From an optimization exercise on the open Yosys and OpenROAD flow, aimed at small area; shortcuts taken in it are not production practice. Only simulation tests tie the RTL to the original design; equivalence was not proved. No activity file was given, so power comes from the tool's default toggle rates.

$ cat flow/constraint.sdc
create_clock -name core_clock -period 8.0 [get_ports {ACLK}]
set_input_delay 1.6000 -clock core_clock [delete_from_list [all_inputs] [get_ports {ACLK}]]
set_output_delay 1.6000 -clock core_clock [all_outputs]
set_load 0.01 [all_outputs]
$ cat flow/run.sh
#!/bin/bash
# synth_recipe.tcl (not shown) runs the flow's synth.tcl, then flattens the netlist and writes it again
# the make line also repeats each setting of config.mk as NAME=value (left out here)
make -C /OpenROAD-flow-scripts/flow DESIGN_CONFIG=/design/flow/config.mk WORK_HOME=/design/flow/orfs CLKGATE_MAP_FILE= SYNTH_SCRIPT=/design/flow/synth_recipe.tcl finish
$ cat flow/design.v
module Arbiter_R (
    input  aclk          ,
    input  aresetn       ,
    input  m0_arvalid    ,
    input  m0_rready     ,
    input  m1_arvalid    ,
    input  m1_rready     ,
    input  m2_arvalid    ,
    input  m2_rready     ,
    input  m3_arvalid    ,
    input  m3_rready     ,
    input  m_rvalid      ,
    input  m_rlast       ,
    output m0_read_accept,
    output m1_read_accept,
    output m2_read_accept,
    output m3_read_accept 
);
localparam MASTER_0 = 2'b00;
localparam MASTER_1 = 2'b01;
localparam MASTER_2 = 2'b10;
localparam MASTER_3 = 2'b11;
reg [1:0] CURRENT_STATE;
reg [1:0] NEXT_STATE;
always @(*) begin
    case (CURRENT_STATE)
        MASTER_0 : begin
            if (m0_arvalid)
                NEXT_STATE = MASTER_0;
            else if (m_rvalid || m0_rready)
                NEXT_STATE = MASTER_0;
            else if (m_rlast && m_rvalid)
                NEXT_STATE = MASTER_1;
            else if (m1_arvalid)
                NEXT_STATE = MASTER_1;
            else if (m2_arvalid)
                NEXT_STATE = MASTER_2;
            else if (m3_arvalid)
                NEXT_STATE = MASTER_3;
            else
                NEXT_STATE = MASTER_0;
        end
        MASTER_1 : begin
            if (m1_arvalid)
                NEXT_STATE = MASTER_1;
            else if (m_rvalid || m1_rready)
                NEXT_STATE = MASTER_1;
            else if (m_rlast && m_rvalid)
                NEXT_STATE = MASTER_2;
            else if (m2_arvalid)
                NEXT_STATE = MASTER_2;
            else if (m3_arvalid)
                NEXT_STATE = MASTER_3;
            else if (m0_arvalid)
                NEXT_STATE = MASTER_0;
            else
                NEXT_STATE = MASTER_1;
        end
        MASTER_2 : begin
            if (m2_arvalid)
                NEXT_STATE = MASTER_2;
            else if (m_rvalid || m2_rready)
                NEXT_STATE = MASTER_2;
            else if (m_rlast && m_rvalid)
                NEXT_STATE = MASTER_3;
            else if (m3_arvalid)
                NEXT_STATE = MASTER_3;
            else if (m0_arvalid)
                NEXT_STATE = MASTER_0;
            else if (m1_arvalid)
                NEXT_STATE = MASTER_1;
            else
                NEXT_STATE = MASTER_2;
        end
        MASTER_3 : begin
            if (m3_arvalid)
                NEXT_STATE = MASTER_3;
            else if (m_rvalid || m3_rready)
                NEXT_STATE = MASTER_3;
            else if (m_rlast && m_rvalid)
                NEXT_STATE = MASTER_0;
            else if (m0_arvalid)
                NEXT_STATE = MASTER_0;
            else if (m1_arvalid)
                NEXT_STATE = MASTER_1;
            else if (m2_arvalid)
                NEXT_STATE = MASTER_2;
            else
                NEXT_STATE = MASTER_3;
        end
        default : begin
            NEXT_STATE = MASTER_0;
        end 
    endcase
end
always @(posedge aclk or negedge aresetn) begin
    if (!aresetn)
        CURRENT_STATE <= MASTER_0;
    else
        CURRENT_STATE <= NEXT_STATE;
end
reg m0_read_accept_r;
reg m1_read_accept_r;
reg m2_read_accept_r;
reg m3_read_accept_r;
always @(*) begin
    case (CURRENT_STATE)
        MASTER_0 : {m0_read_accept_r, m1_read_accept_r, m2_read_accept_r, m3_read_accept_r} = 4'b1000;
        MASTER_1 : {m0_read_accept_r, m1_read_accept_r, m2_read_accept_r, m3_read_accept_r} = 4'b0100;
        MASTER_2 : {m0_read_accept_r, m1_read_accept_r, m2_read_accept_r, m3_read_accept_r} = 4'b0010;
        MASTER_3 : {m0_read_accept_r, m1_read_accept_r, m2_read_accept_r, m3_read_accept_r} = 4'b0001;
        default  : {m0_read_accept_r, m1_read_accept_r, m2_read_accept_r, m3_read_accept_r} = 4'b0000;
    endcase
end
assign m0_read_accept = m0_read_accept_r;
assign m1_read_accept = m1_read_accept_r;
assign m2_read_accept = m2_read_accept_r;
assign m3_read_accept = m3_read_accept_r;
endmodule
module Arbiter_W (
    input         aclk           ,
    input         aresetn        ,
    input         m0_awvalid     ,
    input         m0_wvalid      ,
    input         m0_bready      ,
    input         m1_awvalid     ,
    input         m1_wvalid      ,
    input         m1_bready      ,
    input         m2_awvalid     ,
    input         m2_wvalid      ,
    input         m2_bready      ,
    input         m3_awvalid     ,
    input         m3_wvalid      ,
    input         m3_bready      ,
    input         m_awready      ,
    input         m_wready       ,
    input         m_bvalid       ,
    output        m0_write_accept,
    output        m1_write_accept,
    output        m2_write_accept,
    output        m3_write_accept 
);
localparam MASTER_0 = 2'b00;
localparam MASTER_1 = 2'b01;
localparam MASTER_2 = 2'b10;
localparam MASTER_3 = 2'b11;
reg [1:0] CURRENT_STATE;
reg [1:0] NEXT_STATE;
always @(*) begin
    case (CURRENT_STATE)
        MASTER_0 : begin
            if (m0_awvalid)
                NEXT_STATE = MASTER_0;
            else if (m0_wvalid || m_wready)
                NEXT_STATE = MASTER_0;
            else if (m_bvalid && m0_bready)
                NEXT_STATE = MASTER_1;
            else if (m1_awvalid)
                NEXT_STATE = MASTER_1;
            else if (m2_awvalid)
                NEXT_STATE = MASTER_2;
            else if (m3_awvalid)
                NEXT_STATE = MASTER_3;
            else
                NEXT_STATE = MASTER_0;
        end
        MASTER_1 : begin
            if (m1_awvalid)
                NEXT_STATE = MASTER_1;
            else if (m1_wvalid || m_wready)
                NEXT_STATE = MASTER_1;
            else if (m_bvalid && m1_bready)
                NEXT_STATE = MASTER_2;
            else if (m2_awvalid)
                NEXT_STATE = MASTER_2;
            else if (m3_awvalid)
                NEXT_STATE = MASTER_3;
            else if (m0_awvalid)
                NEXT_STATE = MASTER_0;
            else
                NEXT_STATE = MASTER_1;
        end
        MASTER_2 : begin
            if (m2_awvalid)
                NEXT_STATE = MASTER_2;
            else if (m2_wvalid || m_wready)
                NEXT_STATE = MASTER_2;
            else if (m_bvalid && m2_bready)
                NEXT_STATE = MASTER_3;
            else if (m3_awvalid)
                NEXT_STATE = MASTER_3;
            else if (m0_awvalid)
                NEXT_STATE = MASTER_0;
            else if (m1_awvalid)
                NEXT_STATE = MASTER_1;
            else
                NEXT_STATE = MASTER_2;
        end
        MASTER_3 : begin
            if (m3_awvalid)
                NEXT_STATE = MASTER_3;
            else if (m3_wvalid || m_wready)
                NEXT_STATE = MASTER_3;
            else if (m_bvalid && m3_bready)
                NEXT_STATE = MASTER_0;
            else if (m0_awvalid)
                NEXT_STATE = MASTER_0;
            else if (m1_awvalid)
                NEXT_STATE = MASTER_1;
            else if (m2_awvalid)
                NEXT_STATE = MASTER_2;
            else
                NEXT_STATE = MASTER_3;
        end
        default : begin
            NEXT_STATE = MASTER_0;
        end
    endcase
end
always @(posedge aclk or negedge aresetn) begin
    if (!aresetn)
        CURRENT_STATE <= MASTER_0;
    else
        CURRENT_STATE <= NEXT_STATE;
end
reg m0_write_accept_r;
reg m1_write_accept_r;
reg m2_write_accept_r;
reg m3_write_accept_r;
always @(*) begin
    case (CURRENT_STATE)
        MASTER_0 : {m0_write_accept_r, m1_write_accept_r, m2_write_accept_r, m3_write_accept_r} = 4'b1000;
        MASTER_1 : {m0_write_accept_r, m1_write_accept_r, m2_write_accept_r, m3_write_accept_r} = 4'b0100;
        MASTER_2 : {m0_write_accept_r, m1_write_accept_r, m2_write_accept_r, m3_write_accept_r} = 4'b0010;
        MASTER_3 : {m0_write_accept_r, m1_write_accept_r, m2_write_accept_r, m3_write_accept_r} = 4'b0001;
        default  : {m0_write_accept_r, m1_write_accept_r, m2_write_accept_r, m3_write_accept_r} = 4'b0000;
    endcase
end
assign m0_write_accept = m0_write_accept_r;
assign m1_write_accept = m1_write_accept_r;
assign m2_write_accept = m2_write_accept_r;
assign m3_write_accept = m3_write_accept_r;
endmodule
module Master_Mux_R (
    input         aclk          ,
    input         aresetn       ,
    input  [3:0]  m0_axi_arid   ,
    input  [31:0] m0_axi_araddr ,
    input  [7:0]  m0_axi_arlen  ,
    input  [2:0]  m0_axi_arsize ,
    input  [1:0]  m0_axi_arburst,
    input         m0_axi_arvalid,
    output        m0_axi_arready,
    output [3:0]  m0_axi_rid    ,
    output [31:0] m0_axi_rdata  ,
    output [1:0]  m0_axi_rresp  ,
    output        m0_axi_rlast  ,
    output        m0_axi_rvalid ,
    input         m0_axi_rready ,
    input  [3:0]  m1_axi_arid   ,
    input  [31:0] m1_axi_araddr ,
    input  [7:0]  m1_axi_arlen  ,
    input  [2:0]  m1_axi_arsize ,
    input  [1:0]  m1_axi_arburst,
    input         m1_axi_arvalid,
    output        m1_axi_arready,
    output [3:0]  m1_axi_rid    ,
    output [31:0] m1_axi_rdata  ,
    output [1:0]  m1_axi_rresp  ,
    output        m1_axi_rlast  ,
    output        m1_axi_rvalid ,
    input         m1_axi_rready ,
    input  [3:0]  m2_axi_arid   ,
    input  [31:0] m2_axi_araddr ,
    input  [7:0]  m2_axi_arlen  ,
    input  [2:0]  m2_axi_arsize ,
    input  [1:0]  m2_axi_arburst,
    input         m2_axi_arvalid,
    output        m2_axi_arready,
    output [3:0]  m2_axi_rid    ,
    output [31:0] m2_axi_rdata  ,
    output [1:0]  m2_axi_rresp  ,
    output        m2_axi_rlast  ,
    output        m2_axi_rvalid ,
    input         m2_axi_rready ,
    input  [3:0]  m3_axi_arid   ,
    input  [31:0] m3_axi_araddr ,
    input  [7:0]  m3_axi_arlen  ,
    input  [2:0]  m3_axi_arsize ,
    input  [1:0]  m3_axi_arburst,
    input         m3_axi_arvalid,
    output        m3_axi_arready,
    output [3:0]  m3_axi_rid    ,
    output [31:0] m3_axi_rdata  ,
    output [1:0]  m3_axi_rresp  ,
    output        m3_axi_rlast  ,
    output        m3_axi_rvalid ,
    input         m3_axi_rready ,
    output [3:0]  s_arid        ,
    output [31:0] s_araddr      ,
    output [7:0]  s_arlen       ,
    output [2:0]  s_arsize      ,
    output [1:0]  s_arburst     ,
    output        s_arvalid     ,
    output        s_rready      ,
    input         m_arready     ,
    input  [3:0]  m_rid         ,
    input  [31:0] m_rdata       ,
    input  [1:0]  m_rresp       ,
    input         m_rlast       ,
    input         m_rvalid      ,
    input         m0_read_accept,
    input         m1_read_accept,
    input         m2_read_accept,
    input         m3_read_accept
);
reg [3:0]  s_arid_r   ;
reg [31:0] s_araddr_r ;
reg [7:0]  s_arlen_r  ;
reg [2:0]  s_arsize_r ;
reg [1:0]  s_arburst_r;
reg        s_arvalid_r;
reg        s_rready_r ;
always @(*) begin
    case ({m0_read_accept, m1_read_accept, m2_read_accept, m3_read_accept})
        4'b1000 : begin
            s_arid_r    = m0_axi_arid   ;
            s_araddr_r  = m0_axi_araddr ;
            s_arlen_r   = m0_axi_arlen  ;
            s_arsize_r  = m0_axi_arsize ;
            s_arburst_r = m0_axi_arburst;
            s_arvalid_r = m0_axi_arvalid;
            s_rready_r  = m0_axi_rready ;
        end
        4'b0100 : begin
            s_arid_r    = m1_axi_arid   ;
            s_araddr_r  = m1_axi_araddr ;
            s_arlen_r   = m1_axi_arlen  ;
            s_arsize_r  = m1_axi_arsize ;
            s_arburst_r = m1_axi_arburst;
            s_arvalid_r = m1_axi_arvalid;
            s_rready_r  = m1_axi_rready ;
        end
        4'b0010 : begin
            s_arid_r    = m2_axi_arid   ;
            s_araddr_r  = m2_axi_araddr ;
            s_arlen_r   = m2_axi_arlen  ;
            s_arsize_r  = m2_axi_arsize ;
            s_arburst_r = m2_axi_arburst;
            s_arvalid_r = m2_axi_arvalid;
            s_rready_r  = m2_axi_rready ;
        end
        4'b0001 : begin
            s_arid_r    = m3_axi_arid   ;
            s_araddr_r  = m3_axi_araddr ;
            s_arlen_r   = m3_axi_arlen  ;
            s_arsize_r  = m3_axi_arsize ;
            s_arburst_r = m3_axi_arburst;
            s_arvalid_r = m3_axi_arvalid;
            s_rready_r  = m3_axi_rready ;
        end
        default : begin
            s_arid_r    = 4'd0 ;
            s_araddr_r  = 32'd0;
            s_arlen_r   = 8'd0 ;
            s_arsize_r  = 3'd0 ;
            s_arburst_r = 2'd0 ;
            s_arvalid_r = 1'b0 ;
            s_rready_r  = 1'b0 ;
        end
    endcase
end
assign s_arid    = s_arid_r   ;
assign s_araddr  = s_araddr_r ;
assign s_arlen   = s_arlen_r  ;
assign s_arsize  = s_arsize_r ;
assign s_arburst = s_arburst_r;
assign s_arvalid = s_arvalid_r;
assign s_rready  = s_rready_r ;
reg m0_axi_arready_r;
reg m1_axi_arready_r;
reg m2_axi_arready_r;
reg m3_axi_arready_r;
always @(*) begin
    case ({m0_read_accept, m1_read_accept, m2_read_accept, m3_read_accept})
        4'b1000 : begin
            m0_axi_arready_r = m_arready;
            m1_axi_arready_r = 1'b0;
            m2_axi_arready_r = 1'b0;
            m3_axi_arready_r = 1'b0;
        end
        4'b0100 : begin
            m0_axi_arready_r = 1'b0;
            m1_axi_arready_r = m_arready;
            m2_axi_arready_r = 1'b0;
            m3_axi_arready_r = 1'b0;
        end
        4'b0010 : begin
            m0_axi_arready_r = 1'b0;
            m1_axi_arready_r = 1'b0;
            m2_axi_arready_r = m_arready;
            m3_axi_arready_r = 1'b0;
        end
        4'b0001 : begin
            m0_axi_arready_r = 1'b0;
            m1_axi_arready_r = 1'b0;
            m2_axi_arready_r = 1'b0;
            m3_axi_arready_r = m_arready;
        end
        default : begin
            m0_axi_arready_r = 1'b0;
            m1_axi_arready_r = 1'b0;
            m2_axi_arready_r = 1'b0;
            m3_axi_arready_r = 1'b0;
        end
    endcase
end
assign m0_axi_arready = m0_axi_arready_r;
assign m1_axi_arready = m1_axi_arready_r;
assign m2_axi_arready = m2_axi_arready_r;
assign m3_axi_arready = m3_axi_arready_r;
reg [3:0] m0_axi_rid_r;
reg [3:0] m1_axi_rid_r;
reg [3:0] m2_axi_rid_r;
reg [3:0] m3_axi_rid_r;
always @(*) begin
    case ({m0_read_accept, m1_read_accept, m2_read_accept, m3_read_accept})
        4'b1000 : begin
            m0_axi_rid_r = m_rid;
            m1_axi_rid_r = 4'd0;
            m2_axi_rid_r = 4'd0;
            m3_axi_rid_r = 4'd0;
        end
        4'b0100 : begin
            m0_axi_rid_r = 4'd0;
            m1_axi_rid_r = m_rid;
            m2_axi_rid_r = 4'd0;
            m3_axi_rid_r = 4'd0;
        end
        4'b0010 : begin
            m0_axi_rid_r = 4'd0;
            m1_axi_rid_r = 4'd0;
            m2_axi_rid_r = m_rid;
            m3_axi_rid_r = 4'd0;
        end
        4'b0001 : begin
            m0_axi_rid_r = 4'd0;
            m1_axi_rid_r = 4'd0;
            m2_axi_rid_r = 4'd0;
            m3_axi_rid_r = m_rid;
        end
        default : begin
            m0_axi_rid_r = 4'd0;
            m1_axi_rid_r = 4'd0;
            m2_axi_rid_r = 4'd0;
            m3_axi_rid_r = 4'd0;
        end
    endcase
end
assign m0_axi_rid = m0_axi_rid_r;
assign m1_axi_rid = m1_axi_rid_r;
assign m2_axi_rid = m2_axi_rid_r;
assign m3_axi_rid = m3_axi_rid_r;
reg [31:0] m0_axi_rdata_r;
reg [31:0] m1_axi_rdata_r;
reg [31:0] m2_axi_rdata_r;
reg [31:0] m3_axi_rdata_r;
always @(*) begin
    case ({m0_read_accept, m1_read_accept, m2_read_accept, m3_read_accept})
        4'b1000 : begin
            m0_axi_rdata_r = m_rdata;
            m1_axi_rdata_r = 32'd0;
            m2_axi_rdata_r = 32'd0;
            m3_axi_rdata_r = 32'd0;
        end
        4'b0100 : begin
            m0_axi_rdata_r = 32'd0;
            m1_axi_rdata_r = m_rdata;
            m2_axi_rdata_r = 32'd0;
            m3_axi_rdata_r = 32'd0;
        end
        4'b0010 : begin
            m0_axi_rdata_r = 32'd0;
            m1_axi_rdata_r = 32'd0;
            m2_axi_rdata_r = m_rdata;
            m3_axi_rdata_r = 32'd0;
        end
        4'b0001 : begin
            m0_axi_rdata_r = 32'd0;
            m1_axi_rdata_r = 32'd0;
            m2_axi_rdata_r = 32'd0;
            m3_axi_rdata_r = m_rdata;
        end
        default : begin
            m0_axi_rdata_r = 32'd0;
            m1_axi_rdata_r = 32'd0;
            m2_axi_rdata_r = 32'd0;
            m3_axi_rdata_r = 32'd0;
        end
    endcase
end
assign m0_axi_rdata = m0_axi_rdata_r;
assign m1_axi_rdata = m1_axi_rdata_r;
assign m2_axi_rdata = m2_axi_rdata_r;
assign m3_axi_rdata = m3_axi_rdata_r;
reg [1:0] m0_axi_rresp_r;
reg [1:0] m1_axi_rresp_r;
reg [1:0] m2_axi_rresp_r;
reg [1:0] m3_axi_rresp_r;
always @(*) begin
    case ({m0_read_accept, m1_read_accept, m2_read_accept, m3_read_accept})
        4'b1000 : begin
            m0_axi_rresp_r = m_rresp;
            m1_axi_rresp_r = 2'd0;
            m2_axi_rresp_r = 2'd0;
            m3_axi_rresp_r = 2'd0;
        end
        4'b0100 : begin
            m0_axi_rresp_r = 2'd0;
            m1_axi_rresp_r = m_rresp;
            m2_axi_rresp_r = 2'd0;
            m3_axi_rresp_r = 2'd0;
        end
        4'b0010 : begin
            m0_axi_rresp_r = 2'd0;
            m1_axi_rresp_r = 2'd0;
            m2_axi_rresp_r = m_rresp;
            m3_axi_rresp_r = 2'd0;
        end
        4'b0001 : begin
            m0_axi_rresp_r = 2'd0;
            m1_axi_rresp_r = 2'd0;
            m2_axi_rresp_r = 2'd0;
            m3_axi_rresp_r = m_rresp;
        end
        default : begin
            m0_axi_rresp_r = 2'd0;
            m1_axi_rresp_r = 2'd0;
            m2_axi_rresp_r = 2'd0;
            m3_axi_rresp_r = 2'd0;
        end
    endcase
end
assign m0_axi_rresp = m0_axi_rresp_r;
assign m1_axi_rresp = m1_axi_rresp_r;
assign m2_axi_rresp = m2_axi_rresp_r;
assign m3_axi_rresp = m3_axi_rresp_r;
reg m0_axi_rlast_r;
reg m1_axi_rlast_r;
reg m2_axi_rlast_r;
reg m3_axi_rlast_r;
always @(*) begin
    case ({m0_read_accept, m1_read_accept, m2_read_accept, m3_read_accept})
        4'b1000 : begin
            m0_axi_rlast_r = m_rlast;
            m1_axi_rlast_r = 1'b0;
            m2_axi_rlast_r = 1'b0;
            m3_axi_rlast_r = 1'b0;
        end
        4'b0100 : begin
            m0_axi_rlast_r = 1'b0;
            m1_axi_rlast_r = m_rlast;
            m2_axi_rlast_r = 1'b0;
            m3_axi_rlast_r = 1'b0;
        end
        4'b0010 : begin
            m0_axi_rlast_r = 1'b0;
            m1_axi_rlast_r = 1'b0;
            m2_axi_rlast_r = m_rlast;
            m3_axi_rlast_r = 1'b0;
        end
        4'b0001 : begin
            m0_axi_rlast_r = 1'b0;
            m1_axi_rlast_r = 1'b0;
            m2_axi_rlast_r = 1'b0;
            m3_axi_rlast_r = m_rlast;
        end
        default : begin
            m0_axi_rlast_r = 1'b0;
            m1_axi_rlast_r = 1'b0;
            m2_axi_rlast_r = 1'b0;
            m3_axi_rlast_r = 1'b0;
        end
    endcase
end
assign m0_axi_rlast = m0_axi_rlast_r;
assign m1_axi_rlast = m1_axi_rlast_r;
assign m2_axi_rlast = m2_axi_rlast_r;
assign m3_axi_rlast = m3_axi_rlast_r;
reg m0_axi_rvalid_r;
reg m1_axi_rvalid_r;
reg m2_axi_rvalid_r;
reg m3_axi_rvalid_r;
always @(*) begin
    case ({m0_read_accept, m1_read_accept, m2_read_accept, m3_read_accept})
        4'b1000 : begin
            m0_axi_rvalid_r = m_rvalid;
            m1_axi_rvalid_r = 1'b0;
            m2_axi_rvalid_r = 1'b0;
            m3_axi_rvalid_r = 1'b0;
        end
        4'b0100 : begin
            m0_axi_rvalid_r = 1'b0;
            m1_axi_rvalid_r = m_rvalid;
            m2_axi_rvalid_r = 1'b0;
            m3_axi_rvalid_r = 1'b0;
        end
        4'b0010 : begin
            m0_axi_rvalid_r = 1'b0;
            m1_axi_rvalid_r = 1'b0;
            m2_axi_rvalid_r = m_rvalid;
            m3_axi_rvalid_r = 1'b0;
        end
        4'b0001 : begin
            m0_axi_rvalid_r = 1'b0;
            m1_axi_rvalid_r = 1'b0;
            m2_axi_rvalid_r = 1'b0;
            m3_axi_rvalid_r = m_rvalid;
        end
        default : begin
            m0_axi_rvalid_r = 1'b0;
            m1_axi_rvalid_r = 1'b0;
            m2_axi_rvalid_r = 1'b0;
            m3_axi_rvalid_r = 1'b0;
        end 
    endcase
end
assign m0_axi_rvalid = m0_axi_rvalid_r;
assign m1_axi_rvalid = m1_axi_rvalid_r;
assign m2_axi_rvalid = m2_axi_rvalid_r;
assign m3_axi_rvalid = m3_axi_rvalid_r;
endmodule
module Master_Mux_W (
    input         aclk          ,
    input         aresetn       ,
    input  [3:0]  m0_axi_awid   ,
    input  [31:0] m0_axi_awaddr ,
    input  [7:0]  m0_axi_awlen  ,
    input  [2:0]  m0_axi_awsize ,
    input  [1:0]  m0_axi_awburst,
    input         m0_axi_awvalid,
    output        m0_axi_awready,
    input  [31:0] m0_axi_wdata  ,
    input  [3:0]  m0_axi_wstrb  ,
    input         m0_axi_wlast  ,
    input         m0_axi_wvalid ,
    output        m0_axi_wready ,
    output [3:0]  m0_axi_bid    ,
    output [1:0]  m0_axi_bresp  ,
    output        m0_axi_bvalid ,
    input         m0_axi_bready ,
    input  [3:0]  m1_axi_awid   ,
    input  [31:0] m1_axi_awaddr ,
    input  [7:0]  m1_axi_awlen  ,
    input  [2:0]  m1_axi_awsize ,
    input  [1:0]  m1_axi_awburst,
    input         m1_axi_awvalid,
    output        m1_axi_awready,
    input  [31:0] m1_axi_wdata  ,
    input  [3:0]  m1_axi_wstrb  ,
    input         m1_axi_wlast  ,
    input         m1_axi_wvalid ,
    output        m1_axi_wready ,
    output [3:0]  m1_axi_bid    ,
    output [1:0]  m1_axi_bresp  ,
    output        m1_axi_bvalid ,
    input         m1_axi_bready ,
    input  [3:0]  m2_axi_awid   ,
    input  [31:0] m2_axi_awaddr ,
    input  [7:0]  m2_axi_awlen  ,
    input  [2:0]  m2_axi_awsize ,
    input  [1:0]  m2_axi_awburst,
    input         m2_axi_awvalid,
    output        m2_axi_awready,
    input  [31:0] m2_axi_wdata  ,
    input  [3:0]  m2_axi_wstrb  ,
    input         m2_axi_wlast  ,
    input         m2_axi_wvalid ,
    output        m2_axi_wready ,
    output [3:0]  m2_axi_bid    ,
    output [1:0]  m2_axi_bresp  ,
    output        m2_axi_bvalid ,
    input         m2_axi_bready ,
    input  [3:0]  m3_axi_awid   ,
    input  [31:0] m3_axi_awaddr ,
    input  [7:0]  m3_axi_awlen  ,
    input  [2:0]  m3_axi_awsize ,
    input  [1:0]  m3_axi_awburst,
    input         m3_axi_awvalid,
    output        m3_axi_awready,
    input  [31:0] m3_axi_wdata  ,
    input  [3:0]  m3_axi_wstrb  ,
    input         m3_axi_wlast  ,
    input         m3_axi_wvalid ,
    output        m3_axi_wready ,
    output [3:0]  m3_axi_bid    ,
    output [1:0]  m3_axi_bresp  ,
    output        m3_axi_bvalid ,
    input         m3_axi_bready ,
    output [3:0]  s_awid        ,
    output [31:0] s_awaddr      ,
    output [7:0]  s_awlen       ,
    output [2:0]  s_awsize      ,
    output [1:0]  s_awburst     ,
    output        s_awvalid     ,
    output [31:0] s_wdata       ,
    output [3:0]  s_wstrb       ,
    output        s_wlast       ,
    output        s_wvalid      ,
    output        s_bready      ,
    input         m_awready     ,
    input         m_wready      ,
    input  [3:0]  m_bid         ,
    input  [1:0]  m_bresp       ,
    input         m_bvalid      ,
    input         m0_write_accept,
    input         m1_write_accept,
    input         m2_write_accept,
    input         m3_write_accept
);
reg [3:0]  s_awid_r   ; 
reg [31:0] s_awaddr_r ; 
reg [7:0]  s_awlen_r  ; 
reg [2:0]  s_awsize_r ; 
reg [1:0]  s_awburst_r; 
reg        s_awvalid_r; 
reg [31:0] s_wdata_r  ; 
reg [3:0]  s_wstrb_r  ; 
reg        s_wlast_r  ; 
reg        s_wvalid_r ; 
reg        s_bready_r ; 
always @(*) begin
    case ({m0_write_accept, m1_write_accept, m2_write_accept, m3_write_accept})
        4'b1000 : begin
            s_awid_r    = m0_axi_awid   ;
            s_awaddr_r  = m0_axi_awaddr ;
            s_awlen_r   = m0_axi_awlen  ;
            s_awsize_r  = m0_axi_awsize ;
            s_awburst_r = m0_axi_awburst;
            s_awvalid_r = m0_axi_wvalid ;
            s_wdata_r   = m0_axi_wdata  ;
            s_wstrb_r   = m0_axi_wstrb  ;
            s_wlast_r   = m0_axi_wlast  ;
            s_wvalid_r  = m0_axi_wvalid ;
            s_bready_r  = m0_axi_bready ;
        end
        4'b0100 : begin
            s_awid_r    = m1_axi_awid   ;
            s_awaddr_r  = m1_axi_awaddr ;
            s_awlen_r   = m1_axi_awlen  ;
            s_awsize_r  = m1_axi_awsize ;
            s_awburst_r = m1_axi_awburst;
            s_awvalid_r = m1_axi_wvalid ;
            s_wdata_r   = m1_axi_wdata  ;
            s_wstrb_r   = m1_axi_wstrb  ;
            s_wlast_r   = m1_axi_wlast  ;
            s_wvalid_r  = m1_axi_wvalid ;
            s_bready_r  = m1_axi_bready ;
        end
        4'b0010 : begin
            s_awid_r    = m2_axi_awid   ;
            s_awaddr_r  = m2_axi_awaddr ;
            s_awlen_r   = m2_axi_awlen  ;
            s_awsize_r  = m2_axi_awsize ;
            s_awburst_r = m2_axi_awburst;
            s_awvalid_r = m2_axi_wvalid ;
            s_wdata_r   = m2_axi_wdata  ;
            s_wstrb_r   = m2_axi_wstrb  ;
            s_wlast_r   = m2_axi_wlast  ;
            s_wvalid_r  = m2_axi_wvalid ;
            s_bready_r  = m2_axi_bready ;
        end
        4'b0001 : begin
            s_awid_r    = m3_axi_awid   ;
            s_awaddr_r  = m3_axi_awaddr ;
            s_awlen_r   = m3_axi_awlen  ;
            s_awsize_r  = m3_axi_awsize ;
            s_awburst_r = m3_axi_awburst;
            s_awvalid_r = m3_axi_wvalid ;
            s_wdata_r   = m3_axi_wdata  ;
            s_wstrb_r   = m3_axi_wstrb  ;
            s_wlast_r   = m3_axi_wlast  ;
            s_wvalid_r  = m3_axi_wvalid ;
            s_bready_r  = m3_axi_bready ;
        end
        default : begin
            s_awid_r    = 4'd0 ;
            s_awaddr_r  = 32'd0;
            s_awlen_r   = 8'd0 ;
            s_awsize_r  = 3'd0 ;
            s_awburst_r = 2'd0 ;
            s_awvalid_r = 1'b0 ;
            s_wdata_r   = 32'd0;
            s_wstrb_r   = 4'd0 ;
            s_wlast_r   = 1'b0 ;
            s_wvalid_r  = 1'b0 ;
            s_bready_r  = 1'b0 ;
        end
    endcase
end
assign s_awid    = s_awid_r   ;
assign s_awaddr  = s_awaddr_r ;
assign s_awlen   = s_awlen_r  ;
assign s_awsize  = s_awsize_r ;
assign s_awburst = s_awburst_r;
assign s_awvalid = s_awvalid_r;
assign s_wdata   = s_wdata_r  ;
assign s_wstrb   = s_wstrb_r  ;
assign s_wlast   = s_wlast_r  ; 
assign s_wvalid  = s_wvalid_r ;
assign s_bready  = s_bready_r ;
reg m0_awready_r;
reg m1_awready_r;
reg m2_awready_r;
reg m3_awready_r;
always @(*) begin
    case ({m0_write_accept, m1_write_accept, m2_write_accept, m3_write_accept})
        4'b1000 : begin
            m0_awready_r = m_awready;
            m1_awready_r = 1'b0;
            m2_awready_r = 1'b0;
            m3_awready_r = 1'b0;
        end
        4'b0100 : begin
            m0_awready_r = 1'b0;
            m1_awready_r = m_awready;
            m2_awready_r = 1'b0;
            m3_awready_r = 1'b0;
        end
        4'b0010 : begin
            m0_awready_r = 1'b0;
            m1_awready_r = 1'b0;
            m2_awready_r = m_awready;
            m3_awready_r = 1'b0;
        end
        4'b0001 : begin
            m0_awready_r = 1'b0;
            m1_awready_r = 1'b0;
            m2_awready_r = 1'b0;
            m3_awready_r = m_awready;
        end
        default : begin
            m0_awready_r = 1'b0;
            m1_awready_r = 1'b0;
            m2_awready_r = 1'b0;
            m3_awready_r = 1'b0;
        end
    endcase
end
assign m0_axi_awready = m0_awready_r;
assign m1_axi_awready = m1_awready_r;
assign m2_axi_awready = m2_awready_r;
assign m3_axi_awready = m3_awready_r;
reg m0_axi_wready_r;
reg m1_axi_wready_r;
reg m2_axi_wready_r;
reg m3_axi_wready_r;
always @(*) begin
    case ({m0_write_accept, m1_write_accept, m2_write_accept, m3_write_accept})
        4'b1000 : begin
            m0_axi_wready_r = m_wready;
            m1_axi_wready_r = 1'b0;
            m2_axi_wready_r = 1'b0;
            m3_axi_wready_r = 1'b0;
        end
        4'b0100 : begin
            m0_axi_wready_r = 1'b0;
            m1_axi_wready_r = m_wready;
            m2_axi_wready_r = 1'b0;
            m3_axi_wready_r = 1'b0;
        end
        4'b0010 : begin
            m0_axi_wready_r = 1'b0;
            m1_axi_wready_r = 1'b0;
            m2_axi_wready_r = m_wready;
            m3_axi_wready_r = 1'b0;
        end
        4'b0001 : begin
            m0_axi_wready_r = 1'b0;
            m1_axi_wready_r = 1'b0;
            m2_axi_wready_r = 1'b0;
            m3_axi_wready_r = m_wready;
        end
        default : begin
            m0_axi_wready_r = 1'b0;
            m1_axi_wready_r = 1'b0;
            m2_axi_wready_r = 1'b0;
            m3_axi_wready_r = 1'b0;
        end 
    endcase
end
assign m0_axi_wready = m0_axi_wready_r;
assign m1_axi_wready = m1_axi_wready_r;
assign m2_axi_wready = m2_axi_wready_r;
assign m3_axi_wready = m3_axi_wready_r;
reg [3:0] m0_axi_bid_r;
reg [3:0] m1_axi_bid_r;
reg [3:0] m2_axi_bid_r;
reg [3:0] m3_axi_bid_r;
always @(*) begin
    case ({m0_write_accept, m1_write_accept, m2_write_accept, m3_write_accept})
        4'b1000 : begin
            m0_axi_bid_r = m_bid;
            m1_axi_bid_r = 4'd0;
            m2_axi_bid_r = 4'd0;
            m3_axi_bid_r = 4'd0;
        end
        4'b0100 : begin
            m0_axi_bid_r = 4'd0;
            m1_axi_bid_r = m_bid;
            m2_axi_bid_r = 4'd0;
            m3_axi_bid_r = 4'd0;
        end
        4'b0010 : begin
            m0_axi_bid_r = 4'd0;
            m1_axi_bid_r = 4'd0;
            m2_axi_bid_r = m_bid;
            m3_axi_bid_r = 4'd0;
        end
        4'b0001 : begin
            m0_axi_bid_r = 4'd0;
            m1_axi_bid_r = 4'd0;
            m2_axi_bid_r = 4'd0;
            m3_axi_bid_r = m_bid;
        end
        default : begin
            m0_axi_bid_r = 4'd0;
            m1_axi_bid_r = 4'd0;
            m2_axi_bid_r = 4'd0;
            m3_axi_bid_r = 4'd0;
        end
    endcase
end
assign m0_axi_bid = m0_axi_bid_r;
assign m1_axi_bid = m1_axi_bid_r;
assign m2_axi_bid = m2_axi_bid_r;
assign m3_axi_bid = m3_axi_bid_r;
reg [1:0] m0_axi_bresp_r;
reg [1:0] m1_axi_bresp_r;
reg [1:0] m2_axi_bresp_r;
reg [1:0] m3_axi_bresp_r;
always @(*) begin
    case ({m0_write_accept, m1_write_accept, m2_write_accept, m3_write_accept})
        4'b1000 : begin
            m0_axi_bresp_r = m_bresp;
            m1_axi_bresp_r = 2'd0;
            m2_axi_bresp_r = 2'd0;
            m3_axi_bresp_r = 2'd0;
        end
        4'b0100 : begin
            m0_axi_bresp_r = 2'd0;
            m1_axi_bresp_r = m_bresp;
            m2_axi_bresp_r = 2'd0;
            m3_axi_bresp_r = 2'd0;
        end
        4'b0010 : begin
            m0_axi_bresp_r = 2'd0;
            m1_axi_bresp_r = 2'd0;
            m2_axi_bresp_r = m_bresp;
            m3_axi_bresp_r = 2'd0;
        end
        4'b0001 : begin
            m0_axi_bresp_r = 2'd0;
            m1_axi_bresp_r = 2'd0;
            m2_axi_bresp_r = 2'd0;
            m3_axi_bresp_r = m_bresp;
        end
        default : begin
            m0_axi_bresp_r = 2'd0;
            m1_axi_bresp_r = 2'd0;
            m2_axi_bresp_r = 2'd0;
            m3_axi_bresp_r = 2'd0;
        end
    endcase
end
assign m0_axi_bresp = m0_axi_bresp_r;
assign m1_axi_bresp = m1_axi_bresp_r;
assign m2_axi_bresp = m2_axi_bresp_r;
assign m3_axi_bresp = m3_axi_bresp_r;
reg m0_axi_bvalid_r;
reg m1_axi_bvalid_r;
reg m2_axi_bvalid_r;
reg m3_axi_bvalid_r;
always @(*) begin
    case ({m0_write_accept, m1_write_accept, m2_write_accept, m3_write_accept})
        4'b1000 : begin
            m0_axi_bvalid_r = m_bvalid;
            m1_axi_bvalid_r = 1'b0;
            m2_axi_bvalid_r = 1'b0;
            m3_axi_bvalid_r = 1'b0;
        end
        4'b0100 : begin
            m0_axi_bvalid_r = 1'b0;
            m1_axi_bvalid_r = m_bvalid;
            m2_axi_bvalid_r = 1'b0;
            m3_axi_bvalid_r = 1'b0;
        end
        4'b0010 : begin
            m0_axi_bvalid_r = 1'b0;
            m1_axi_bvalid_r = 1'b0;
            m2_axi_bvalid_r = m_bvalid;
            m3_axi_bvalid_r = 1'b0;
        end
        4'b0001 : begin
            m0_axi_bvalid_r = 1'b0;
            m1_axi_bvalid_r = 1'b0;
            m2_axi_bvalid_r = 1'b0;
            m3_axi_bvalid_r = m_bvalid;
        end
        default : begin
            m0_axi_bvalid_r = 1'b0;
            m1_axi_bvalid_r = 1'b0;
            m2_axi_bvalid_r = 1'b0;
            m3_axi_bvalid_r = 1'b0;
        end
    endcase
end
assign m0_axi_bvalid = m0_axi_bvalid_r;
assign m1_axi_bvalid = m1_axi_bvalid_r;
assign m2_axi_bvalid = m2_axi_bvalid_r;
assign m3_axi_bvalid = m3_axi_bvalid_r;
endmodule
module Slave_Mux_R (
    input  aclk   ,
    input  aresetn,
    output [3:0]  s0_axi_arid   ,
    output [31:0] s0_axi_araddr ,
    output [7:0]  s0_axi_arlen  ,
    output [2:0]  s0_axi_arsize ,
    output [1:0]  s0_axi_arburst,
    output        s0_axi_arvalid,
    input         s0_axi_arready,
    input  [3:0]  s0_axi_rid    ,
    input  [31:0] s0_axi_rdata  ,
    input  [1:0]  s0_axi_rresp  ,
    input         s0_axi_rlast  ,
    input         s0_axi_rvalid ,
    output        s0_axi_rready ,
    output [3:0]  s1_axi_arid   ,
    output [31:0] s1_axi_araddr ,
    output [7:0]  s1_axi_arlen  ,
    output [2:0]  s1_axi_arsize ,
    output [1:0]  s1_axi_arburst,
    output        s1_axi_arvalid,
    input         s1_axi_arready,
    input  [3:0]  s1_axi_rid    ,
    input  [31:0] s1_axi_rdata  ,
    input  [1:0]  s1_axi_rresp  ,
    input         s1_axi_rlast  ,
    input         s1_axi_rvalid ,
    output        s1_axi_rready ,
    output [3:0]  s2_axi_arid   ,
    output [31:0] s2_axi_araddr ,
    output [7:0]  s2_axi_arlen  ,
    output [2:0]  s2_axi_arsize ,
    output [1:0]  s2_axi_arburst,
    output        s2_axi_arvalid,
    input         s2_axi_arready,
    input  [3:0]  s2_axi_rid    ,
    input  [31:0] s2_axi_rdata  ,
    input  [1:0]  s2_axi_rresp  ,
    input         s2_axi_rlast  ,
    input         s2_axi_rvalid ,
    output        s2_axi_rready ,
    output [3:0]  s3_axi_arid   ,
    output [31:0] s3_axi_araddr ,
    output [7:0]  s3_axi_arlen  ,
    output [2:0]  s3_axi_arsize ,
    output [1:0]  s3_axi_arburst,
    output        s3_axi_arvalid,
    input         s3_axi_arready,
    input  [3:0]  s3_axi_rid    ,
    input  [31:0] s3_axi_rdata  ,
    input  [1:0]  s3_axi_rresp  ,
    input         s3_axi_rlast  ,
    input         s3_axi_rvalid ,
    output        s3_axi_rready ,
    output        m_arready     ,
    output [3:0]  m_rid         ,
    output [31:0] m_rdata       ,
    output [1:0]  m_rresp       ,
    output        m_rlast       ,
    output        m_rvalid      ,
    input  [3:0]  s_arid        ,
    input  [31:0] s_araddr      ,
    input  [7:0]  s_arlen       ,
    input  [2:0]  s_arsize      ,
    input  [1:0]  s_arburst     ,
    input         s_arvalid     ,
    input         s_rready      
);
reg [3:0] s_arid_r;
always @(posedge aclk or negedge aresetn) begin
    if (!aresetn)
        s_arid_r <= 4'b0000;
    else
        s_arid_r <= s_arid;
end
reg        m_arready_r;
reg [3:0]  m_rid_r;    
reg [31:0] m_rdata_r;  
reg [1:0]  m_rresp_r;  
reg        m_rlast_r;  
reg        m_rvalid_r; 
always @(*) begin
    case (s_arid_r)
        4'b1000 : begin
            m_arready_r = s0_axi_rready;
            m_rid_r     = s0_axi_rid;
            m_rdata_r   = s0_axi_rdata;
            m_rresp_r   = s0_axi_rresp;
            m_rlast_r   = s0_axi_rlast;
            m_rvalid_r  = s0_axi_rvalid;
        end
        4'b0100 : begin
            m_arready_r = s1_axi_rready;
            m_rid_r     = s1_axi_rid;
            m_rdata_r   = s1_axi_rdata;
            m_rresp_r   = s1_axi_rresp;
            m_rlast_r   = s1_axi_rlast;
            m_rvalid_r  = s1_axi_rvalid;
        end
        4'b0010 : begin
            m_arready_r = s2_axi_rready;
            m_rid_r     = s2_axi_rid;
            m_rdata_r   = s2_axi_rdata;
            m_rresp_r   = s2_axi_rresp;
            m_rlast_r   = s2_axi_rlast;
            m_rvalid_r  = s2_axi_rvalid;
        end
        4'b0001 : begin
            m_arready_r = s3_axi_rready;
            m_rid_r     = s3_axi_rid;
            m_rdata_r   = s3_axi_rdata;
            m_rresp_r   = s3_axi_rresp;
            m_rlast_r   = s3_axi_rlast;
            m_rvalid_r  = s3_axi_rvalid;
        end
        default : begin
            m_arready_r = 1'b0 ;
            m_rid_r     = 4'd0 ;
            m_rdata_r   = 32'd0;
            m_rresp_r   = 2'd0 ;
            m_rlast_r   = 1'b0 ;
            m_rvalid_r  = 1'b0 ;
        end
    endcase
end
assign m_arready = m_arready_r;
assign m_rid     = m_rid_r    ;
assign m_rdata   = m_rdata_r  ;
assign m_rresp   = m_rresp_r  ;
assign m_rlast   = m_rlast_r  ;
assign m_rvalid  = m_rvalid_r ;
reg [3:0] s0_axi_arid_r;
reg [3:0] s1_axi_arid_r;
reg [3:0] s2_axi_arid_r;
reg [3:0] s3_axi_arid_r;
always @(*) begin
    case (s_arid_r)
        4'b1000 : begin
            s0_axi_arid_r = s_arid;
            s1_axi_arid_r = 4'd0;
            s2_axi_arid_r = 4'd0;
            s3_axi_arid_r = 4'd0;
        end
        4'b0100 : begin
            s0_axi_arid_r = 4'd0;
            s1_axi_arid_r = s_arid;
            s2_axi_arid_r = 4'd0;
            s3_axi_arid_r = 4'd0;
        end
        4'b0010 : begin
            s0_axi_arid_r = 4'd0;
            s1_axi_arid_r = 4'd0;
            s2_axi_arid_r = s_arid;
            s3_axi_arid_r = 4'd0;
        end
        4'b0001 : begin
            s0_axi_arid_r = 4'd0;
            s1_axi_arid_r = 4'd0;
            s2_axi_arid_r = 4'd0;
            s3_axi_arid_r = s_arid;
        end
        default : begin
            s0_axi_arid_r = 4'd0;
            s1_axi_arid_r = 4'd0;
            s2_axi_arid_r = 4'd0;
            s3_axi_arid_r = 4'd0;
        end
    endcase
end
assign s0_axi_arid = s0_axi_arid_r;
assign s1_axi_arid = s1_axi_arid_r;
assign s2_axi_arid = s2_axi_arid_r;
assign s3_axi_arid = s3_axi_arid_r;
reg [31:0] s0_axi_araddr_r;
reg [31:0] s1_axi_araddr_r;
reg [31:0] s2_axi_araddr_r;
reg [31:0] s3_axi_araddr_r;
always @(*) begin
    case (s_arid_r)
        4'b1000 : begin
            s0_axi_araddr_r = s_araddr;
            s1_axi_araddr_r = 32'd0;
            s2_axi_araddr_r = 32'd0;
            s3_axi_araddr_r = 32'd0;
        end
        4'b0100 : begin
            s0_axi_araddr_r = 32'd0;
            s1_axi_araddr_r = s_araddr;
            s2_axi_araddr_r = 32'd0;
            s3_axi_araddr_r = 32'd0;
        end
        4'b0010 : begin
            s0_axi_araddr_r = 32'd0;
            s1_axi_araddr_r = 32'd0;
            s2_axi_araddr_r = s_araddr;
            s3_axi_araddr_r = 32'd0;
        end
        4'b0001 : begin
            s0_axi_araddr_r = 32'd0;
            s1_axi_araddr_r = 32'd0;
            s2_axi_araddr_r = 32'd0;
            s3_axi_araddr_r = s_araddr;
        end
        default : begin
            s0_axi_araddr_r = 32'd0;
            s1_axi_araddr_r = 32'd0;
            s2_axi_araddr_r = 32'd0;
            s3_axi_araddr_r = 32'd0;
        end
    endcase
end
assign s0_axi_araddr = s0_axi_araddr_r;
assign s1_axi_araddr = s1_axi_araddr_r;
assign s2_axi_araddr = s2_axi_araddr_r;
assign s3_axi_araddr = s3_axi_araddr_r;
reg [7:0] s0_axi_arlen_r;
reg [7:0] s1_axi_arlen_r;
reg [7:0] s2_axi_arlen_r;
reg [7:0] s3_axi_arlen_r;
always @(*) begin
    case (s_arid_r)
        4'b1000 : begin
            s0_axi_arlen_r = s_arlen;
            s1_axi_arlen_r = 8'd0;
            s2_axi_arlen_r = 8'd0;
            s3_axi_arlen_r = 8'd0;
        end
        4'b0100 : begin
            s0_axi_arlen_r = 8'd0;
            s1_axi_arlen_r = s_arlen;
            s2_axi_arlen_r = 8'd0;
            s3_axi_arlen_r = 8'd0;
        end
        4'b0010 : begin
            s0_axi_arlen_r = 8'd0;
            s1_axi_arlen_r = 8'd0;
            s2_axi_arlen_r = s_arlen;
            s3_axi_arlen_r = 8'd0;
        end
        4'b0001 : begin
            s0_axi_arlen_r = 8'd0;
            s1_axi_arlen_r = 8'd0;
            s2_axi_arlen_r = 8'd0;
            s3_axi_arlen_r = s_arlen;
        end
        default : begin
            s0_axi_arlen_r = 8'd0;
            s1_axi_arlen_r = 8'd0;
            s2_axi_arlen_r = 8'd0;
            s3_axi_arlen_r = 8'd0;
        end
    endcase
end
assign s0_axi_arlen = s0_axi_arlen_r;
assign s1_axi_arlen = s1_axi_arlen_r;
assign s2_axi_arlen = s2_axi_arlen_r;
assign s3_axi_arlen = s3_axi_arlen_r;
reg [2:0] s0_axi_arsize_r;
reg [2:0] s1_axi_arsize_r;
reg [2:0] s2_axi_arsize_r;
reg [2:0] s3_axi_arsize_r;
always @(*) begin
    case (s_arid_r)
        4'b1000 : begin
            s0_axi_arsize_r = s_arsize;
            s1_axi_arsize_r = 3'd0;
            s2_axi_arsize_r = 3'd0;
            s3_axi_arsize_r = 3'd0;
        end
        4'b0100 : begin
            s0_axi_arsize_r = 3'd0;
            s1_axi_arsize_r = s_arsize;
            s2_axi_arsize_r = 3'd0;
            s3_axi_arsize_r = 3'd0;
        end
        4'b0010 : begin
            s0_axi_arsize_r = 3'd0;
            s1_axi_arsize_r = 3'd0;
            s2_axi_arsize_r = s_arsize;
            s3_axi_arsize_r = 3'd0;
        end
        4'b0001 : begin
            s0_axi_arsize_r = 3'd0;
            s1_axi_arsize_r = 3'd0;
            s2_axi_arsize_r = 3'd0;
            s3_axi_arsize_r = s_arsize;
        end
        default : begin
            s0_axi_arsize_r = 3'd0;
            s1_axi_arsize_r = 3'd0;
            s2_axi_arsize_r = 3'd0;
            s3_axi_arsize_r = 3'd0;
        end
    endcase
end
assign s0_axi_arsize = s0_axi_arsize_r;
assign s1_axi_arsize = s1_axi_arsize_r;
assign s2_axi_arsize = s2_axi_arsize_r;
assign s3_axi_arsize = s3_axi_arsize_r;
reg [1:0] s0_axi_arburst_r;
reg [1:0] s1_axi_arburst_r;
reg [1:0] s2_axi_arburst_r;
reg [1:0] s3_axi_arburst_r;
always @(*) begin
    case (s_arid_r)
        4'b1000 : begin
            s0_axi_arburst_r = s_arburst;
            s1_axi_arburst_r = 2'd0;
            s2_axi_arburst_r = 2'd0;
            s3_axi_arburst_r = 2'd0;
        end
        4'b0100 : begin
            s0_axi_arburst_r = 2'd0;
            s1_axi_arburst_r = s_arburst;
            s2_axi_arburst_r = 2'd0;
            s3_axi_arburst_r = 2'd0;
        end
        4'b0010 : begin
            s0_axi_arburst_r = 2'd0;
            s1_axi_arburst_r = 2'd0;
            s2_axi_arburst_r = s_arburst;
            s3_axi_arburst_r = 2'd0;
        end
        4'b0001 : begin
            s0_axi_arburst_r = 2'd0;
            s1_axi_arburst_r = 2'd0;
            s2_axi_arburst_r = 2'd0;
            s3_axi_arburst_r = s_arburst;
        end
        default : begin
            s0_axi_arburst_r = 2'd0;
            s1_axi_arburst_r = 2'd0;
            s2_axi_arburst_r = 2'd0;
            s3_axi_arburst_r = 2'd0;
        end
    endcase
end
assign s0_axi_arburst = s0_axi_arburst_r;
assign s1_axi_arburst = s1_axi_arburst_r;
assign s2_axi_arburst = s2_axi_arburst_r;
assign s3_axi_arburst = s3_axi_arburst_r;
reg s0_axi_arvalid_r;
reg s1_axi_arvalid_r;
reg s2_axi_arvalid_r;
reg s3_axi_arvalid_r;
always @(*) begin
    case (s_arid_r)
        4'b1000 : begin
            s0_axi_arvalid_r = s_arvalid;
            s1_axi_arvalid_r = 1'b0;
            s2_axi_arvalid_r = 1'b0;
            s3_axi_arvalid_r = 1'b0;
        end
        4'b0100 : begin
            s0_axi_arvalid_r = 1'b0;
            s1_axi_arvalid_r = s_arvalid;
            s2_axi_arvalid_r = 1'b0;
            s3_axi_arvalid_r = 1'b0;
        end
        4'b0010 : begin
            s0_axi_arvalid_r = 1'b0;
            s1_axi_arvalid_r = 1'b0;
            s2_axi_arvalid_r = s_arvalid;
            s3_axi_arvalid_r = 1'b0;
        end
        4'b0001 : begin
            s0_axi_arvalid_r = 1'b0;
            s1_axi_arvalid_r = 1'b0;
            s2_axi_arvalid_r = 1'b0;
            s3_axi_arvalid_r = s_arvalid;
        end
        default : begin
            s0_axi_arvalid_r = 1'b0;
            s1_axi_arvalid_r = 1'b0;
            s2_axi_arvalid_r = 1'b0;
            s3_axi_arvalid_r = 1'b0;
        end
    endcase
end
assign s0_axi_arvalid = s0_axi_arvalid_r;
assign s1_axi_arvalid = s1_axi_arvalid_r;
assign s2_axi_arvalid = s2_axi_arvalid_r;
assign s3_axi_arvalid = s3_axi_arvalid_r;
reg s0_axi_rready_r;
reg s1_axi_rready_r;
reg s2_axi_rready_r;
reg s3_axi_rready_r;
always @(*) begin
    case (s_arid_r)
        4'b1000 : begin
            s0_axi_rready_r = s_rready;
            s1_axi_rready_r = 1'b0;
            s2_axi_rready_r = 1'b0;
            s3_axi_rready_r = 1'b0;
        end
        4'b0100 : begin
            s0_axi_rready_r = 1'b0;
            s1_axi_rready_r = s_rready;
            s2_axi_rready_r = 1'b0;
            s3_axi_rready_r = 1'b0;
        end
        4'b0010 : begin
            s0_axi_rready_r = 1'b0;
            s1_axi_rready_r = 1'b0;
            s2_axi_rready_r = s_rready;
            s3_axi_rready_r = 1'b0;
        end
        4'b0001 : begin
            s0_axi_rready_r = 1'b0;
            s1_axi_rready_r = 1'b0;
            s2_axi_rready_r = 1'b0;
            s3_axi_rready_r = s_rready;
        end
        default : begin
            s0_axi_rready_r = 1'b0;
            s1_axi_rready_r = 1'b0;
            s2_axi_rready_r = 1'b0;
            s3_axi_rready_r = 1'b0;
        end
    endcase
end
assign s0_axi_rready = s0_axi_rready_r;
assign s1_axi_rready = s1_axi_rready_r;
assign s2_axi_rready = s2_axi_rready_r;
assign s3_axi_rready = s3_axi_rready_r;
endmodule
module Slave_Mux_W (
    input         aclk          ,
    input         aresetn       ,
    output [3:0]  s0_axi_awid   ,
    output [31:0] s0_axi_awaddr ,
    output [7:0]  s0_axi_awlen  ,
    output [2:0]  s0_axi_awsize ,
    output [1:0]  s0_axi_awburst,
    output        s0_axi_awvalid,
    input         s0_axi_awready,
    output [31:0] s0_axi_wdata  ,
    output [3:0]  s0_axi_wstrb  ,
    output        s0_axi_wlast  ,
    output        s0_axi_wvalid ,
    input         s0_axi_wready ,
    input  [3:0]  s0_axi_bid    ,
    input  [1:0]  s0_axi_bresp  ,
    input         s0_axi_bvalid ,
    output        s0_axi_bready ,
    output [3:0]  s1_axi_awid   ,
    output [31:0] s1_axi_awaddr ,
    output [7:0]  s1_axi_awlen  ,
    output [2:0]  s1_axi_awsize ,
    output [1:0]  s1_axi_awburst,
    output        s1_axi_awvalid,
    input         s1_axi_awready,
    output [31:0] s1_axi_wdata  ,
    output [3:0]  s1_axi_wstrb  ,
    output        s1_axi_wlast  ,
    output        s1_axi_wvalid ,
    input         s1_axi_wready ,
    input  [3:0]  s1_axi_bid    ,
    input  [1:0]  s1_axi_bresp  ,
    input         s1_axi_bvalid ,
    output        s1_axi_bready ,
    output [3:0]  s2_axi_awid   ,
    output [31:0] s2_axi_awaddr ,
    output [7:0]  s2_axi_awlen  ,
    output [2:0]  s2_axi_awsize ,
    output [1:0]  s2_axi_awburst,
    output        s2_axi_awvalid,
    input         s2_axi_awready,
    output [31:0] s2_axi_wdata  ,
    output [3:0]  s2_axi_wstrb  ,
    output        s2_axi_wlast  ,
    output        s2_axi_wvalid ,
    input         s2_axi_wready ,
    input  [3:0]  s2_axi_bid    ,
    input  [1:0]  s2_axi_bresp  ,
    input         s2_axi_bvalid ,
    output        s2_axi_bready ,
    output [3:0]  s3_axi_awid   ,
    output [31:0] s3_axi_awaddr ,
    output [7:0]  s3_axi_awlen  ,
    output [2:0]  s3_axi_awsize ,
    output [1:0]  s3_axi_awburst,
    output        s3_axi_awvalid,
    input         s3_axi_awready,
    output [31:0] s3_axi_wdata  ,
    output [3:0]  s3_axi_wstrb  ,
    output        s3_axi_wlast  ,
    output        s3_axi_wvalid ,
    input         s3_axi_wready ,
    input  [3:0]  s3_axi_bid    ,
    input  [1:0]  s3_axi_bresp  ,
    input         s3_axi_bvalid ,
    output        s3_axi_bready ,
    output        m_awready     ,
    output        m_wready      ,
    output [3:0]  m_bid         ,
    output [1:0]  m_bresp       ,
    output        m_bvalid      ,
    input  [3:0]  s_awid        ,
    input  [31:0] s_awaddr      ,
    input  [7:0]  s_awlen       ,
    input  [2:0]  s_awsize      ,
    input  [1:0]  s_awburst     ,
    input         s_awvalid     ,
    input  [31:0] s_wdata       ,
    input  [3:0]  s_wstrb       ,
    input         s_wlast       ,
    input         s_wvalid      ,
    input         s_bready      
);
reg [3:0] s_awid_r;
always @(posedge aclk or negedge aresetn) begin
    if (!aresetn)
        s_awid_r <= 4'b0000;
    else
        s_awid_r <= s_awid;
end
reg       m_awready_r;
reg       m_wready_r ;
reg [3:0] m_bid_r    ;
reg [1:0] m_bresp_r  ;
reg       m_bvalid_r ;
always @(*) begin
    case (s_awid_r)
        4'b1000 : begin
            m_awready_r = s0_axi_awready;
            m_wready_r  = s0_axi_wready ;
            m_bid_r     = s0_axi_bid    ;
            m_bresp_r   = s0_axi_bresp  ;
            m_bvalid_r  = s0_axi_bvalid ;
        end
        4'b0100 : begin
            m_awready_r = s1_axi_awready;
            m_wready_r  = s1_axi_wready ;
            m_bid_r     = s1_axi_bid    ;
            m_bresp_r   = s1_axi_bresp  ;
            m_bvalid_r  = s1_axi_bvalid ;
        end
        4'b0010 : begin
            m_awready_r = s2_axi_awready;
            m_wready_r  = s2_axi_wready ;
            m_bid_r     = s2_axi_bid    ;
            m_bresp_r   = s2_axi_bresp  ;
            m_bvalid_r  = s2_axi_bvalid ;
        end
        4'b0001 : begin
            m_awready_r = s3_axi_awready;
            m_wready_r  = s3_axi_wready ;
            m_bid_r     = s3_axi_bid    ;
            m_bresp_r   = s3_axi_bresp  ;
            m_bvalid_r  = s3_axi_bvalid ;
        end
        default : begin
            m_awready_r = 1'b0;
            m_wready_r  = 1'b0;
            m_bid_r     = 4'd0;
            m_bresp_r   = 2'd0;
            m_bvalid_r  = 1'b0;
        end
    endcase
end
assign m_awready = m_awready_r;
assign m_wready  = m_wready_r ;
assign m_bid     = m_bid_r    ;
assign m_bresp   = m_bresp_r  ;
assign m_bvalid  = m_bvalid_r ;
reg [3:0] s0_axi_awid_r;
reg [3:0] s1_axi_awid_r;
reg [3:0] s2_axi_awid_r;
reg [3:0] s3_axi_awid_r;
always @(*) begin
    case (s_awid_r)
        4'b1000 : begin
            s0_axi_awid_r = s_awid;
            s1_axi_awid_r = 4'd0;
            s2_axi_awid_r = 4'd0;
            s3_axi_awid_r = 4'd0;
        end
        4'b0100 : begin
            s0_axi_awid_r = 4'd0;
            s1_axi_awid_r = s_awid;
            s2_axi_awid_r = 4'd0;
            s3_axi_awid_r = 4'd0;
        end
        4'b0010 : begin
            s0_axi_awid_r = 4'd0;
            s1_axi_awid_r = 4'd0;
            s2_axi_awid_r = s_awid;
            s3_axi_awid_r = 4'd0;
        end
        4'b0001 : begin
            s0_axi_awid_r = 4'd0;
            s1_axi_awid_r = 4'd0;
            s2_axi_awid_r = 4'd0;
            s3_axi_awid_r = s_awid;
        end
        default : begin
            s0_axi_awid_r = 4'd0;
            s1_axi_awid_r = 4'd0;
            s2_axi_awid_r = 4'd0;
            s3_axi_awid_r = 4'd0;
        end
    endcase
end
assign s0_axi_awid = s0_axi_awid_r;
assign s1_axi_awid = s1_axi_awid_r;
assign s2_axi_awid = s2_axi_awid_r;
assign s3_axi_awid = s3_axi_awid_r;
reg [31:0] s0_axi_awaddr_r;
reg [31:0] s1_axi_awaddr_r;
reg [31:0] s2_axi_awaddr_r;
reg [31:0] s3_axi_awaddr_r;
always @(*) begin
    case (s_awid_r)
        4'b1000 : begin
            s0_axi_awaddr_r = s_awaddr;
            s1_axi_awaddr_r = 32'd0;
            s2_axi_awaddr_r = 32'd0;
            s3_axi_awaddr_r = 32'd0;
        end
        4'b0100 : begin
            s0_axi_awaddr_r = 32'd0;
            s1_axi_awaddr_r = s_awaddr;
            s2_axi_awaddr_r = 32'd0;
            s3_axi_awaddr_r = 32'd0;
        end
        4'b0010 : begin
            s0_axi_awaddr_r = 32'd0;
            s1_axi_awaddr_r = 32'd0;
            s2_axi_awaddr_r = s_awaddr;
            s3_axi_awaddr_r = 32'd0;
        end
        4'b0001 : begin
            s0_axi_awaddr_r = 32'd0;
            s1_axi_awaddr_r = 32'd0;
            s2_axi_awaddr_r = 32'd0;
            s3_axi_awaddr_r = s_awaddr;
        end
        default : begin
            s0_axi_awaddr_r = 32'd0;
            s1_axi_awaddr_r = 32'd0;
            s2_axi_awaddr_r = 32'd0;
            s3_axi_awaddr_r = 32'd0;
        end
    endcase
end
assign s0_axi_awaddr = s0_axi_awaddr_r;
assign s1_axi_awaddr = s1_axi_awaddr_r;
assign s2_axi_awaddr = s2_axi_awaddr_r;
assign s3_axi_awaddr = s3_axi_awaddr_r;
reg [7:0] s0_axi_awlen_r;
reg [7:0] s1_axi_awlen_r;
reg [7:0] s2_axi_awlen_r;
reg [7:0] s3_axi_awlen_r;
always @(*) begin
    case (s_awid_r)
        4'b1000 : begin
            s0_axi_awlen_r = s_awlen;
            s1_axi_awlen_r = 8'd0;
            s2_axi_awlen_r = 8'd0;
            s3_axi_awlen_r = 8'd0;
        end
        4'b0100 : begin
            s0_axi_awlen_r = 8'd0;
            s1_axi_awlen_r = s_awlen;
            s2_axi_awlen_r = 8'd0;
            s3_axi_awlen_r = 8'd0;
        end
        4'b0010 : begin
            s0_axi_awlen_r = 8'd0;
            s1_axi_awlen_r = 8'd0;
            s2_axi_awlen_r = s_awlen;
            s3_axi_awlen_r = 8'd0;
        end
        4'b0001 : begin
            s0_axi_awlen_r = 8'd0;
            s1_axi_awlen_r = 8'd0;
            s2_axi_awlen_r = 8'd0;
            s3_axi_awlen_r = s_awlen;
        end
        default : begin
            s0_axi_awlen_r = 8'd0;
            s1_axi_awlen_r = 8'd0;
            s2_axi_awlen_r = 8'd0;
            s3_axi_awlen_r = 8'd0;
        end
    endcase
end
assign s0_axi_awlen = s0_axi_awlen_r;
assign s1_axi_awlen = s1_axi_awlen_r;
assign s2_axi_awlen = s2_axi_awlen_r;
assign s3_axi_awlen = s3_axi_awlen_r;
reg [2:0] s0_axi_awsize_r;
reg [2:0] s1_axi_awsize_r;
reg [2:0] s2_axi_awsize_r;
reg [2:0] s3_axi_awsize_r;
always @(*) begin
    case (s_awid_r)
        4'b1000 : begin
            s0_axi_awsize_r = s_awsize;
            s1_axi_awsize_r = 3'd0;
            s2_axi_awsize_r = 3'd0;
            s3_axi_awsize_r = 3'd0;
        end
        4'b0100 : begin
            s0_axi_awsize_r = 3'd0;
            s1_axi_awsize_r = s_awsize;
            s2_axi_awsize_r = 3'd0;
            s3_axi_awsize_r = 3'd0;
        end
        4'b0010 : begin
            s0_axi_awsize_r = 3'd0;
            s1_axi_awsize_r = 3'd0;
            s2_axi_awsize_r = s_awsize;
            s3_axi_awsize_r = 3'd0;
        end
        4'b0001 : begin
            s0_axi_awsize_r = 3'd0;
            s1_axi_awsize_r = 3'd0;
            s2_axi_awsize_r = 3'd0;
            s3_axi_awsize_r = s_awsize;
        end
        default : begin
            s0_axi_awsize_r = 3'd0;
            s1_axi_awsize_r = 3'd0;
            s2_axi_awsize_r = 3'd0;
            s3_axi_awsize_r = 3'd0;
        end
    endcase
end
assign s0_axi_awsize = s0_axi_awsize_r;
assign s1_axi_awsize = s1_axi_awsize_r;
assign s2_axi_awsize = s2_axi_awsize_r;
assign s3_axi_awsize = s3_axi_awsize_r;
reg [1:0] s0_axi_awburst_r;
reg [1:0] s1_axi_awburst_r;
reg [1:0] s2_axi_awburst_r;
reg [1:0] s3_axi_awburst_r;
always @(*) begin
    case (s_awid_r)
        4'b1000 : begin
            s0_axi_awburst_r = s_awburst;
            s1_axi_awburst_r = 2'd0;
            s2_axi_awburst_r = 2'd0;
            s3_axi_awburst_r = 2'd0;
        end
        4'b0100 : begin
            s0_axi_awburst_r = 2'd0;
            s1_axi_awburst_r = s_awburst;
            s2_axi_awburst_r = 2'd0;
            s3_axi_awburst_r = 2'd0;
        end
        4'b0010 : begin
            s0_axi_awburst_r = 2'd0;
            s1_axi_awburst_r = 2'd0;
            s2_axi_awburst_r = s_awburst;
            s3_axi_awburst_r = 2'd0;
        end
        4'b0001 : begin
            s0_axi_awburst_r = 2'd0;
            s1_axi_awburst_r = 2'd0;
            s2_axi_awburst_r = 2'd0;
            s3_axi_awburst_r = s_awburst;
        end
        default : begin
            s0_axi_awburst_r = 2'd0;
            s1_axi_awburst_r = 2'd0;
            s2_axi_awburst_r = 2'd0;
            s3_axi_awburst_r = 2'd0;
        end
    endcase
end
assign s0_axi_awburst = s0_axi_awburst_r;
assign s1_axi_awburst = s1_axi_awburst_r;
assign s2_axi_awburst = s2_axi_awburst_r;
assign s3_axi_awburst = s3_axi_awburst_r;
reg s0_axi_awvalid_r;
reg s1_axi_awvalid_r;
reg s2_axi_awvalid_r;
reg s3_axi_awvalid_r;
always @(*) begin
    case (s_awid_r)
        4'b1000 : begin
            s0_axi_awvalid_r = s_awvalid;
            s1_axi_awvalid_r = 1'b0;
            s2_axi_awvalid_r = 1'b0;
            s3_axi_awvalid_r = 1'b0;
        end
        4'b0100 : begin
            s0_axi_awvalid_r = 1'b0;
            s1_axi_awvalid_r = s_awvalid;
            s2_axi_awvalid_r = 1'b0;
            s3_axi_awvalid_r = 1'b0;
        end
        4'b0010 : begin
            s0_axi_awvalid_r = 1'b0;
            s1_axi_awvalid_r = 1'b0;
            s2_axi_awvalid_r = s_awvalid;
            s3_axi_awvalid_r = 1'b0;
        end
        4'b0001 : begin
            s0_axi_awvalid_r = 1'b0;
            s1_axi_awvalid_r = 1'b0;
            s2_axi_awvalid_r = 1'b0;
            s3_axi_awvalid_r = s_awvalid;
        end
        default : begin
            s0_axi_awvalid_r = 1'b0;
            s1_axi_awvalid_r = 1'b0;
            s2_axi_awvalid_r = 1'b0;
            s3_axi_awvalid_r = 1'b0;
        end
    endcase
end
assign s0_axi_awvalid = s0_axi_awvalid_r;
assign s1_axi_awvalid = s1_axi_awvalid_r;
assign s2_axi_awvalid = s2_axi_awvalid_r;
assign s3_axi_awvalid = s3_axi_awvalid_r;
reg [31:0] s0_axi_wdata_r;
reg [31:0] s1_axi_wdata_r;
reg [31:0] s2_axi_wdata_r;
reg [31:0] s3_axi_wdata_r;
always @(*) begin
    case (s_awid_r)
        4'b1000 : begin
            s0_axi_wdata_r = s_wdata;
            s1_axi_wdata_r = 32'd0;
            s2_axi_wdata_r = 32'd0;
            s3_axi_wdata_r = 32'd0;
        end
        4'b0100 : begin
            s0_axi_wdata_r = 32'd0;
            s1_axi_wdata_r = s_wdata;
            s2_axi_wdata_r = 32'd0;
            s3_axi_wdata_r = 32'd0;
        end
        4'b0010 : begin
            s0_axi_wdata_r = 32'd0;
            s1_axi_wdata_r = 32'd0;
            s2_axi_wdata_r = s_wdata;
            s3_axi_wdata_r = 32'd0;
        end
        4'b0001 : begin
            s0_axi_wdata_r = 32'd0;
            s1_axi_wdata_r = 32'd0;
            s2_axi_wdata_r = 32'd0;
            s3_axi_wdata_r = s_wdata;
        end
        default : begin
            s0_axi_wdata_r = 32'd0;
            s1_axi_wdata_r = 32'd0;
            s2_axi_wdata_r = 32'd0;
            s3_axi_wdata_r = 32'd0;
        end
    endcase
end
assign s0_axi_wdata = s0_axi_wdata_r;
assign s1_axi_wdata = s1_axi_wdata_r;
assign s2_axi_wdata = s2_axi_wdata_r;
assign s3_axi_wdata = s3_axi_wdata_r;
reg [3:0] s0_axi_wstrb_r;
reg [3:0] s1_axi_wstrb_r;
reg [3:0] s2_axi_wstrb_r;
reg [3:0] s3_axi_wstrb_r;
always @(*) begin
    case (s_awid_r)
        4'b1000 : begin
            s0_axi_wstrb_r = s_wstrb;
            s1_axi_wstrb_r = 4'd0;
            s2_axi_wstrb_r = 4'd0;
            s3_axi_wstrb_r = 4'd0;
        end
        4'b0100 : begin
            s0_axi_wstrb_r = 4'd0;
            s1_axi_wstrb_r = s_wstrb;
            s2_axi_wstrb_r = 4'd0;
            s3_axi_wstrb_r = 4'd0;
        end
        4'b0010 : begin
            s0_axi_wstrb_r = 4'd0;
            s1_axi_wstrb_r = 4'd0;
            s2_axi_wstrb_r = s_wstrb;
            s3_axi_wstrb_r = 4'd0;
        end
        4'b0001 : begin
            s0_axi_wstrb_r = 4'd0;
            s1_axi_wstrb_r = 4'd0;
            s2_axi_wstrb_r = 4'd0;
            s3_axi_wstrb_r = s_wstrb;
        end
        default : begin
            s0_axi_wstrb_r = 4'd0;
            s1_axi_wstrb_r = 4'd0;
            s2_axi_wstrb_r = 4'd0;
            s3_axi_wstrb_r = 4'd0;
        end
    endcase
end
assign s0_axi_wstrb = s0_axi_wstrb_r;
assign s1_axi_wstrb = s1_axi_wstrb_r;
assign s2_axi_wstrb = s2_axi_wstrb_r;
assign s3_axi_wstrb = s3_axi_wstrb_r;
reg s0_axi_wlast_r;
reg s1_axi_wlast_r;
reg s2_axi_wlast_r;
reg s3_axi_wlast_r;
always @(*) begin
    case (s_awid_r)
        4'b1000 : begin
            s0_axi_wlast_r = s_wlast;
            s1_axi_wlast_r = 1'b0;
            s2_axi_wlast_r = 1'b0;
            s3_axi_wlast_r = 1'b0;
        end
        4'b0100 : begin
            s0_axi_wlast_r = 1'b0;
            s1_axi_wlast_r = s_wlast;
            s2_axi_wlast_r = 1'b0;
            s3_axi_wlast_r = 1'b0;
        end
        4'b0010 : begin
            s0_axi_wlast_r = 1'b0;
            s1_axi_wlast_r = 1'b0;
            s2_axi_wlast_r = s_wlast;
            s3_axi_wlast_r = 1'b0;
        end
        4'b0001 : begin
            s0_axi_wlast_r = 1'b0;
            s1_axi_wlast_r = 1'b0;
            s2_axi_wlast_r = 1'b0;
            s3_axi_wlast_r = s_wlast;
        end
        default : begin
            s0_axi_wlast_r = 1'b0;
            s1_axi_wlast_r = 1'b0;
            s2_axi_wlast_r = 1'b0;
            s3_axi_wlast_r = 1'b0;
        end
    endcase
end
assign s0_axi_wlast = s0_axi_wlast_r;
assign s1_axi_wlast = s1_axi_wlast_r;
assign s2_axi_wlast = s2_axi_wlast_r;
assign s3_axi_wlast = s3_axi_wlast_r;
reg s0_axi_wvalid_r;
reg s1_axi_wvalid_r;
reg s2_axi_wvalid_r;
reg s3_axi_wvalid_r;
always @(*) begin
    case (s_awid_r)
        4'b1000 : begin
            s0_axi_wvalid_r = s_wvalid;
            s1_axi_wvalid_r = 1'b0;
            s2_axi_wvalid_r = 1'b0;
            s3_axi_wvalid_r = 1'b0;
        end
        4'b0100 : begin
            s0_axi_wvalid_r = 1'b0;
            s1_axi_wvalid_r = s_wvalid;
            s2_axi_wvalid_r = 1'b0;
            s3_axi_wvalid_r = 1'b0;
        end
        4'b0010 : begin
            s0_axi_wvalid_r = 1'b0;
            s1_axi_wvalid_r = 1'b0;
            s2_axi_wvalid_r = s_wvalid;
            s3_axi_wvalid_r = 1'b0;
        end
        4'b0001 : begin
            s0_axi_wvalid_r = 1'b0;
            s1_axi_wvalid_r = 1'b0;
            s2_axi_wvalid_r = 1'b0;
            s3_axi_wvalid_r = s_wvalid;
        end
        default : begin
            s0_axi_wvalid_r = 1'b0;
            s1_axi_wvalid_r = 1'b0;
            s2_axi_wvalid_r = 1'b0;
            s3_axi_wvalid_r = 1'b0;
        end
    endcase
end
assign s0_axi_wvalid = s0_axi_wvalid_r;
assign s1_axi_wvalid = s1_axi_wvalid_r;
assign s2_axi_wvalid = s2_axi_wvalid_r;
assign s3_axi_wvalid = s3_axi_wvalid_r;
reg s0_axi_bready_r;
reg s1_axi_bready_r;
reg s2_axi_bready_r;
reg s3_axi_bready_r;
always @(*) begin
    case (s_awid_r)
        4'b1000 : begin
            s0_axi_bready_r = s_bready;
            s1_axi_bready_r = 1'b0;
            s2_axi_bready_r = 1'b0;
            s3_axi_bready_r = 1'b0;
        end
        4'b0100 : begin
            s0_axi_bready_r = 1'b0;
            s1_axi_bready_r = s_bready;
            s2_axi_bready_r = 1'b0;
            s3_axi_bready_r = 1'b0;
        end
        4'b0010 : begin
            s0_axi_bready_r = 1'b0;
            s1_axi_bready_r = 1'b0;
            s2_axi_bready_r = s_bready;
            s3_axi_bready_r = 1'b0;
        end
        4'b0001 : begin
            s0_axi_bready_r = 1'b0;
            s1_axi_bready_r = 1'b0;
            s2_axi_bready_r = 1'b0;
            s3_axi_bready_r = s_bready;
        end
        default : begin
            s0_axi_bready_r = 1'b0;
            s1_axi_bready_r = 1'b0;
            s2_axi_bready_r = 1'b0;
            s3_axi_bready_r = 1'b0;
        end
    endcase
end
assign s0_axi_bready = s0_axi_bready_r;
assign s1_axi_bready = s1_axi_bready_r;
assign s2_axi_bready = s2_axi_bready_r;
assign s3_axi_bready = s3_axi_bready_r;
endmodule
module Interconnect (
    input  ACLK   ,
    input  ARESETn,
    input  [3:0]  m0_axi_awid   ,
    input  [31:0] m0_axi_awaddr ,
    input  [7:0]  m0_axi_awlen  ,
    input  [2:0]  m0_axi_awsize ,
    input  [1:0]  m0_axi_awburst,
    input         m0_axi_awvalid,
    output        m0_axi_awready,
    input  [31:0] m0_axi_wdata  ,
    input  [3:0]  m0_axi_wstrb  ,
    input         m0_axi_wlast  ,
    input         m0_axi_wvalid ,
    output        m0_axi_wready ,
    output [3:0]  m0_axi_bid    ,
    output [1:0]  m0_axi_bresp  ,
    output        m0_axi_bvalid ,
    input         m0_axi_bready ,
    input  [3:0]  m0_axi_arid   ,
    input  [31:0] m0_axi_araddr ,
    input  [7:0]  m0_axi_arlen  ,
    input  [2:0]  m0_axi_arsize ,
    input  [1:0]  m0_axi_arburst,
    input         m0_axi_arvalid,
    output        m0_axi_arready,
    output [3:0]  m0_axi_rid    ,
    output [31:0] m0_axi_rdata  ,
    output [1:0]  m0_axi_rresp  ,
    output        m0_axi_rlast  ,
    output        m0_axi_rvalid ,
    input         m0_axi_rready ,
    input  [3:0]  m1_axi_awid   ,
    input  [31:0] m1_axi_awaddr ,
    input  [7:0]  m1_axi_awlen  ,
    input  [2:0]  m1_axi_awsize ,
    input  [1:0]  m1_axi_awburst,
    input         m1_axi_awvalid,
    output        m1_axi_awready,
    input  [31:0] m1_axi_wdata  ,
    input  [3:0]  m1_axi_wstrb  ,
    input         m1_axi_wlast  ,
    input         m1_axi_wvalid ,
    output        m1_axi_wready ,
    output [3:0]  m1_axi_bid    ,
    output [1:0]  m1_axi_bresp  ,
    output        m1_axi_bvalid ,
    input         m1_axi_bready ,
    input  [3:0]  m1_axi_arid   ,
    input  [31:0] m1_axi_araddr ,
    input  [7:0]  m1_axi_arlen  ,
    input  [2:0]  m1_axi_arsize ,
    input  [1:0]  m1_axi_arburst,
    input         m1_axi_arvalid,
    output        m1_axi_arready,
    output [3:0]  m1_axi_rid    ,
    output [31:0] m1_axi_rdata  ,
    output [1:0]  m1_axi_rresp  ,
    output        m1_axi_rlast  ,
    output        m1_axi_rvalid ,
    input         m1_axi_rready ,
    input  [3:0]  m2_axi_awid   ,
    input  [31:0] m2_axi_awaddr ,
    input  [7:0]  m2_axi_awlen  ,
    input  [2:0]  m2_axi_awsize ,
    input  [1:0]  m2_axi_awburst,
    input         m2_axi_awvalid,
    output        m2_axi_awready,
    input  [31:0] m2_axi_wdata  ,
    input  [3:0]  m2_axi_wstrb  ,
    input         m2_axi_wlast  ,
    input         m2_axi_wvalid ,
    output        m2_axi_wready ,
    output [3:0]  m2_axi_bid    ,
    output [1:0]  m2_axi_bresp  ,
    output        m2_axi_bvalid ,
    input         m2_axi_bready ,
    input  [3:0]  m2_axi_arid   ,
    input  [31:0] m2_axi_araddr ,
    input  [7:0]  m2_axi_arlen  ,
    input  [2:0]  m2_axi_arsize ,
    input  [1:0]  m2_axi_arburst,
    input         m2_axi_arvalid,
    output        m2_axi_arready,
    output [3:0]  m2_axi_rid    ,
    output [31:0] m2_axi_rdata  ,
    output [1:0]  m2_axi_rresp  ,
    output        m2_axi_rlast  ,
    output        m2_axi_rvalid ,
    input         m2_axi_rready ,
    input  [3:0]  m3_axi_awid   ,
    input  [31:0] m3_axi_awaddr ,
    input  [7:0]  m3_axi_awlen  ,
    input  [2:0]  m3_axi_awsize ,
    input  [1:0]  m3_axi_awburst,
    input         m3_axi_awvalid,
    output        m3_axi_awready,
    input  [31:0] m3_axi_wdata  ,
    input  [3:0]  m3_axi_wstrb  ,
    input         m3_axi_wlast  ,
    input         m3_axi_wvalid ,
    output        m3_axi_wready ,
    output [3:0]  m3_axi_bid    ,
    output [1:0]  m3_axi_bresp  ,
    output        m3_axi_bvalid ,
    input         m3_axi_bready ,
    input  [3:0]  m3_axi_arid   ,
    input  [31:0] m3_axi_araddr ,
    input  [7:0]  m3_axi_arlen  ,
    input  [2:0]  m3_axi_arsize ,
    input  [1:0]  m3_axi_arburst,
    input         m3_axi_arvalid,
    output        m3_axi_arready,
    output [3:0]  m3_axi_rid    ,
    output [31:0] m3_axi_rdata  ,
    output [1:0]  m3_axi_rresp  ,
    output        m3_axi_rlast  ,
    output        m3_axi_rvalid ,
    input         m3_axi_rready ,
    output [3:0]  s0_axi_awid   ,
    output [31:0] s0_axi_awaddr ,
    output [7:0]  s0_axi_awlen  ,
    output [2:0]  s0_axi_awsize ,
    output [1:0]  s0_axi_awburst,
    output        s0_axi_awvalid,
    input         s0_axi_awready,
    output [31:0] s0_axi_wdata  ,
    output [3:0]  s0_axi_wstrb  ,
    output        s0_axi_wlast  ,
    output        s0_axi_wvalid ,
    input         s0_axi_wready ,
    input  [3:0]  s0_axi_bid    ,
    input  [1:0]  s0_axi_bresp  ,
    input         s0_axi_bvalid ,
    output        s0_axi_bready ,
    output [3:0]  s0_axi_arid   ,
    output [31:0] s0_axi_araddr ,
    output [7:0]  s0_axi_arlen  ,
    output [2:0]  s0_axi_arsize ,
    output [1:0]  s0_axi_arburst,
    output        s0_axi_arvalid,
    input         s0_axi_arready,
    input  [3:0]  s0_axi_rid    ,
    input  [31:0] s0_axi_rdata  ,
    input  [1:0]  s0_axi_rresp  ,
    input         s0_axi_rlast  ,
    input         s0_axi_rvalid ,
    output        s0_axi_rready ,
    output [3:0]  s1_axi_awid   ,
    output [31:0] s1_axi_awaddr ,
    output [7:0]  s1_axi_awlen  ,
    output [2:0]  s1_axi_awsize ,
    output [1:0]  s1_axi_awburst,
    output        s1_axi_awvalid,
    input         s1_axi_awready,
    output [31:0] s1_axi_wdata  ,
    output [3:0]  s1_axi_wstrb  ,
    output        s1_axi_wlast  ,
    output        s1_axi_wvalid ,
    input         s1_axi_wready ,
    input  [3:0]  s1_axi_bid    ,
    input  [1:0]  s1_axi_bresp  ,
    input         s1_axi_bvalid ,
    output        s1_axi_bready ,
    output [3:0]  s1_axi_arid   ,
    output [31:0] s1_axi_araddr ,
    output [7:0]  s1_axi_arlen  ,
    output [2:0]  s1_axi_arsize ,
    output [1:0]  s1_axi_arburst,
    output        s1_axi_arvalid,
    input         s1_axi_arready,
    input  [3:0]  s1_axi_rid    ,
    input  [31:0] s1_axi_rdata  ,
    input  [1:0]  s1_axi_rresp  ,
    input         s1_axi_rlast  ,
    input         s1_axi_rvalid ,
    output        s1_axi_rready ,
    output [3:0]  s2_axi_awid   ,
    output [31:0] s2_axi_awaddr ,
    output [7:0]  s2_axi_awlen  ,
    output [2:0]  s2_axi_awsize ,
    output [1:0]  s2_axi_awburst,
    output        s2_axi_awvalid,
    input         s2_axi_awready,
    output [31:0] s2_axi_wdata  ,
    output [3:0]  s2_axi_wstrb  ,
    output        s2_axi_wlast  ,
    output        s2_axi_wvalid ,
    input         s2_axi_wready ,
    input  [3:0]  s2_axi_bid    ,
    input  [1:0]  s2_axi_bresp  ,
    input         s2_axi_bvalid ,
    output        s2_axi_bready ,
    output [3:0]  s2_axi_arid   ,
    output [31:0] s2_axi_araddr ,
    output [7:0]  s2_axi_arlen  ,
    output [2:0]  s2_axi_arsize ,
    output [1:0]  s2_axi_arburst,
    output        s2_axi_arvalid,
    input         s2_axi_arready,
    input  [3:0]  s2_axi_rid    ,
    input  [31:0] s2_axi_rdata  ,
    input  [1:0]  s2_axi_rresp  ,
    input         s2_axi_rlast  ,
    input         s2_axi_rvalid ,
    output        s2_axi_rready ,
    output [3:0]  s3_axi_awid   ,
    output [31:0] s3_axi_awaddr ,
    output [7:0]  s3_axi_awlen  ,
    output [2:0]  s3_axi_awsize ,
    output [1:0]  s3_axi_awburst,
    output        s3_axi_awvalid,
    input         s3_axi_awready,
    output [31:0] s3_axi_wdata  ,
    output [3:0]  s3_axi_wstrb  ,
    output        s3_axi_wlast  ,
    output        s3_axi_wvalid ,
    input         s3_axi_wready ,
    input  [3:0]  s3_axi_bid    ,
    input  [1:0]  s3_axi_bresp  ,
    input         s3_axi_bvalid ,
    output        s3_axi_bready ,
    output [3:0]  s3_axi_arid   ,
    output [31:0] s3_axi_araddr ,
    output [7:0]  s3_axi_arlen  ,
    output [2:0]  s3_axi_arsize ,
    output [1:0]  s3_axi_arburst,
    output        s3_axi_arvalid,
    input         s3_axi_arready,
    input  [3:0]  s3_axi_rid    ,
    input  [31:0] s3_axi_rdata  ,
    input  [1:0]  s3_axi_rresp  ,
    input         s3_axi_rlast  ,
    input         s3_axi_rvalid ,
    output        s3_axi_rready 
);
wire m0_read_accept ;
wire m1_read_accept ;
wire m2_read_accept ;
wire m3_read_accept ;
wire m0_write_accept;
wire m1_write_accept;
wire m2_write_accept;
wire m3_write_accept;
wire        m_awready;
wire [3:0]  s_awid   ;
wire [31:0] s_awaddr ;
wire [7:0]  s_awlen  ;
wire [2:0]  s_awsize ;
wire [1:0]  s_awburst;
wire        s_awvalid;
wire        m_wready ;
wire [31:0] s_wdata  ;
wire [3:0]  s_wstrb  ;
wire        s_wlast  ;
wire        s_wvalid ;
wire [3:0]  m_bid    ;
wire [1:0]  m_bresp  ;
wire        m_bvalid ;
wire        s_bready ;
wire        m_arready;
wire [3:0]  s_arid   ;
wire [31:0] s_araddr ;
wire [7:0]  s_arlen  ;
wire [2:0]  s_arsize ;
wire [1:0]  s_arburst;
wire        s_arvalid;
wire [3:0]  m_rid    ;
wire [31:0] m_rdata  ;
wire [1:0]  m_rresp  ;
wire        m_rlast  ;
wire        m_rvalid ;
wire        s_rready ;
Arbiter_R Arbiter_R (
    .aclk           ( ACLK           ),
    .aresetn        ( ARESETn        ),
    .m0_arvalid     ( m0_axi_arvalid ),
    .m0_rready      ( m0_axi_rready  ),
    .m1_arvalid     ( m1_axi_arvalid ),
    .m1_rready      ( m1_axi_rready  ),
    .m2_arvalid     ( m2_axi_arvalid ),
    .m2_rready      ( m2_axi_rready  ),
    .m3_arvalid     ( m3_axi_arvalid ),
    .m3_rready      ( m3_axi_rready  ),
    .m_rvalid       ( m_rvalid       ),
    .m_rlast        ( m_rlast        ),
    .m0_read_accept ( m0_read_accept ),
    .m1_read_accept ( m1_read_accept ),
    .m2_read_accept ( m2_read_accept ),
    .m3_read_accept ( m3_read_accept ) 
);
Arbiter_W Arbiter_W (
    .aclk            ( ACLK            ),
    .aresetn         ( ARESETn         ),
    .m0_awvalid      ( m0_axi_awvalid  ),
    .m0_wvalid       ( m0_axi_wvalid   ),
    .m0_bready       ( m0_axi_bready   ),
    .m1_awvalid      ( m1_axi_awvalid  ),
    .m1_wvalid       ( m1_axi_wvalid   ),
    .m1_bready       ( m1_axi_bready   ),
    .m2_awvalid      ( m2_axi_awvalid  ),
    .m2_wvalid       ( m2_axi_wvalid   ),
    .m2_bready       ( m2_axi_bready   ),
    .m3_awvalid      ( m3_axi_awvalid  ),
    .m3_wvalid       ( m3_axi_wvalid   ),
    .m3_bready       ( m3_axi_bready   ),
    .m_awready       ( m_awready       ),
    .m_wready        ( m_wready        ),
    .m_bvalid        ( m_bvalid        ),
    .m0_write_accept ( m0_write_accept ),
    .m1_write_accept ( m1_write_accept ),
    .m2_write_accept ( m2_write_accept ),
    .m3_write_accept ( m3_write_accept ) 
);
Master_Mux_R Master_Mux_R (
    .aclk           ( ACLK            ),
    .aresetn        ( ARESETn         ),
    .m0_axi_arid    ( m0_axi_arid     ),
    .m0_axi_araddr  ( m0_axi_araddr   ),
    .m0_axi_arlen   ( m0_axi_arlen    ),
    .m0_axi_arsize  ( m0_axi_arsize   ),
    .m0_axi_arburst ( m0_axi_arburst  ),
    .m0_axi_arvalid ( m0_axi_arvalid  ),
    .m0_axi_arready ( m0_axi_arready  ),
    .m0_axi_rid     ( m0_axi_rid      ),
    .m0_axi_rdata   ( m0_axi_rdata    ),
    .m0_axi_rresp   ( m0_axi_rresp    ),
    .m0_axi_rlast   ( m0_axi_rlast    ),
    .m0_axi_rvalid  ( m0_axi_rvalid   ),
    .m0_axi_rready  ( m0_axi_rready   ),
    .m1_axi_arid    ( m1_axi_arid     ),
    .m1_axi_araddr  ( m1_axi_araddr   ),
    .m1_axi_arlen   ( m1_axi_arlen    ),
    .m1_axi_arsize  ( m1_axi_arsize   ),
    .m1_axi_arburst ( m1_axi_arburst  ),
    .m1_axi_arvalid ( m1_axi_arvalid  ),
    .m1_axi_arready ( m1_axi_arready  ),
    .m1_axi_rid     ( m1_axi_rid      ),
    .m1_axi_rdata   ( m1_axi_rdata    ),
    .m1_axi_rresp   ( m1_axi_rresp    ),
    .m1_axi_rlast   ( m1_axi_rlast    ),
    .m1_axi_rvalid  ( m1_axi_rvalid   ),
    .m1_axi_rready  ( m1_axi_rready   ),
    .m2_axi_arid    ( m2_axi_arid     ),
    .m2_axi_araddr  ( m2_axi_araddr   ),
    .m2_axi_arlen   ( m2_axi_arlen    ),
    .m2_axi_arsize  ( m2_axi_arsize   ),
    .m2_axi_arburst ( m2_axi_arburst  ),
    .m2_axi_arvalid ( m2_axi_arvalid  ),
    .m2_axi_arready ( m2_axi_arready  ),
    .m2_axi_rid     ( m2_axi_rid      ),
    .m2_axi_rdata   ( m2_axi_rdata    ),
    .m2_axi_rresp   ( m2_axi_rresp    ),
    .m2_axi_rlast   ( m2_axi_rlast    ),
    .m2_axi_rvalid  ( m2_axi_rvalid   ),
    .m2_axi_rready  ( m2_axi_rready   ),
    .m3_axi_arid    ( m3_axi_arid     ),
    .m3_axi_araddr  ( m3_axi_araddr   ),
    .m3_axi_arlen   ( m3_axi_arlen    ),
    .m3_axi_arsize  ( m3_axi_arsize   ),
    .m3_axi_arburst ( m3_axi_arburst  ),
    .m3_axi_arvalid ( m3_axi_arvalid  ),
    .m3_axi_arready ( m3_axi_arready  ),
    .m3_axi_rid     ( m3_axi_rid      ),
    .m3_axi_rdata   ( m3_axi_rdata    ),
    .m3_axi_rresp   ( m3_axi_rresp    ),
    .m3_axi_rlast   ( m3_axi_rlast    ),
    .m3_axi_rvalid  ( m3_axi_rvalid   ),
    .m3_axi_rready  ( m3_axi_rready   ),
    .s_arid         ( s_arid          ),
    .s_araddr       ( s_araddr        ),
    .s_arlen        ( s_arlen         ),
    .s_arsize       ( s_arsize        ),
    .s_arburst      ( s_arburst       ),
    .s_arvalid      ( s_arvalid       ),
    .s_rready       ( s_rready        ),
    .m_arready      ( m_arready       ),
    .m_rid          ( m_rid           ),
    .m_rdata        ( m_rdata         ),
    .m_rresp        ( m_rresp         ),
    .m_rlast        ( m_rlast         ),
    .m_rvalid       ( m_rvalid        ),
    .m0_read_accept ( m0_read_accept  ),
    .m1_read_accept ( m1_read_accept  ),
    .m2_read_accept ( m2_read_accept  ),
    .m3_read_accept ( m3_read_accept  )
);
Master_Mux_W Master_Mux_W (
    .aclk            ( ACLK            ),
    .aresetn         ( ARESETn         ),
    .m0_axi_awid     ( m0_axi_awid     ),
    .m0_axi_awaddr   ( m0_axi_awaddr   ),
    .m0_axi_awlen    ( m0_axi_awlen    ),
    .m0_axi_awsize   ( m0_axi_awsize   ),
    .m0_axi_awburst  ( m0_axi_awburst  ),
    .m0_axi_awvalid  ( m0_axi_awvalid  ),
    .m0_axi_awready  ( m0_axi_awready  ),
    .m0_axi_wdata    ( m0_axi_wdata    ),
    .m0_axi_wstrb    ( m0_axi_wstrb    ),
    .m0_axi_wlast    ( m0_axi_wlast    ),
    .m0_axi_wvalid   ( m0_axi_wvalid   ),
    .m0_axi_wready   ( m0_axi_wready   ),
    .m0_axi_bid      ( m0_axi_bid      ),
    .m0_axi_bresp    ( m0_axi_bresp    ),
    .m0_axi_bvalid   ( m0_axi_bvalid   ),
    .m0_axi_bready   ( m0_axi_bready   ),
    .m1_axi_awid     ( m1_axi_awid     ),
    .m1_axi_awaddr   ( m1_axi_awaddr   ),
    .m1_axi_awlen    ( m1_axi_awlen    ),
    .m1_axi_awsize   ( m1_axi_awsize   ),
    .m1_axi_awburst  ( m1_axi_awburst  ),
    .m1_axi_awvalid  ( m1_axi_awvalid  ),
    .m1_axi_awready  ( m1_axi_awready  ),
    .m1_axi_wdata    ( m1_axi_wdata    ),
    .m1_axi_wstrb    ( m1_axi_wstrb    ),
    .m1_axi_wlast    ( m1_axi_wlast    ),
    .m1_axi_wvalid   ( m1_axi_wvalid   ),
    .m1_axi_wready   ( m1_axi_wready   ),
    .m1_axi_bid      ( m1_axi_bid      ),
    .m1_axi_bresp    ( m1_axi_bresp    ),
    .m1_axi_bvalid   ( m1_axi_bvalid   ),
    .m1_axi_bready   ( m1_axi_bready   ),
    .m2_axi_awid     ( m2_axi_awid     ),
    .m2_axi_awaddr   ( m2_axi_awaddr   ),
    .m2_axi_awlen    ( m2_axi_awlen    ),
    .m2_axi_awsize   ( m2_axi_awsize   ),
    .m2_axi_awburst  ( m2_axi_awburst  ),
    .m2_axi_awvalid  ( m2_axi_awvalid  ),
    .m2_axi_awready  ( m2_axi_awready  ),
    .m2_axi_wdata    ( m2_axi_wdata    ),
    .m2_axi_wstrb    ( m2_axi_wstrb    ),
    .m2_axi_wlast    ( m2_axi_wlast    ),
    .m2_axi_wvalid   ( m2_axi_wvalid   ),
    .m2_axi_wready   ( m2_axi_wready   ),
    .m2_axi_bid      ( m2_axi_bid      ),
    .m2_axi_bresp    ( m2_axi_bresp    ),
    .m2_axi_bvalid   ( m2_axi_bvalid   ),
    .m2_axi_bready   ( m2_axi_bready   ),
    .m3_axi_awid     ( m3_axi_awid     ),
    .m3_axi_awaddr   ( m3_axi_awaddr   ),
    .m3_axi_awlen    ( m3_axi_awlen    ),
    .m3_axi_awsize   ( m3_axi_awsize   ),
    .m3_axi_awburst  ( m3_axi_awburst  ),
    .m3_axi_awvalid  ( m3_axi_awvalid  ),
    .m3_axi_awready  ( m3_axi_awready  ),
    .m3_axi_wdata    ( m3_axi_wdata    ),
    .m3_axi_wstrb    ( m3_axi_wstrb    ),
    .m3_axi_wlast    ( m3_axi_wlast    ),
    .m3_axi_wvalid   ( m3_axi_wvalid   ),
    .m3_axi_wready   ( m3_axi_wready   ),
    .m3_axi_bid      ( m3_axi_bid      ),
    .m3_axi_bresp    ( m3_axi_bresp    ),
    .m3_axi_bvalid   ( m3_axi_bvalid   ),
    .m3_axi_bready   ( m3_axi_bready   ),
    .s_awid          ( s_awid          ),
    .s_awaddr        ( s_awaddr        ),
    .s_awlen         ( s_awlen         ),
    .s_awsize        ( s_awsize        ),
    .s_awburst       ( s_awburst       ),
    .s_awvalid       ( s_awvalid       ),
    .s_wdata         ( s_wdata         ),
    .s_wstrb         ( s_wstrb         ),
    .s_wlast         ( s_wlast         ),
    .s_wvalid        ( s_wvalid        ),
    .s_bready        ( s_bready        ),
    .m_awready       ( m_awready       ),
    .m_wready        ( m_wready        ),
    .m_bid           ( m_bid           ),
    .m_bresp         ( m_bresp         ),
    .m_bvalid        ( m_bvalid        ),
    .m0_write_accept ( m0_write_accept ),
    .m1_write_accept ( m1_write_accept ),
    .m2_write_accept ( m2_write_accept ),
    .m3_write_accept ( m3_write_accept )
);
Slave_Mux_R Slave_Mux_R (
    .aclk           ( ACLK           ),
    .aresetn        ( ARESETn        ),
    .s0_axi_arid    ( s0_axi_arid    ),
    .s0_axi_araddr  ( s0_axi_araddr  ),
    .s0_axi_arlen   ( s0_axi_arlen   ),
    .s0_axi_arsize  ( s0_axi_arsize  ),
    .s0_axi_arburst ( s0_axi_arburst ),
    .s0_axi_arvalid ( s0_axi_arvalid ),
    .s0_axi_arready ( s0_axi_arready ),
    .s0_axi_rid     ( s0_axi_rid     ),
    .s0_axi_rdata   ( s0_axi_rdata   ),
    .s0_axi_rresp   ( s0_axi_rresp   ),
    .s0_axi_rlast   ( s0_axi_rlast   ),
    .s0_axi_rvalid  ( s0_axi_rvalid  ),
    .s0_axi_rready  ( s0_axi_rready  ),
    .s1_axi_arid    ( s1_axi_arid    ),
    .s1_axi_araddr  ( s1_axi_araddr  ),
    .s1_axi_arlen   ( s1_axi_arlen   ),
    .s1_axi_arsize  ( s1_axi_arsize  ),
    .s1_axi_arburst ( s1_axi_arburst ),
    .s1_axi_arvalid ( s1_axi_arvalid ),
    .s1_axi_arready ( s1_axi_arready ),
    .s1_axi_rid     ( s1_axi_rid     ),
    .s1_axi_rdata   ( s1_axi_rdata   ),
    .s1_axi_rresp   ( s1_axi_rresp   ),
    .s1_axi_rlast   ( s1_axi_rlast   ),
    .s1_axi_rvalid  ( s1_axi_rvalid  ),
    .s1_axi_rready  ( s1_axi_rready  ),
    .s2_axi_arid    ( s2_axi_arid    ),
    .s2_axi_araddr  ( s2_axi_araddr  ),
    .s2_axi_arlen   ( s2_axi_arlen   ),
    .s2_axi_arsize  ( s2_axi_arsize  ),
    .s2_axi_arburst ( s2_axi_arburst ),
    .s2_axi_arvalid ( s2_axi_arvalid ),
    .s2_axi_arready ( s2_axi_arready ),
    .s2_axi_rid     ( s2_axi_rid     ),
    .s2_axi_rdata   ( s2_axi_rdata   ),
    .s2_axi_rresp   ( s2_axi_rresp   ),
    .s2_axi_rlast   ( s2_axi_rlast   ),
    .s2_axi_rvalid  ( s2_axi_rvalid  ),
    .s2_axi_rready  ( s2_axi_rready  ),
    .s3_axi_arid    ( s3_axi_arid    ),
    .s3_axi_araddr  ( s3_axi_araddr  ),
    .s3_axi_arlen   ( s3_axi_arlen   ),
    .s3_axi_arsize  ( s3_axi_arsize  ),
    .s3_axi_arburst ( s3_axi_arburst ),
    .s3_axi_arvalid ( s3_axi_arvalid ),
    .s3_axi_arready ( s3_axi_arready ),
    .s3_axi_rid     ( s3_axi_rid     ),
    .s3_axi_rdata   ( s3_axi_rdata   ),
    .s3_axi_rresp   ( s3_axi_rresp   ),
    .s3_axi_rlast   ( s3_axi_rlast   ),
    .s3_axi_rvalid  ( s3_axi_rvalid  ),
    .s3_axi_rready  ( s3_axi_rready  ),
    .m_arready      ( m_arready      ),
    .m_rid          ( m_rid          ),
    .m_rdata        ( m_rdata        ),
    .m_rresp        ( m_rresp        ),
    .m_rlast        ( m_rlast        ),
    .m_rvalid       ( m_rvalid       ),
    .s_arid         ( s_arid         ),
    .s_araddr       ( s_araddr       ),
    .s_arlen        ( s_arlen        ),
    .s_arsize       ( s_arsize       ),
    .s_arburst      ( s_arburst      ),
    .s_arvalid      ( s_arvalid      ),
    .s_rready       ( s_rready       )
);
Slave_Mux_W Slave_Mux_W (
    .aclk           ( ACLK           ),
    .aresetn        ( ARESETn        ),
    .s0_axi_awid    ( s0_axi_awid    ),
    .s0_axi_awaddr  ( s0_axi_awaddr  ),
    .s0_axi_awlen   ( s0_axi_awlen   ),
    .s0_axi_awsize  ( s0_axi_awsize  ),
    .s0_axi_awburst ( s0_axi_awburst ),
    .s0_axi_awvalid ( s0_axi_awvalid ),
    .s0_axi_awready ( s0_axi_awready ),
    .s0_axi_wdata   ( s0_axi_wdata   ),
    .s0_axi_wstrb   ( s0_axi_wstrb   ),
    .s0_axi_wlast   ( s0_axi_wlast   ),
    .s0_axi_wvalid  ( s0_axi_wvalid  ),
    .s0_axi_wready  ( s0_axi_wready  ),
    .s0_axi_bid     ( s0_axi_bid     ),
    .s0_axi_bresp   ( s0_axi_bresp   ),
    .s0_axi_bvalid  ( s0_axi_bvalid  ),
    .s0_axi_bready  ( s0_axi_bready  ),
    .s1_axi_awid    ( s1_axi_awid    ),
    .s1_axi_awaddr  ( s1_axi_awaddr  ),
    .s1_axi_awlen   ( s1_axi_awlen   ),
    .s1_axi_awsize  ( s1_axi_awsize  ),
    .s1_axi_awburst ( s1_axi_awburst ),
    .s1_axi_awvalid ( s1_axi_awvalid ),
    .s1_axi_awready ( s1_axi_awready ),
    .s1_axi_wdata   ( s1_axi_wdata   ),
    .s1_axi_wstrb   ( s1_axi_wstrb   ),
    .s1_axi_wlast   ( s1_axi_wlast   ),
    .s1_axi_wvalid  ( s1_axi_wvalid  ),
    .s1_axi_wready  ( s1_axi_wready  ),
    .s1_axi_bid     ( s1_axi_bid     ),
    .s1_axi_bresp   ( s1_axi_bresp   ),
    .s1_axi_bvalid  ( s1_axi_bvalid  ),
    .s1_axi_bready  ( s1_axi_bready  ),
    .s2_axi_awid    ( s2_axi_awid    ),
    .s2_axi_awaddr  ( s2_axi_awaddr  ),
    .s2_axi_awlen   ( s2_axi_awlen   ),
    .s2_axi_awsize  ( s2_axi_awsize  ),
    .s2_axi_awburst ( s2_axi_awburst ),
    .s2_axi_awvalid ( s2_axi_awvalid ),
    .s2_axi_awready ( s2_axi_awready ),
    .s2_axi_wdata   ( s2_axi_wdata   ),
    .s2_axi_wstrb   ( s2_axi_wstrb   ),
    .s2_axi_wlast   ( s2_axi_wlast   ),
    .s2_axi_wvalid  ( s2_axi_wvalid  ),
    .s2_axi_wready  ( s2_axi_wready  ),
    .s2_axi_bid     ( s2_axi_bid     ),
    .s2_axi_bresp   ( s2_axi_bresp   ),
    .s2_axi_bvalid  ( s2_axi_bvalid  ),
    .s2_axi_bready  ( s2_axi_bready  ),
    .s3_axi_awid    ( s3_axi_awid    ),
    .s3_axi_awaddr  ( s3_axi_awaddr  ),
    .s3_axi_awlen   ( s3_axi_awlen   ),
    .s3_axi_awsize  ( s3_axi_awsize  ),
    .s3_axi_awburst ( s3_axi_awburst ),
    .s3_axi_awvalid ( s3_axi_awvalid ),
    .s3_axi_awready ( s3_axi_awready ),
    .s3_axi_wdata   ( s3_axi_wdata   ),
    .s3_axi_wstrb   ( s3_axi_wstrb   ),
    .s3_axi_wlast   ( s3_axi_wlast   ),
    .s3_axi_wvalid  ( s3_axi_wvalid  ),
    .s3_axi_wready  ( s3_axi_wready  ),
    .s3_axi_bid     ( s3_axi_bid     ),
    .s3_axi_bresp   ( s3_axi_bresp   ),
    .s3_axi_bvalid  ( s3_axi_bvalid  ),
    .s3_axi_bready  ( s3_axi_bready  ),
    .m_awready      ( m_awready      ),
    .m_wready       ( m_wready       ),
    .m_bid          ( m_bid          ),
    .m_bresp        ( m_bresp        ),
    .m_bvalid       ( m_bvalid       ),
    .s_awid         ( s_awid         ),
    .s_awaddr       ( s_awaddr       ),
    .s_awlen        ( s_awlen        ),
    .s_awsize       ( s_awsize       ),
    .s_awburst      ( s_awburst      ),
    .s_awvalid      ( s_awvalid      ),
    .s_wdata        ( s_wdata        ),
    .s_wstrb        ( s_wstrb        ),
    .s_wlast        ( s_wlast        ),
    .s_wvalid       ( s_wvalid       ),
    .s_bready       ( s_bready       )
);
endmodule
$ cat flow/config.mk
export PLATFORM = sky130hd
export DESIGN_NAME = Interconnect
export DESIGN_NICKNAME = Interconnect
export VERILOG_FILES = /design/flow/design.v
export SDC_FILE = /design/flow/constraint.sdc
export NUM_CORES = 4
export LEC_CHECK = 0
export CAP_MARGIN = 20
export CORE_AREA = 10 10 550 550
export DIE_AREA = 0 0 560 560
export SLEW_MARGIN = 20
flops_by_reg.png
The bar under the picture is 200 microns long. Other sequential cells in the stronger grey, the rest of the logic in the fainter grey.
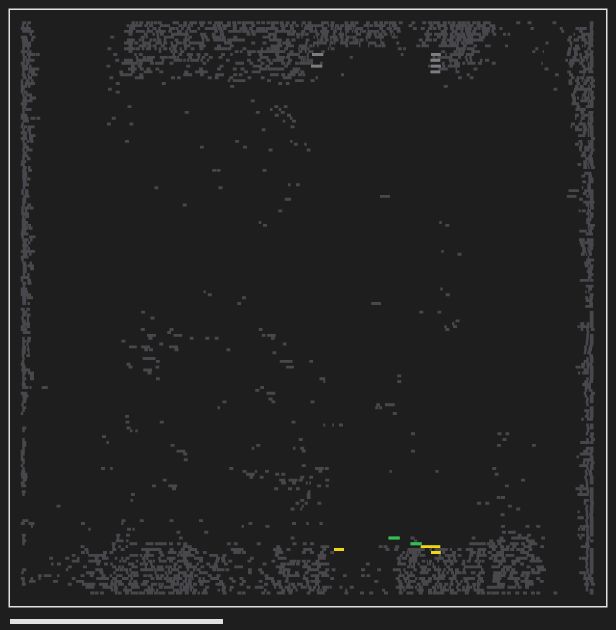
Key: green = Arbiter_W.CURRENT_STATE [placed flops 2]; yellow = Slave_Mux_W.s_awid_r [placed flops 4]
Seq/total area: 0.0103
Sequential Power: 288 uW
final core utilization: 0.105
Reg area: 315 sq um

metal_density.png
The bar under the picture is 200 microns long. 28 x 28 tiles, from dark blue (low) to red (high), scaled to the fullest tile. Values are wire area over tile area, all layers added.
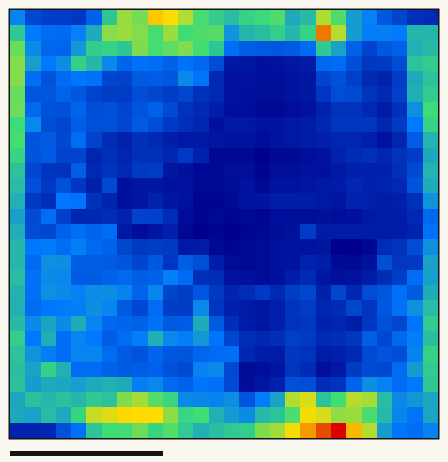
4.2% of the tiles are nearly empty. The mean over all tiles is 0.16. The fullest tile reaches 0.73. The densest ninth of the die: lower left. The emptiest ninth of the die: centre.
routed vias: 19700
final wirelength: 262000 microns
wire per inst: 38.9 microns

placement.png
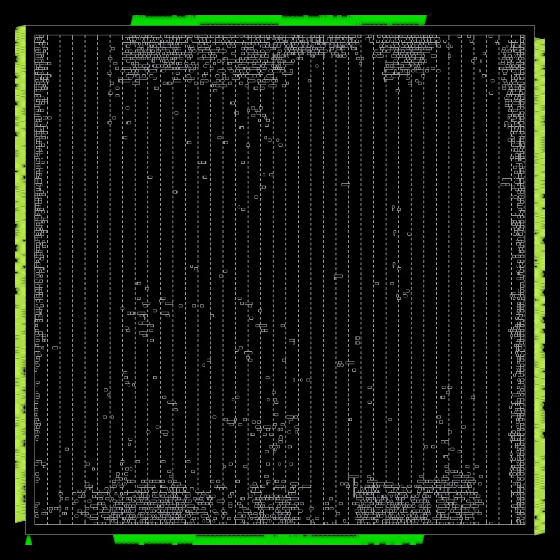
# Taps: 3900
final std cells w/o fill: 6727
# fillers: 33700
Seq cells: 12

wires.png
The bar under the picture is 200 microns long.
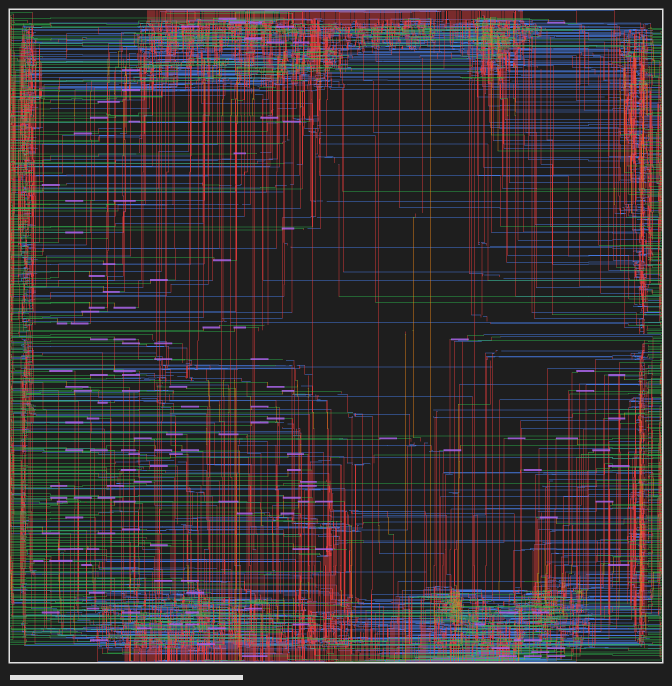
Key: red = metal 2 [wire length 104 mm]; orange = metal 4 [wire length 4770 microns]; green = metal 3 [wire length 49.9 mm]; purple = metal 5 [wire length 1880 microns]; blue = metal 1 [wire length 101 mm]
Total GRT Usage: 0.157

io_fan.png
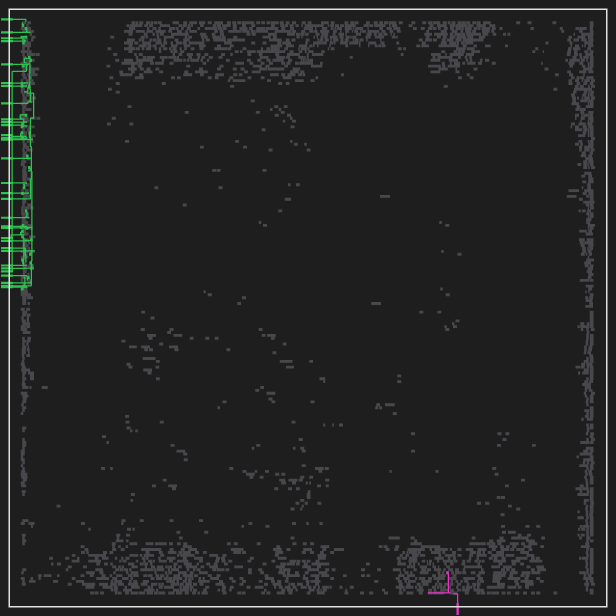
Key: magenta = s3_axi_awvalid [bits 1, direction output, end cells 1, buffers 1, wire 54.1 microns]; green = s0_axi_araddr [bits 32, direction output, end cells 32, buffers 32, wire 1180 microns]

==> out/metrics.cfg <==
[power]
ir_drop_v = 0.000150
p_per_area_nw_per_um2 = 252
leakagePower_nw = 9.42

[timing]
final_max_slew_viol_count = 0
max_slew_margin = 0.265
setup-tns-final_ns = 0
setup_violations = 0
fmax_mhz = 166
fin_ws_ns = 1.97
tightest_slew_ns = 1.10
fin_crit_sh = 0.754
rsz0062_at_grt = no
post-route-min-period_ns = 6.03
whs_ns = 0.868
finalHoldViolCount = 0
clock_skew_ns = 0.000912

[logic_synthesis]
synthCells = 1242
synth_most_common_cell = and2_1
ys_async_sr_fraction = 1.00
synth.net_count = 2004
yosysWarningCount = 6
synth_edf_count = 0
avgSynthCellArea_sq_um = 7.96
synth_flop_cell = dfrtp_1
synth.distinct_cells = 48
synth_top_area_frac = 0.353
ys_ff_latch = 12
ys_seq_area_frac = 0.0304
synth_top_area_cell = and2_1
synthTopCellsByCount = and2_1, nor2_1, mux4_2
syn_area_sq_um = 9880
synth_area_leaders = and2_1, mux4_2, nor2_1, a221oi_1, a22o_1

[grt]
grt_max_degree = 60
grt_pass1_vias = 17900
antenna_found_initial = 380
use_met3 = 0.129
grt_use_met1 = 0.184
overflow = 0
grt.busiest_layer = met2
grt_use_met2 = 0.227
grt_first_pass_wirelength_microns = 303000

[clock_network]
clk_pin_slew_ns = 0.07
postCtsResizedCells = 0
clock_latency_ns = 0.28
clock_sinks = 12
cts.path.max_buffers = 2
cts_tree = done
h-tree-depth = 1
postCtsSetupBuffers = 0
numCtsBuffers = 3
cts_hold_buf = 0
cts-root-buf = clkbuf_16

[final_layout]
multi_input_cells = 1081
clk_share = 0.00245
multi_input_area_sq_um = 9150
final_area_sq_um = 30600
layout-drive-gt1-share = 0.101
multi_input_area_share = 0.299
dominant-cell-class = non-clock buffers
diodes = 125
n_all_inverters = 9
clkbuf_count = 3
final_nets = 3466
buffer_area_frac = 0.517
signal_buffers = 1597
area_delta_synth_final_pct = 210

[drt]
drt_iter0_drc = 2275
dr.pass1.iters = 6
remaining_drc_errors = 0
ant_nets = 0
wl_met2_microns = 104000
route.layer.met1.wl_microns = 101000
top_layer_used = met5
viasPerCell = 2.92
wl_met3_microns = 49900

[place]
dp_slack_ns = 2.09
gp_congestion = 0.947
dpl.cell_count = 6596
place_area_sq_um = 30200
hpwl_microns = 243000
portBuffers = 1517

[critical_path]
crit_arrival_ns = 4.43
critPathLaunchType = primary input
crit_path_end_kind = output pin
path_class = in2out
crit_fanout = 4
worstPathRequired_ns = 6.40

[die]
core_area_sq_um = 291000
die_x_microns = 560
die_area_sq_um = 314000
num_rows = 198
start_util = 0.0340
io-pin-count = 1522
fp.dieH_microns = 560

[min_path]
hp-class = reg2reg

[job]
max_cap_viol_count = 0

[run_status]
status = complete, no violations

cells in the final DEF, fill, tap and decap left out, types with 7 or more instances in the layout:
cell type        count
a221oi_2            17
mux4_2             139
clkdlybuf4s50_1   1517
a21boi_0             8
diode_2            125
o211ai_1             7
inv_1                9
a21oi_1             31
buf_4               64
a221oi_1            18
and2_1             557
buf_8                7
a22oi_1             10
nor2_1             183
dfrtp_1              8
a22o_1              39
registers in the layout (all words and copies together), names as in the netlist:
signal / cells
Slave_Mux_R.s_arid_r: 4
Slave_Mux_W.s_awid_r: 4
Arbiter_W.CURRENT_STATE: 2
Arbiter_R.CURRENT_STATE: 2
logic make-up (layout without fill, tap and decap cells):
family | count (synthesis) | in the layout | share of synthesized area
compound gates | 158 | 158 | 0.123
flops | 12 | 12 | 0.0304
simple gates | 784 | 784 | 0.461
other cells | 0 | 125 | 0
mux | 139 | 139 | 0.317
buf+inv | 149 | 1609 | 0.0684
worst max-delay path, stage by stage:
cell and delay, ns:
clkdlybuf4s50_1 0.47, mux4_2 0.62, and2_1 0.25, nor4_4 0.69
buf_6 0.23, nor2_1 0.05, clkdlybuf4s50_1 0.52
where the power goes:
group	switching (mW)	internal (mW)	total [mW]
combinational	4.61	2.69	7.30
clock	0.0512	0.0665	0.118
sequential	0.192	0.0960	0.288
final timing paths:
path | cells after the start | endpoint | startpoint | slack (ns)
max reg2reg | 5 | Arbiter_W.CURRENT_STATE[0]$_DFF_PN0_ | Arbiter_W.CURRENT_STATE[0]$_DFF_PN0_ | 5.19
min | 2 | Arbiter_R.CURRENT_STATE[0]$_DFF_PN0_ | Arbiter_R.CURRENT_STATE[0]$_DFF_PN0_ | 0.87
min reg2reg | 2 | Arbiter_R.CURRENT_STATE[0]$_DFF_PN0_ | Arbiter_R.CURRENT_STATE[0]$_DFF_PN0_ | 0.87
max | 7 | m3_axi_arready | m1_axi_rready | 1.97
min in group asynchronous | 2 | Arbiter_R.CURRENT_STATE[1]$_DFF_PN0_ | ARESETn | 1.67
max in group asynchronous | 2 | Arbiter_W.CURRENT_STATE[0]$_DFF_PN0_ | ARESETn | 6.01
through the flow:
step                power, mW   util
global placement         7.54  0.102
finish                   7.71  0.105
global route             8.03  0.104
floorplan                2.67      -
detailed placement       7.71  0.104
CTS                      7.87  0.104

[static timing again, ports no longer ideal]
Ports are ideal in the flow. The routed layout listed here was re-timed in OpenROAD.
Step 1: set_driving_cell puts a clkbuf_16 on ACLK and a buf_2 on each other input, an assumption about the parent block.
Step 2 times the ports against the registers' clock, not the clock port: input delays grow and output delays shrink by t, the midpoint of the rising clock arrivals with the driver on.
a / b / c = no drivers / after step 1 / after step 2; a / b = the first two.
shift t [ns]: 0.356
setup WS [ns]: 1.971 / 1.784 / 1.784
worst slew at a driven data input, ns: 0.38
After both steps this run still meets setup and hold. The setup slack of this run moves by -0.187 ns with the drivers and by -0.187 ns with both steps.
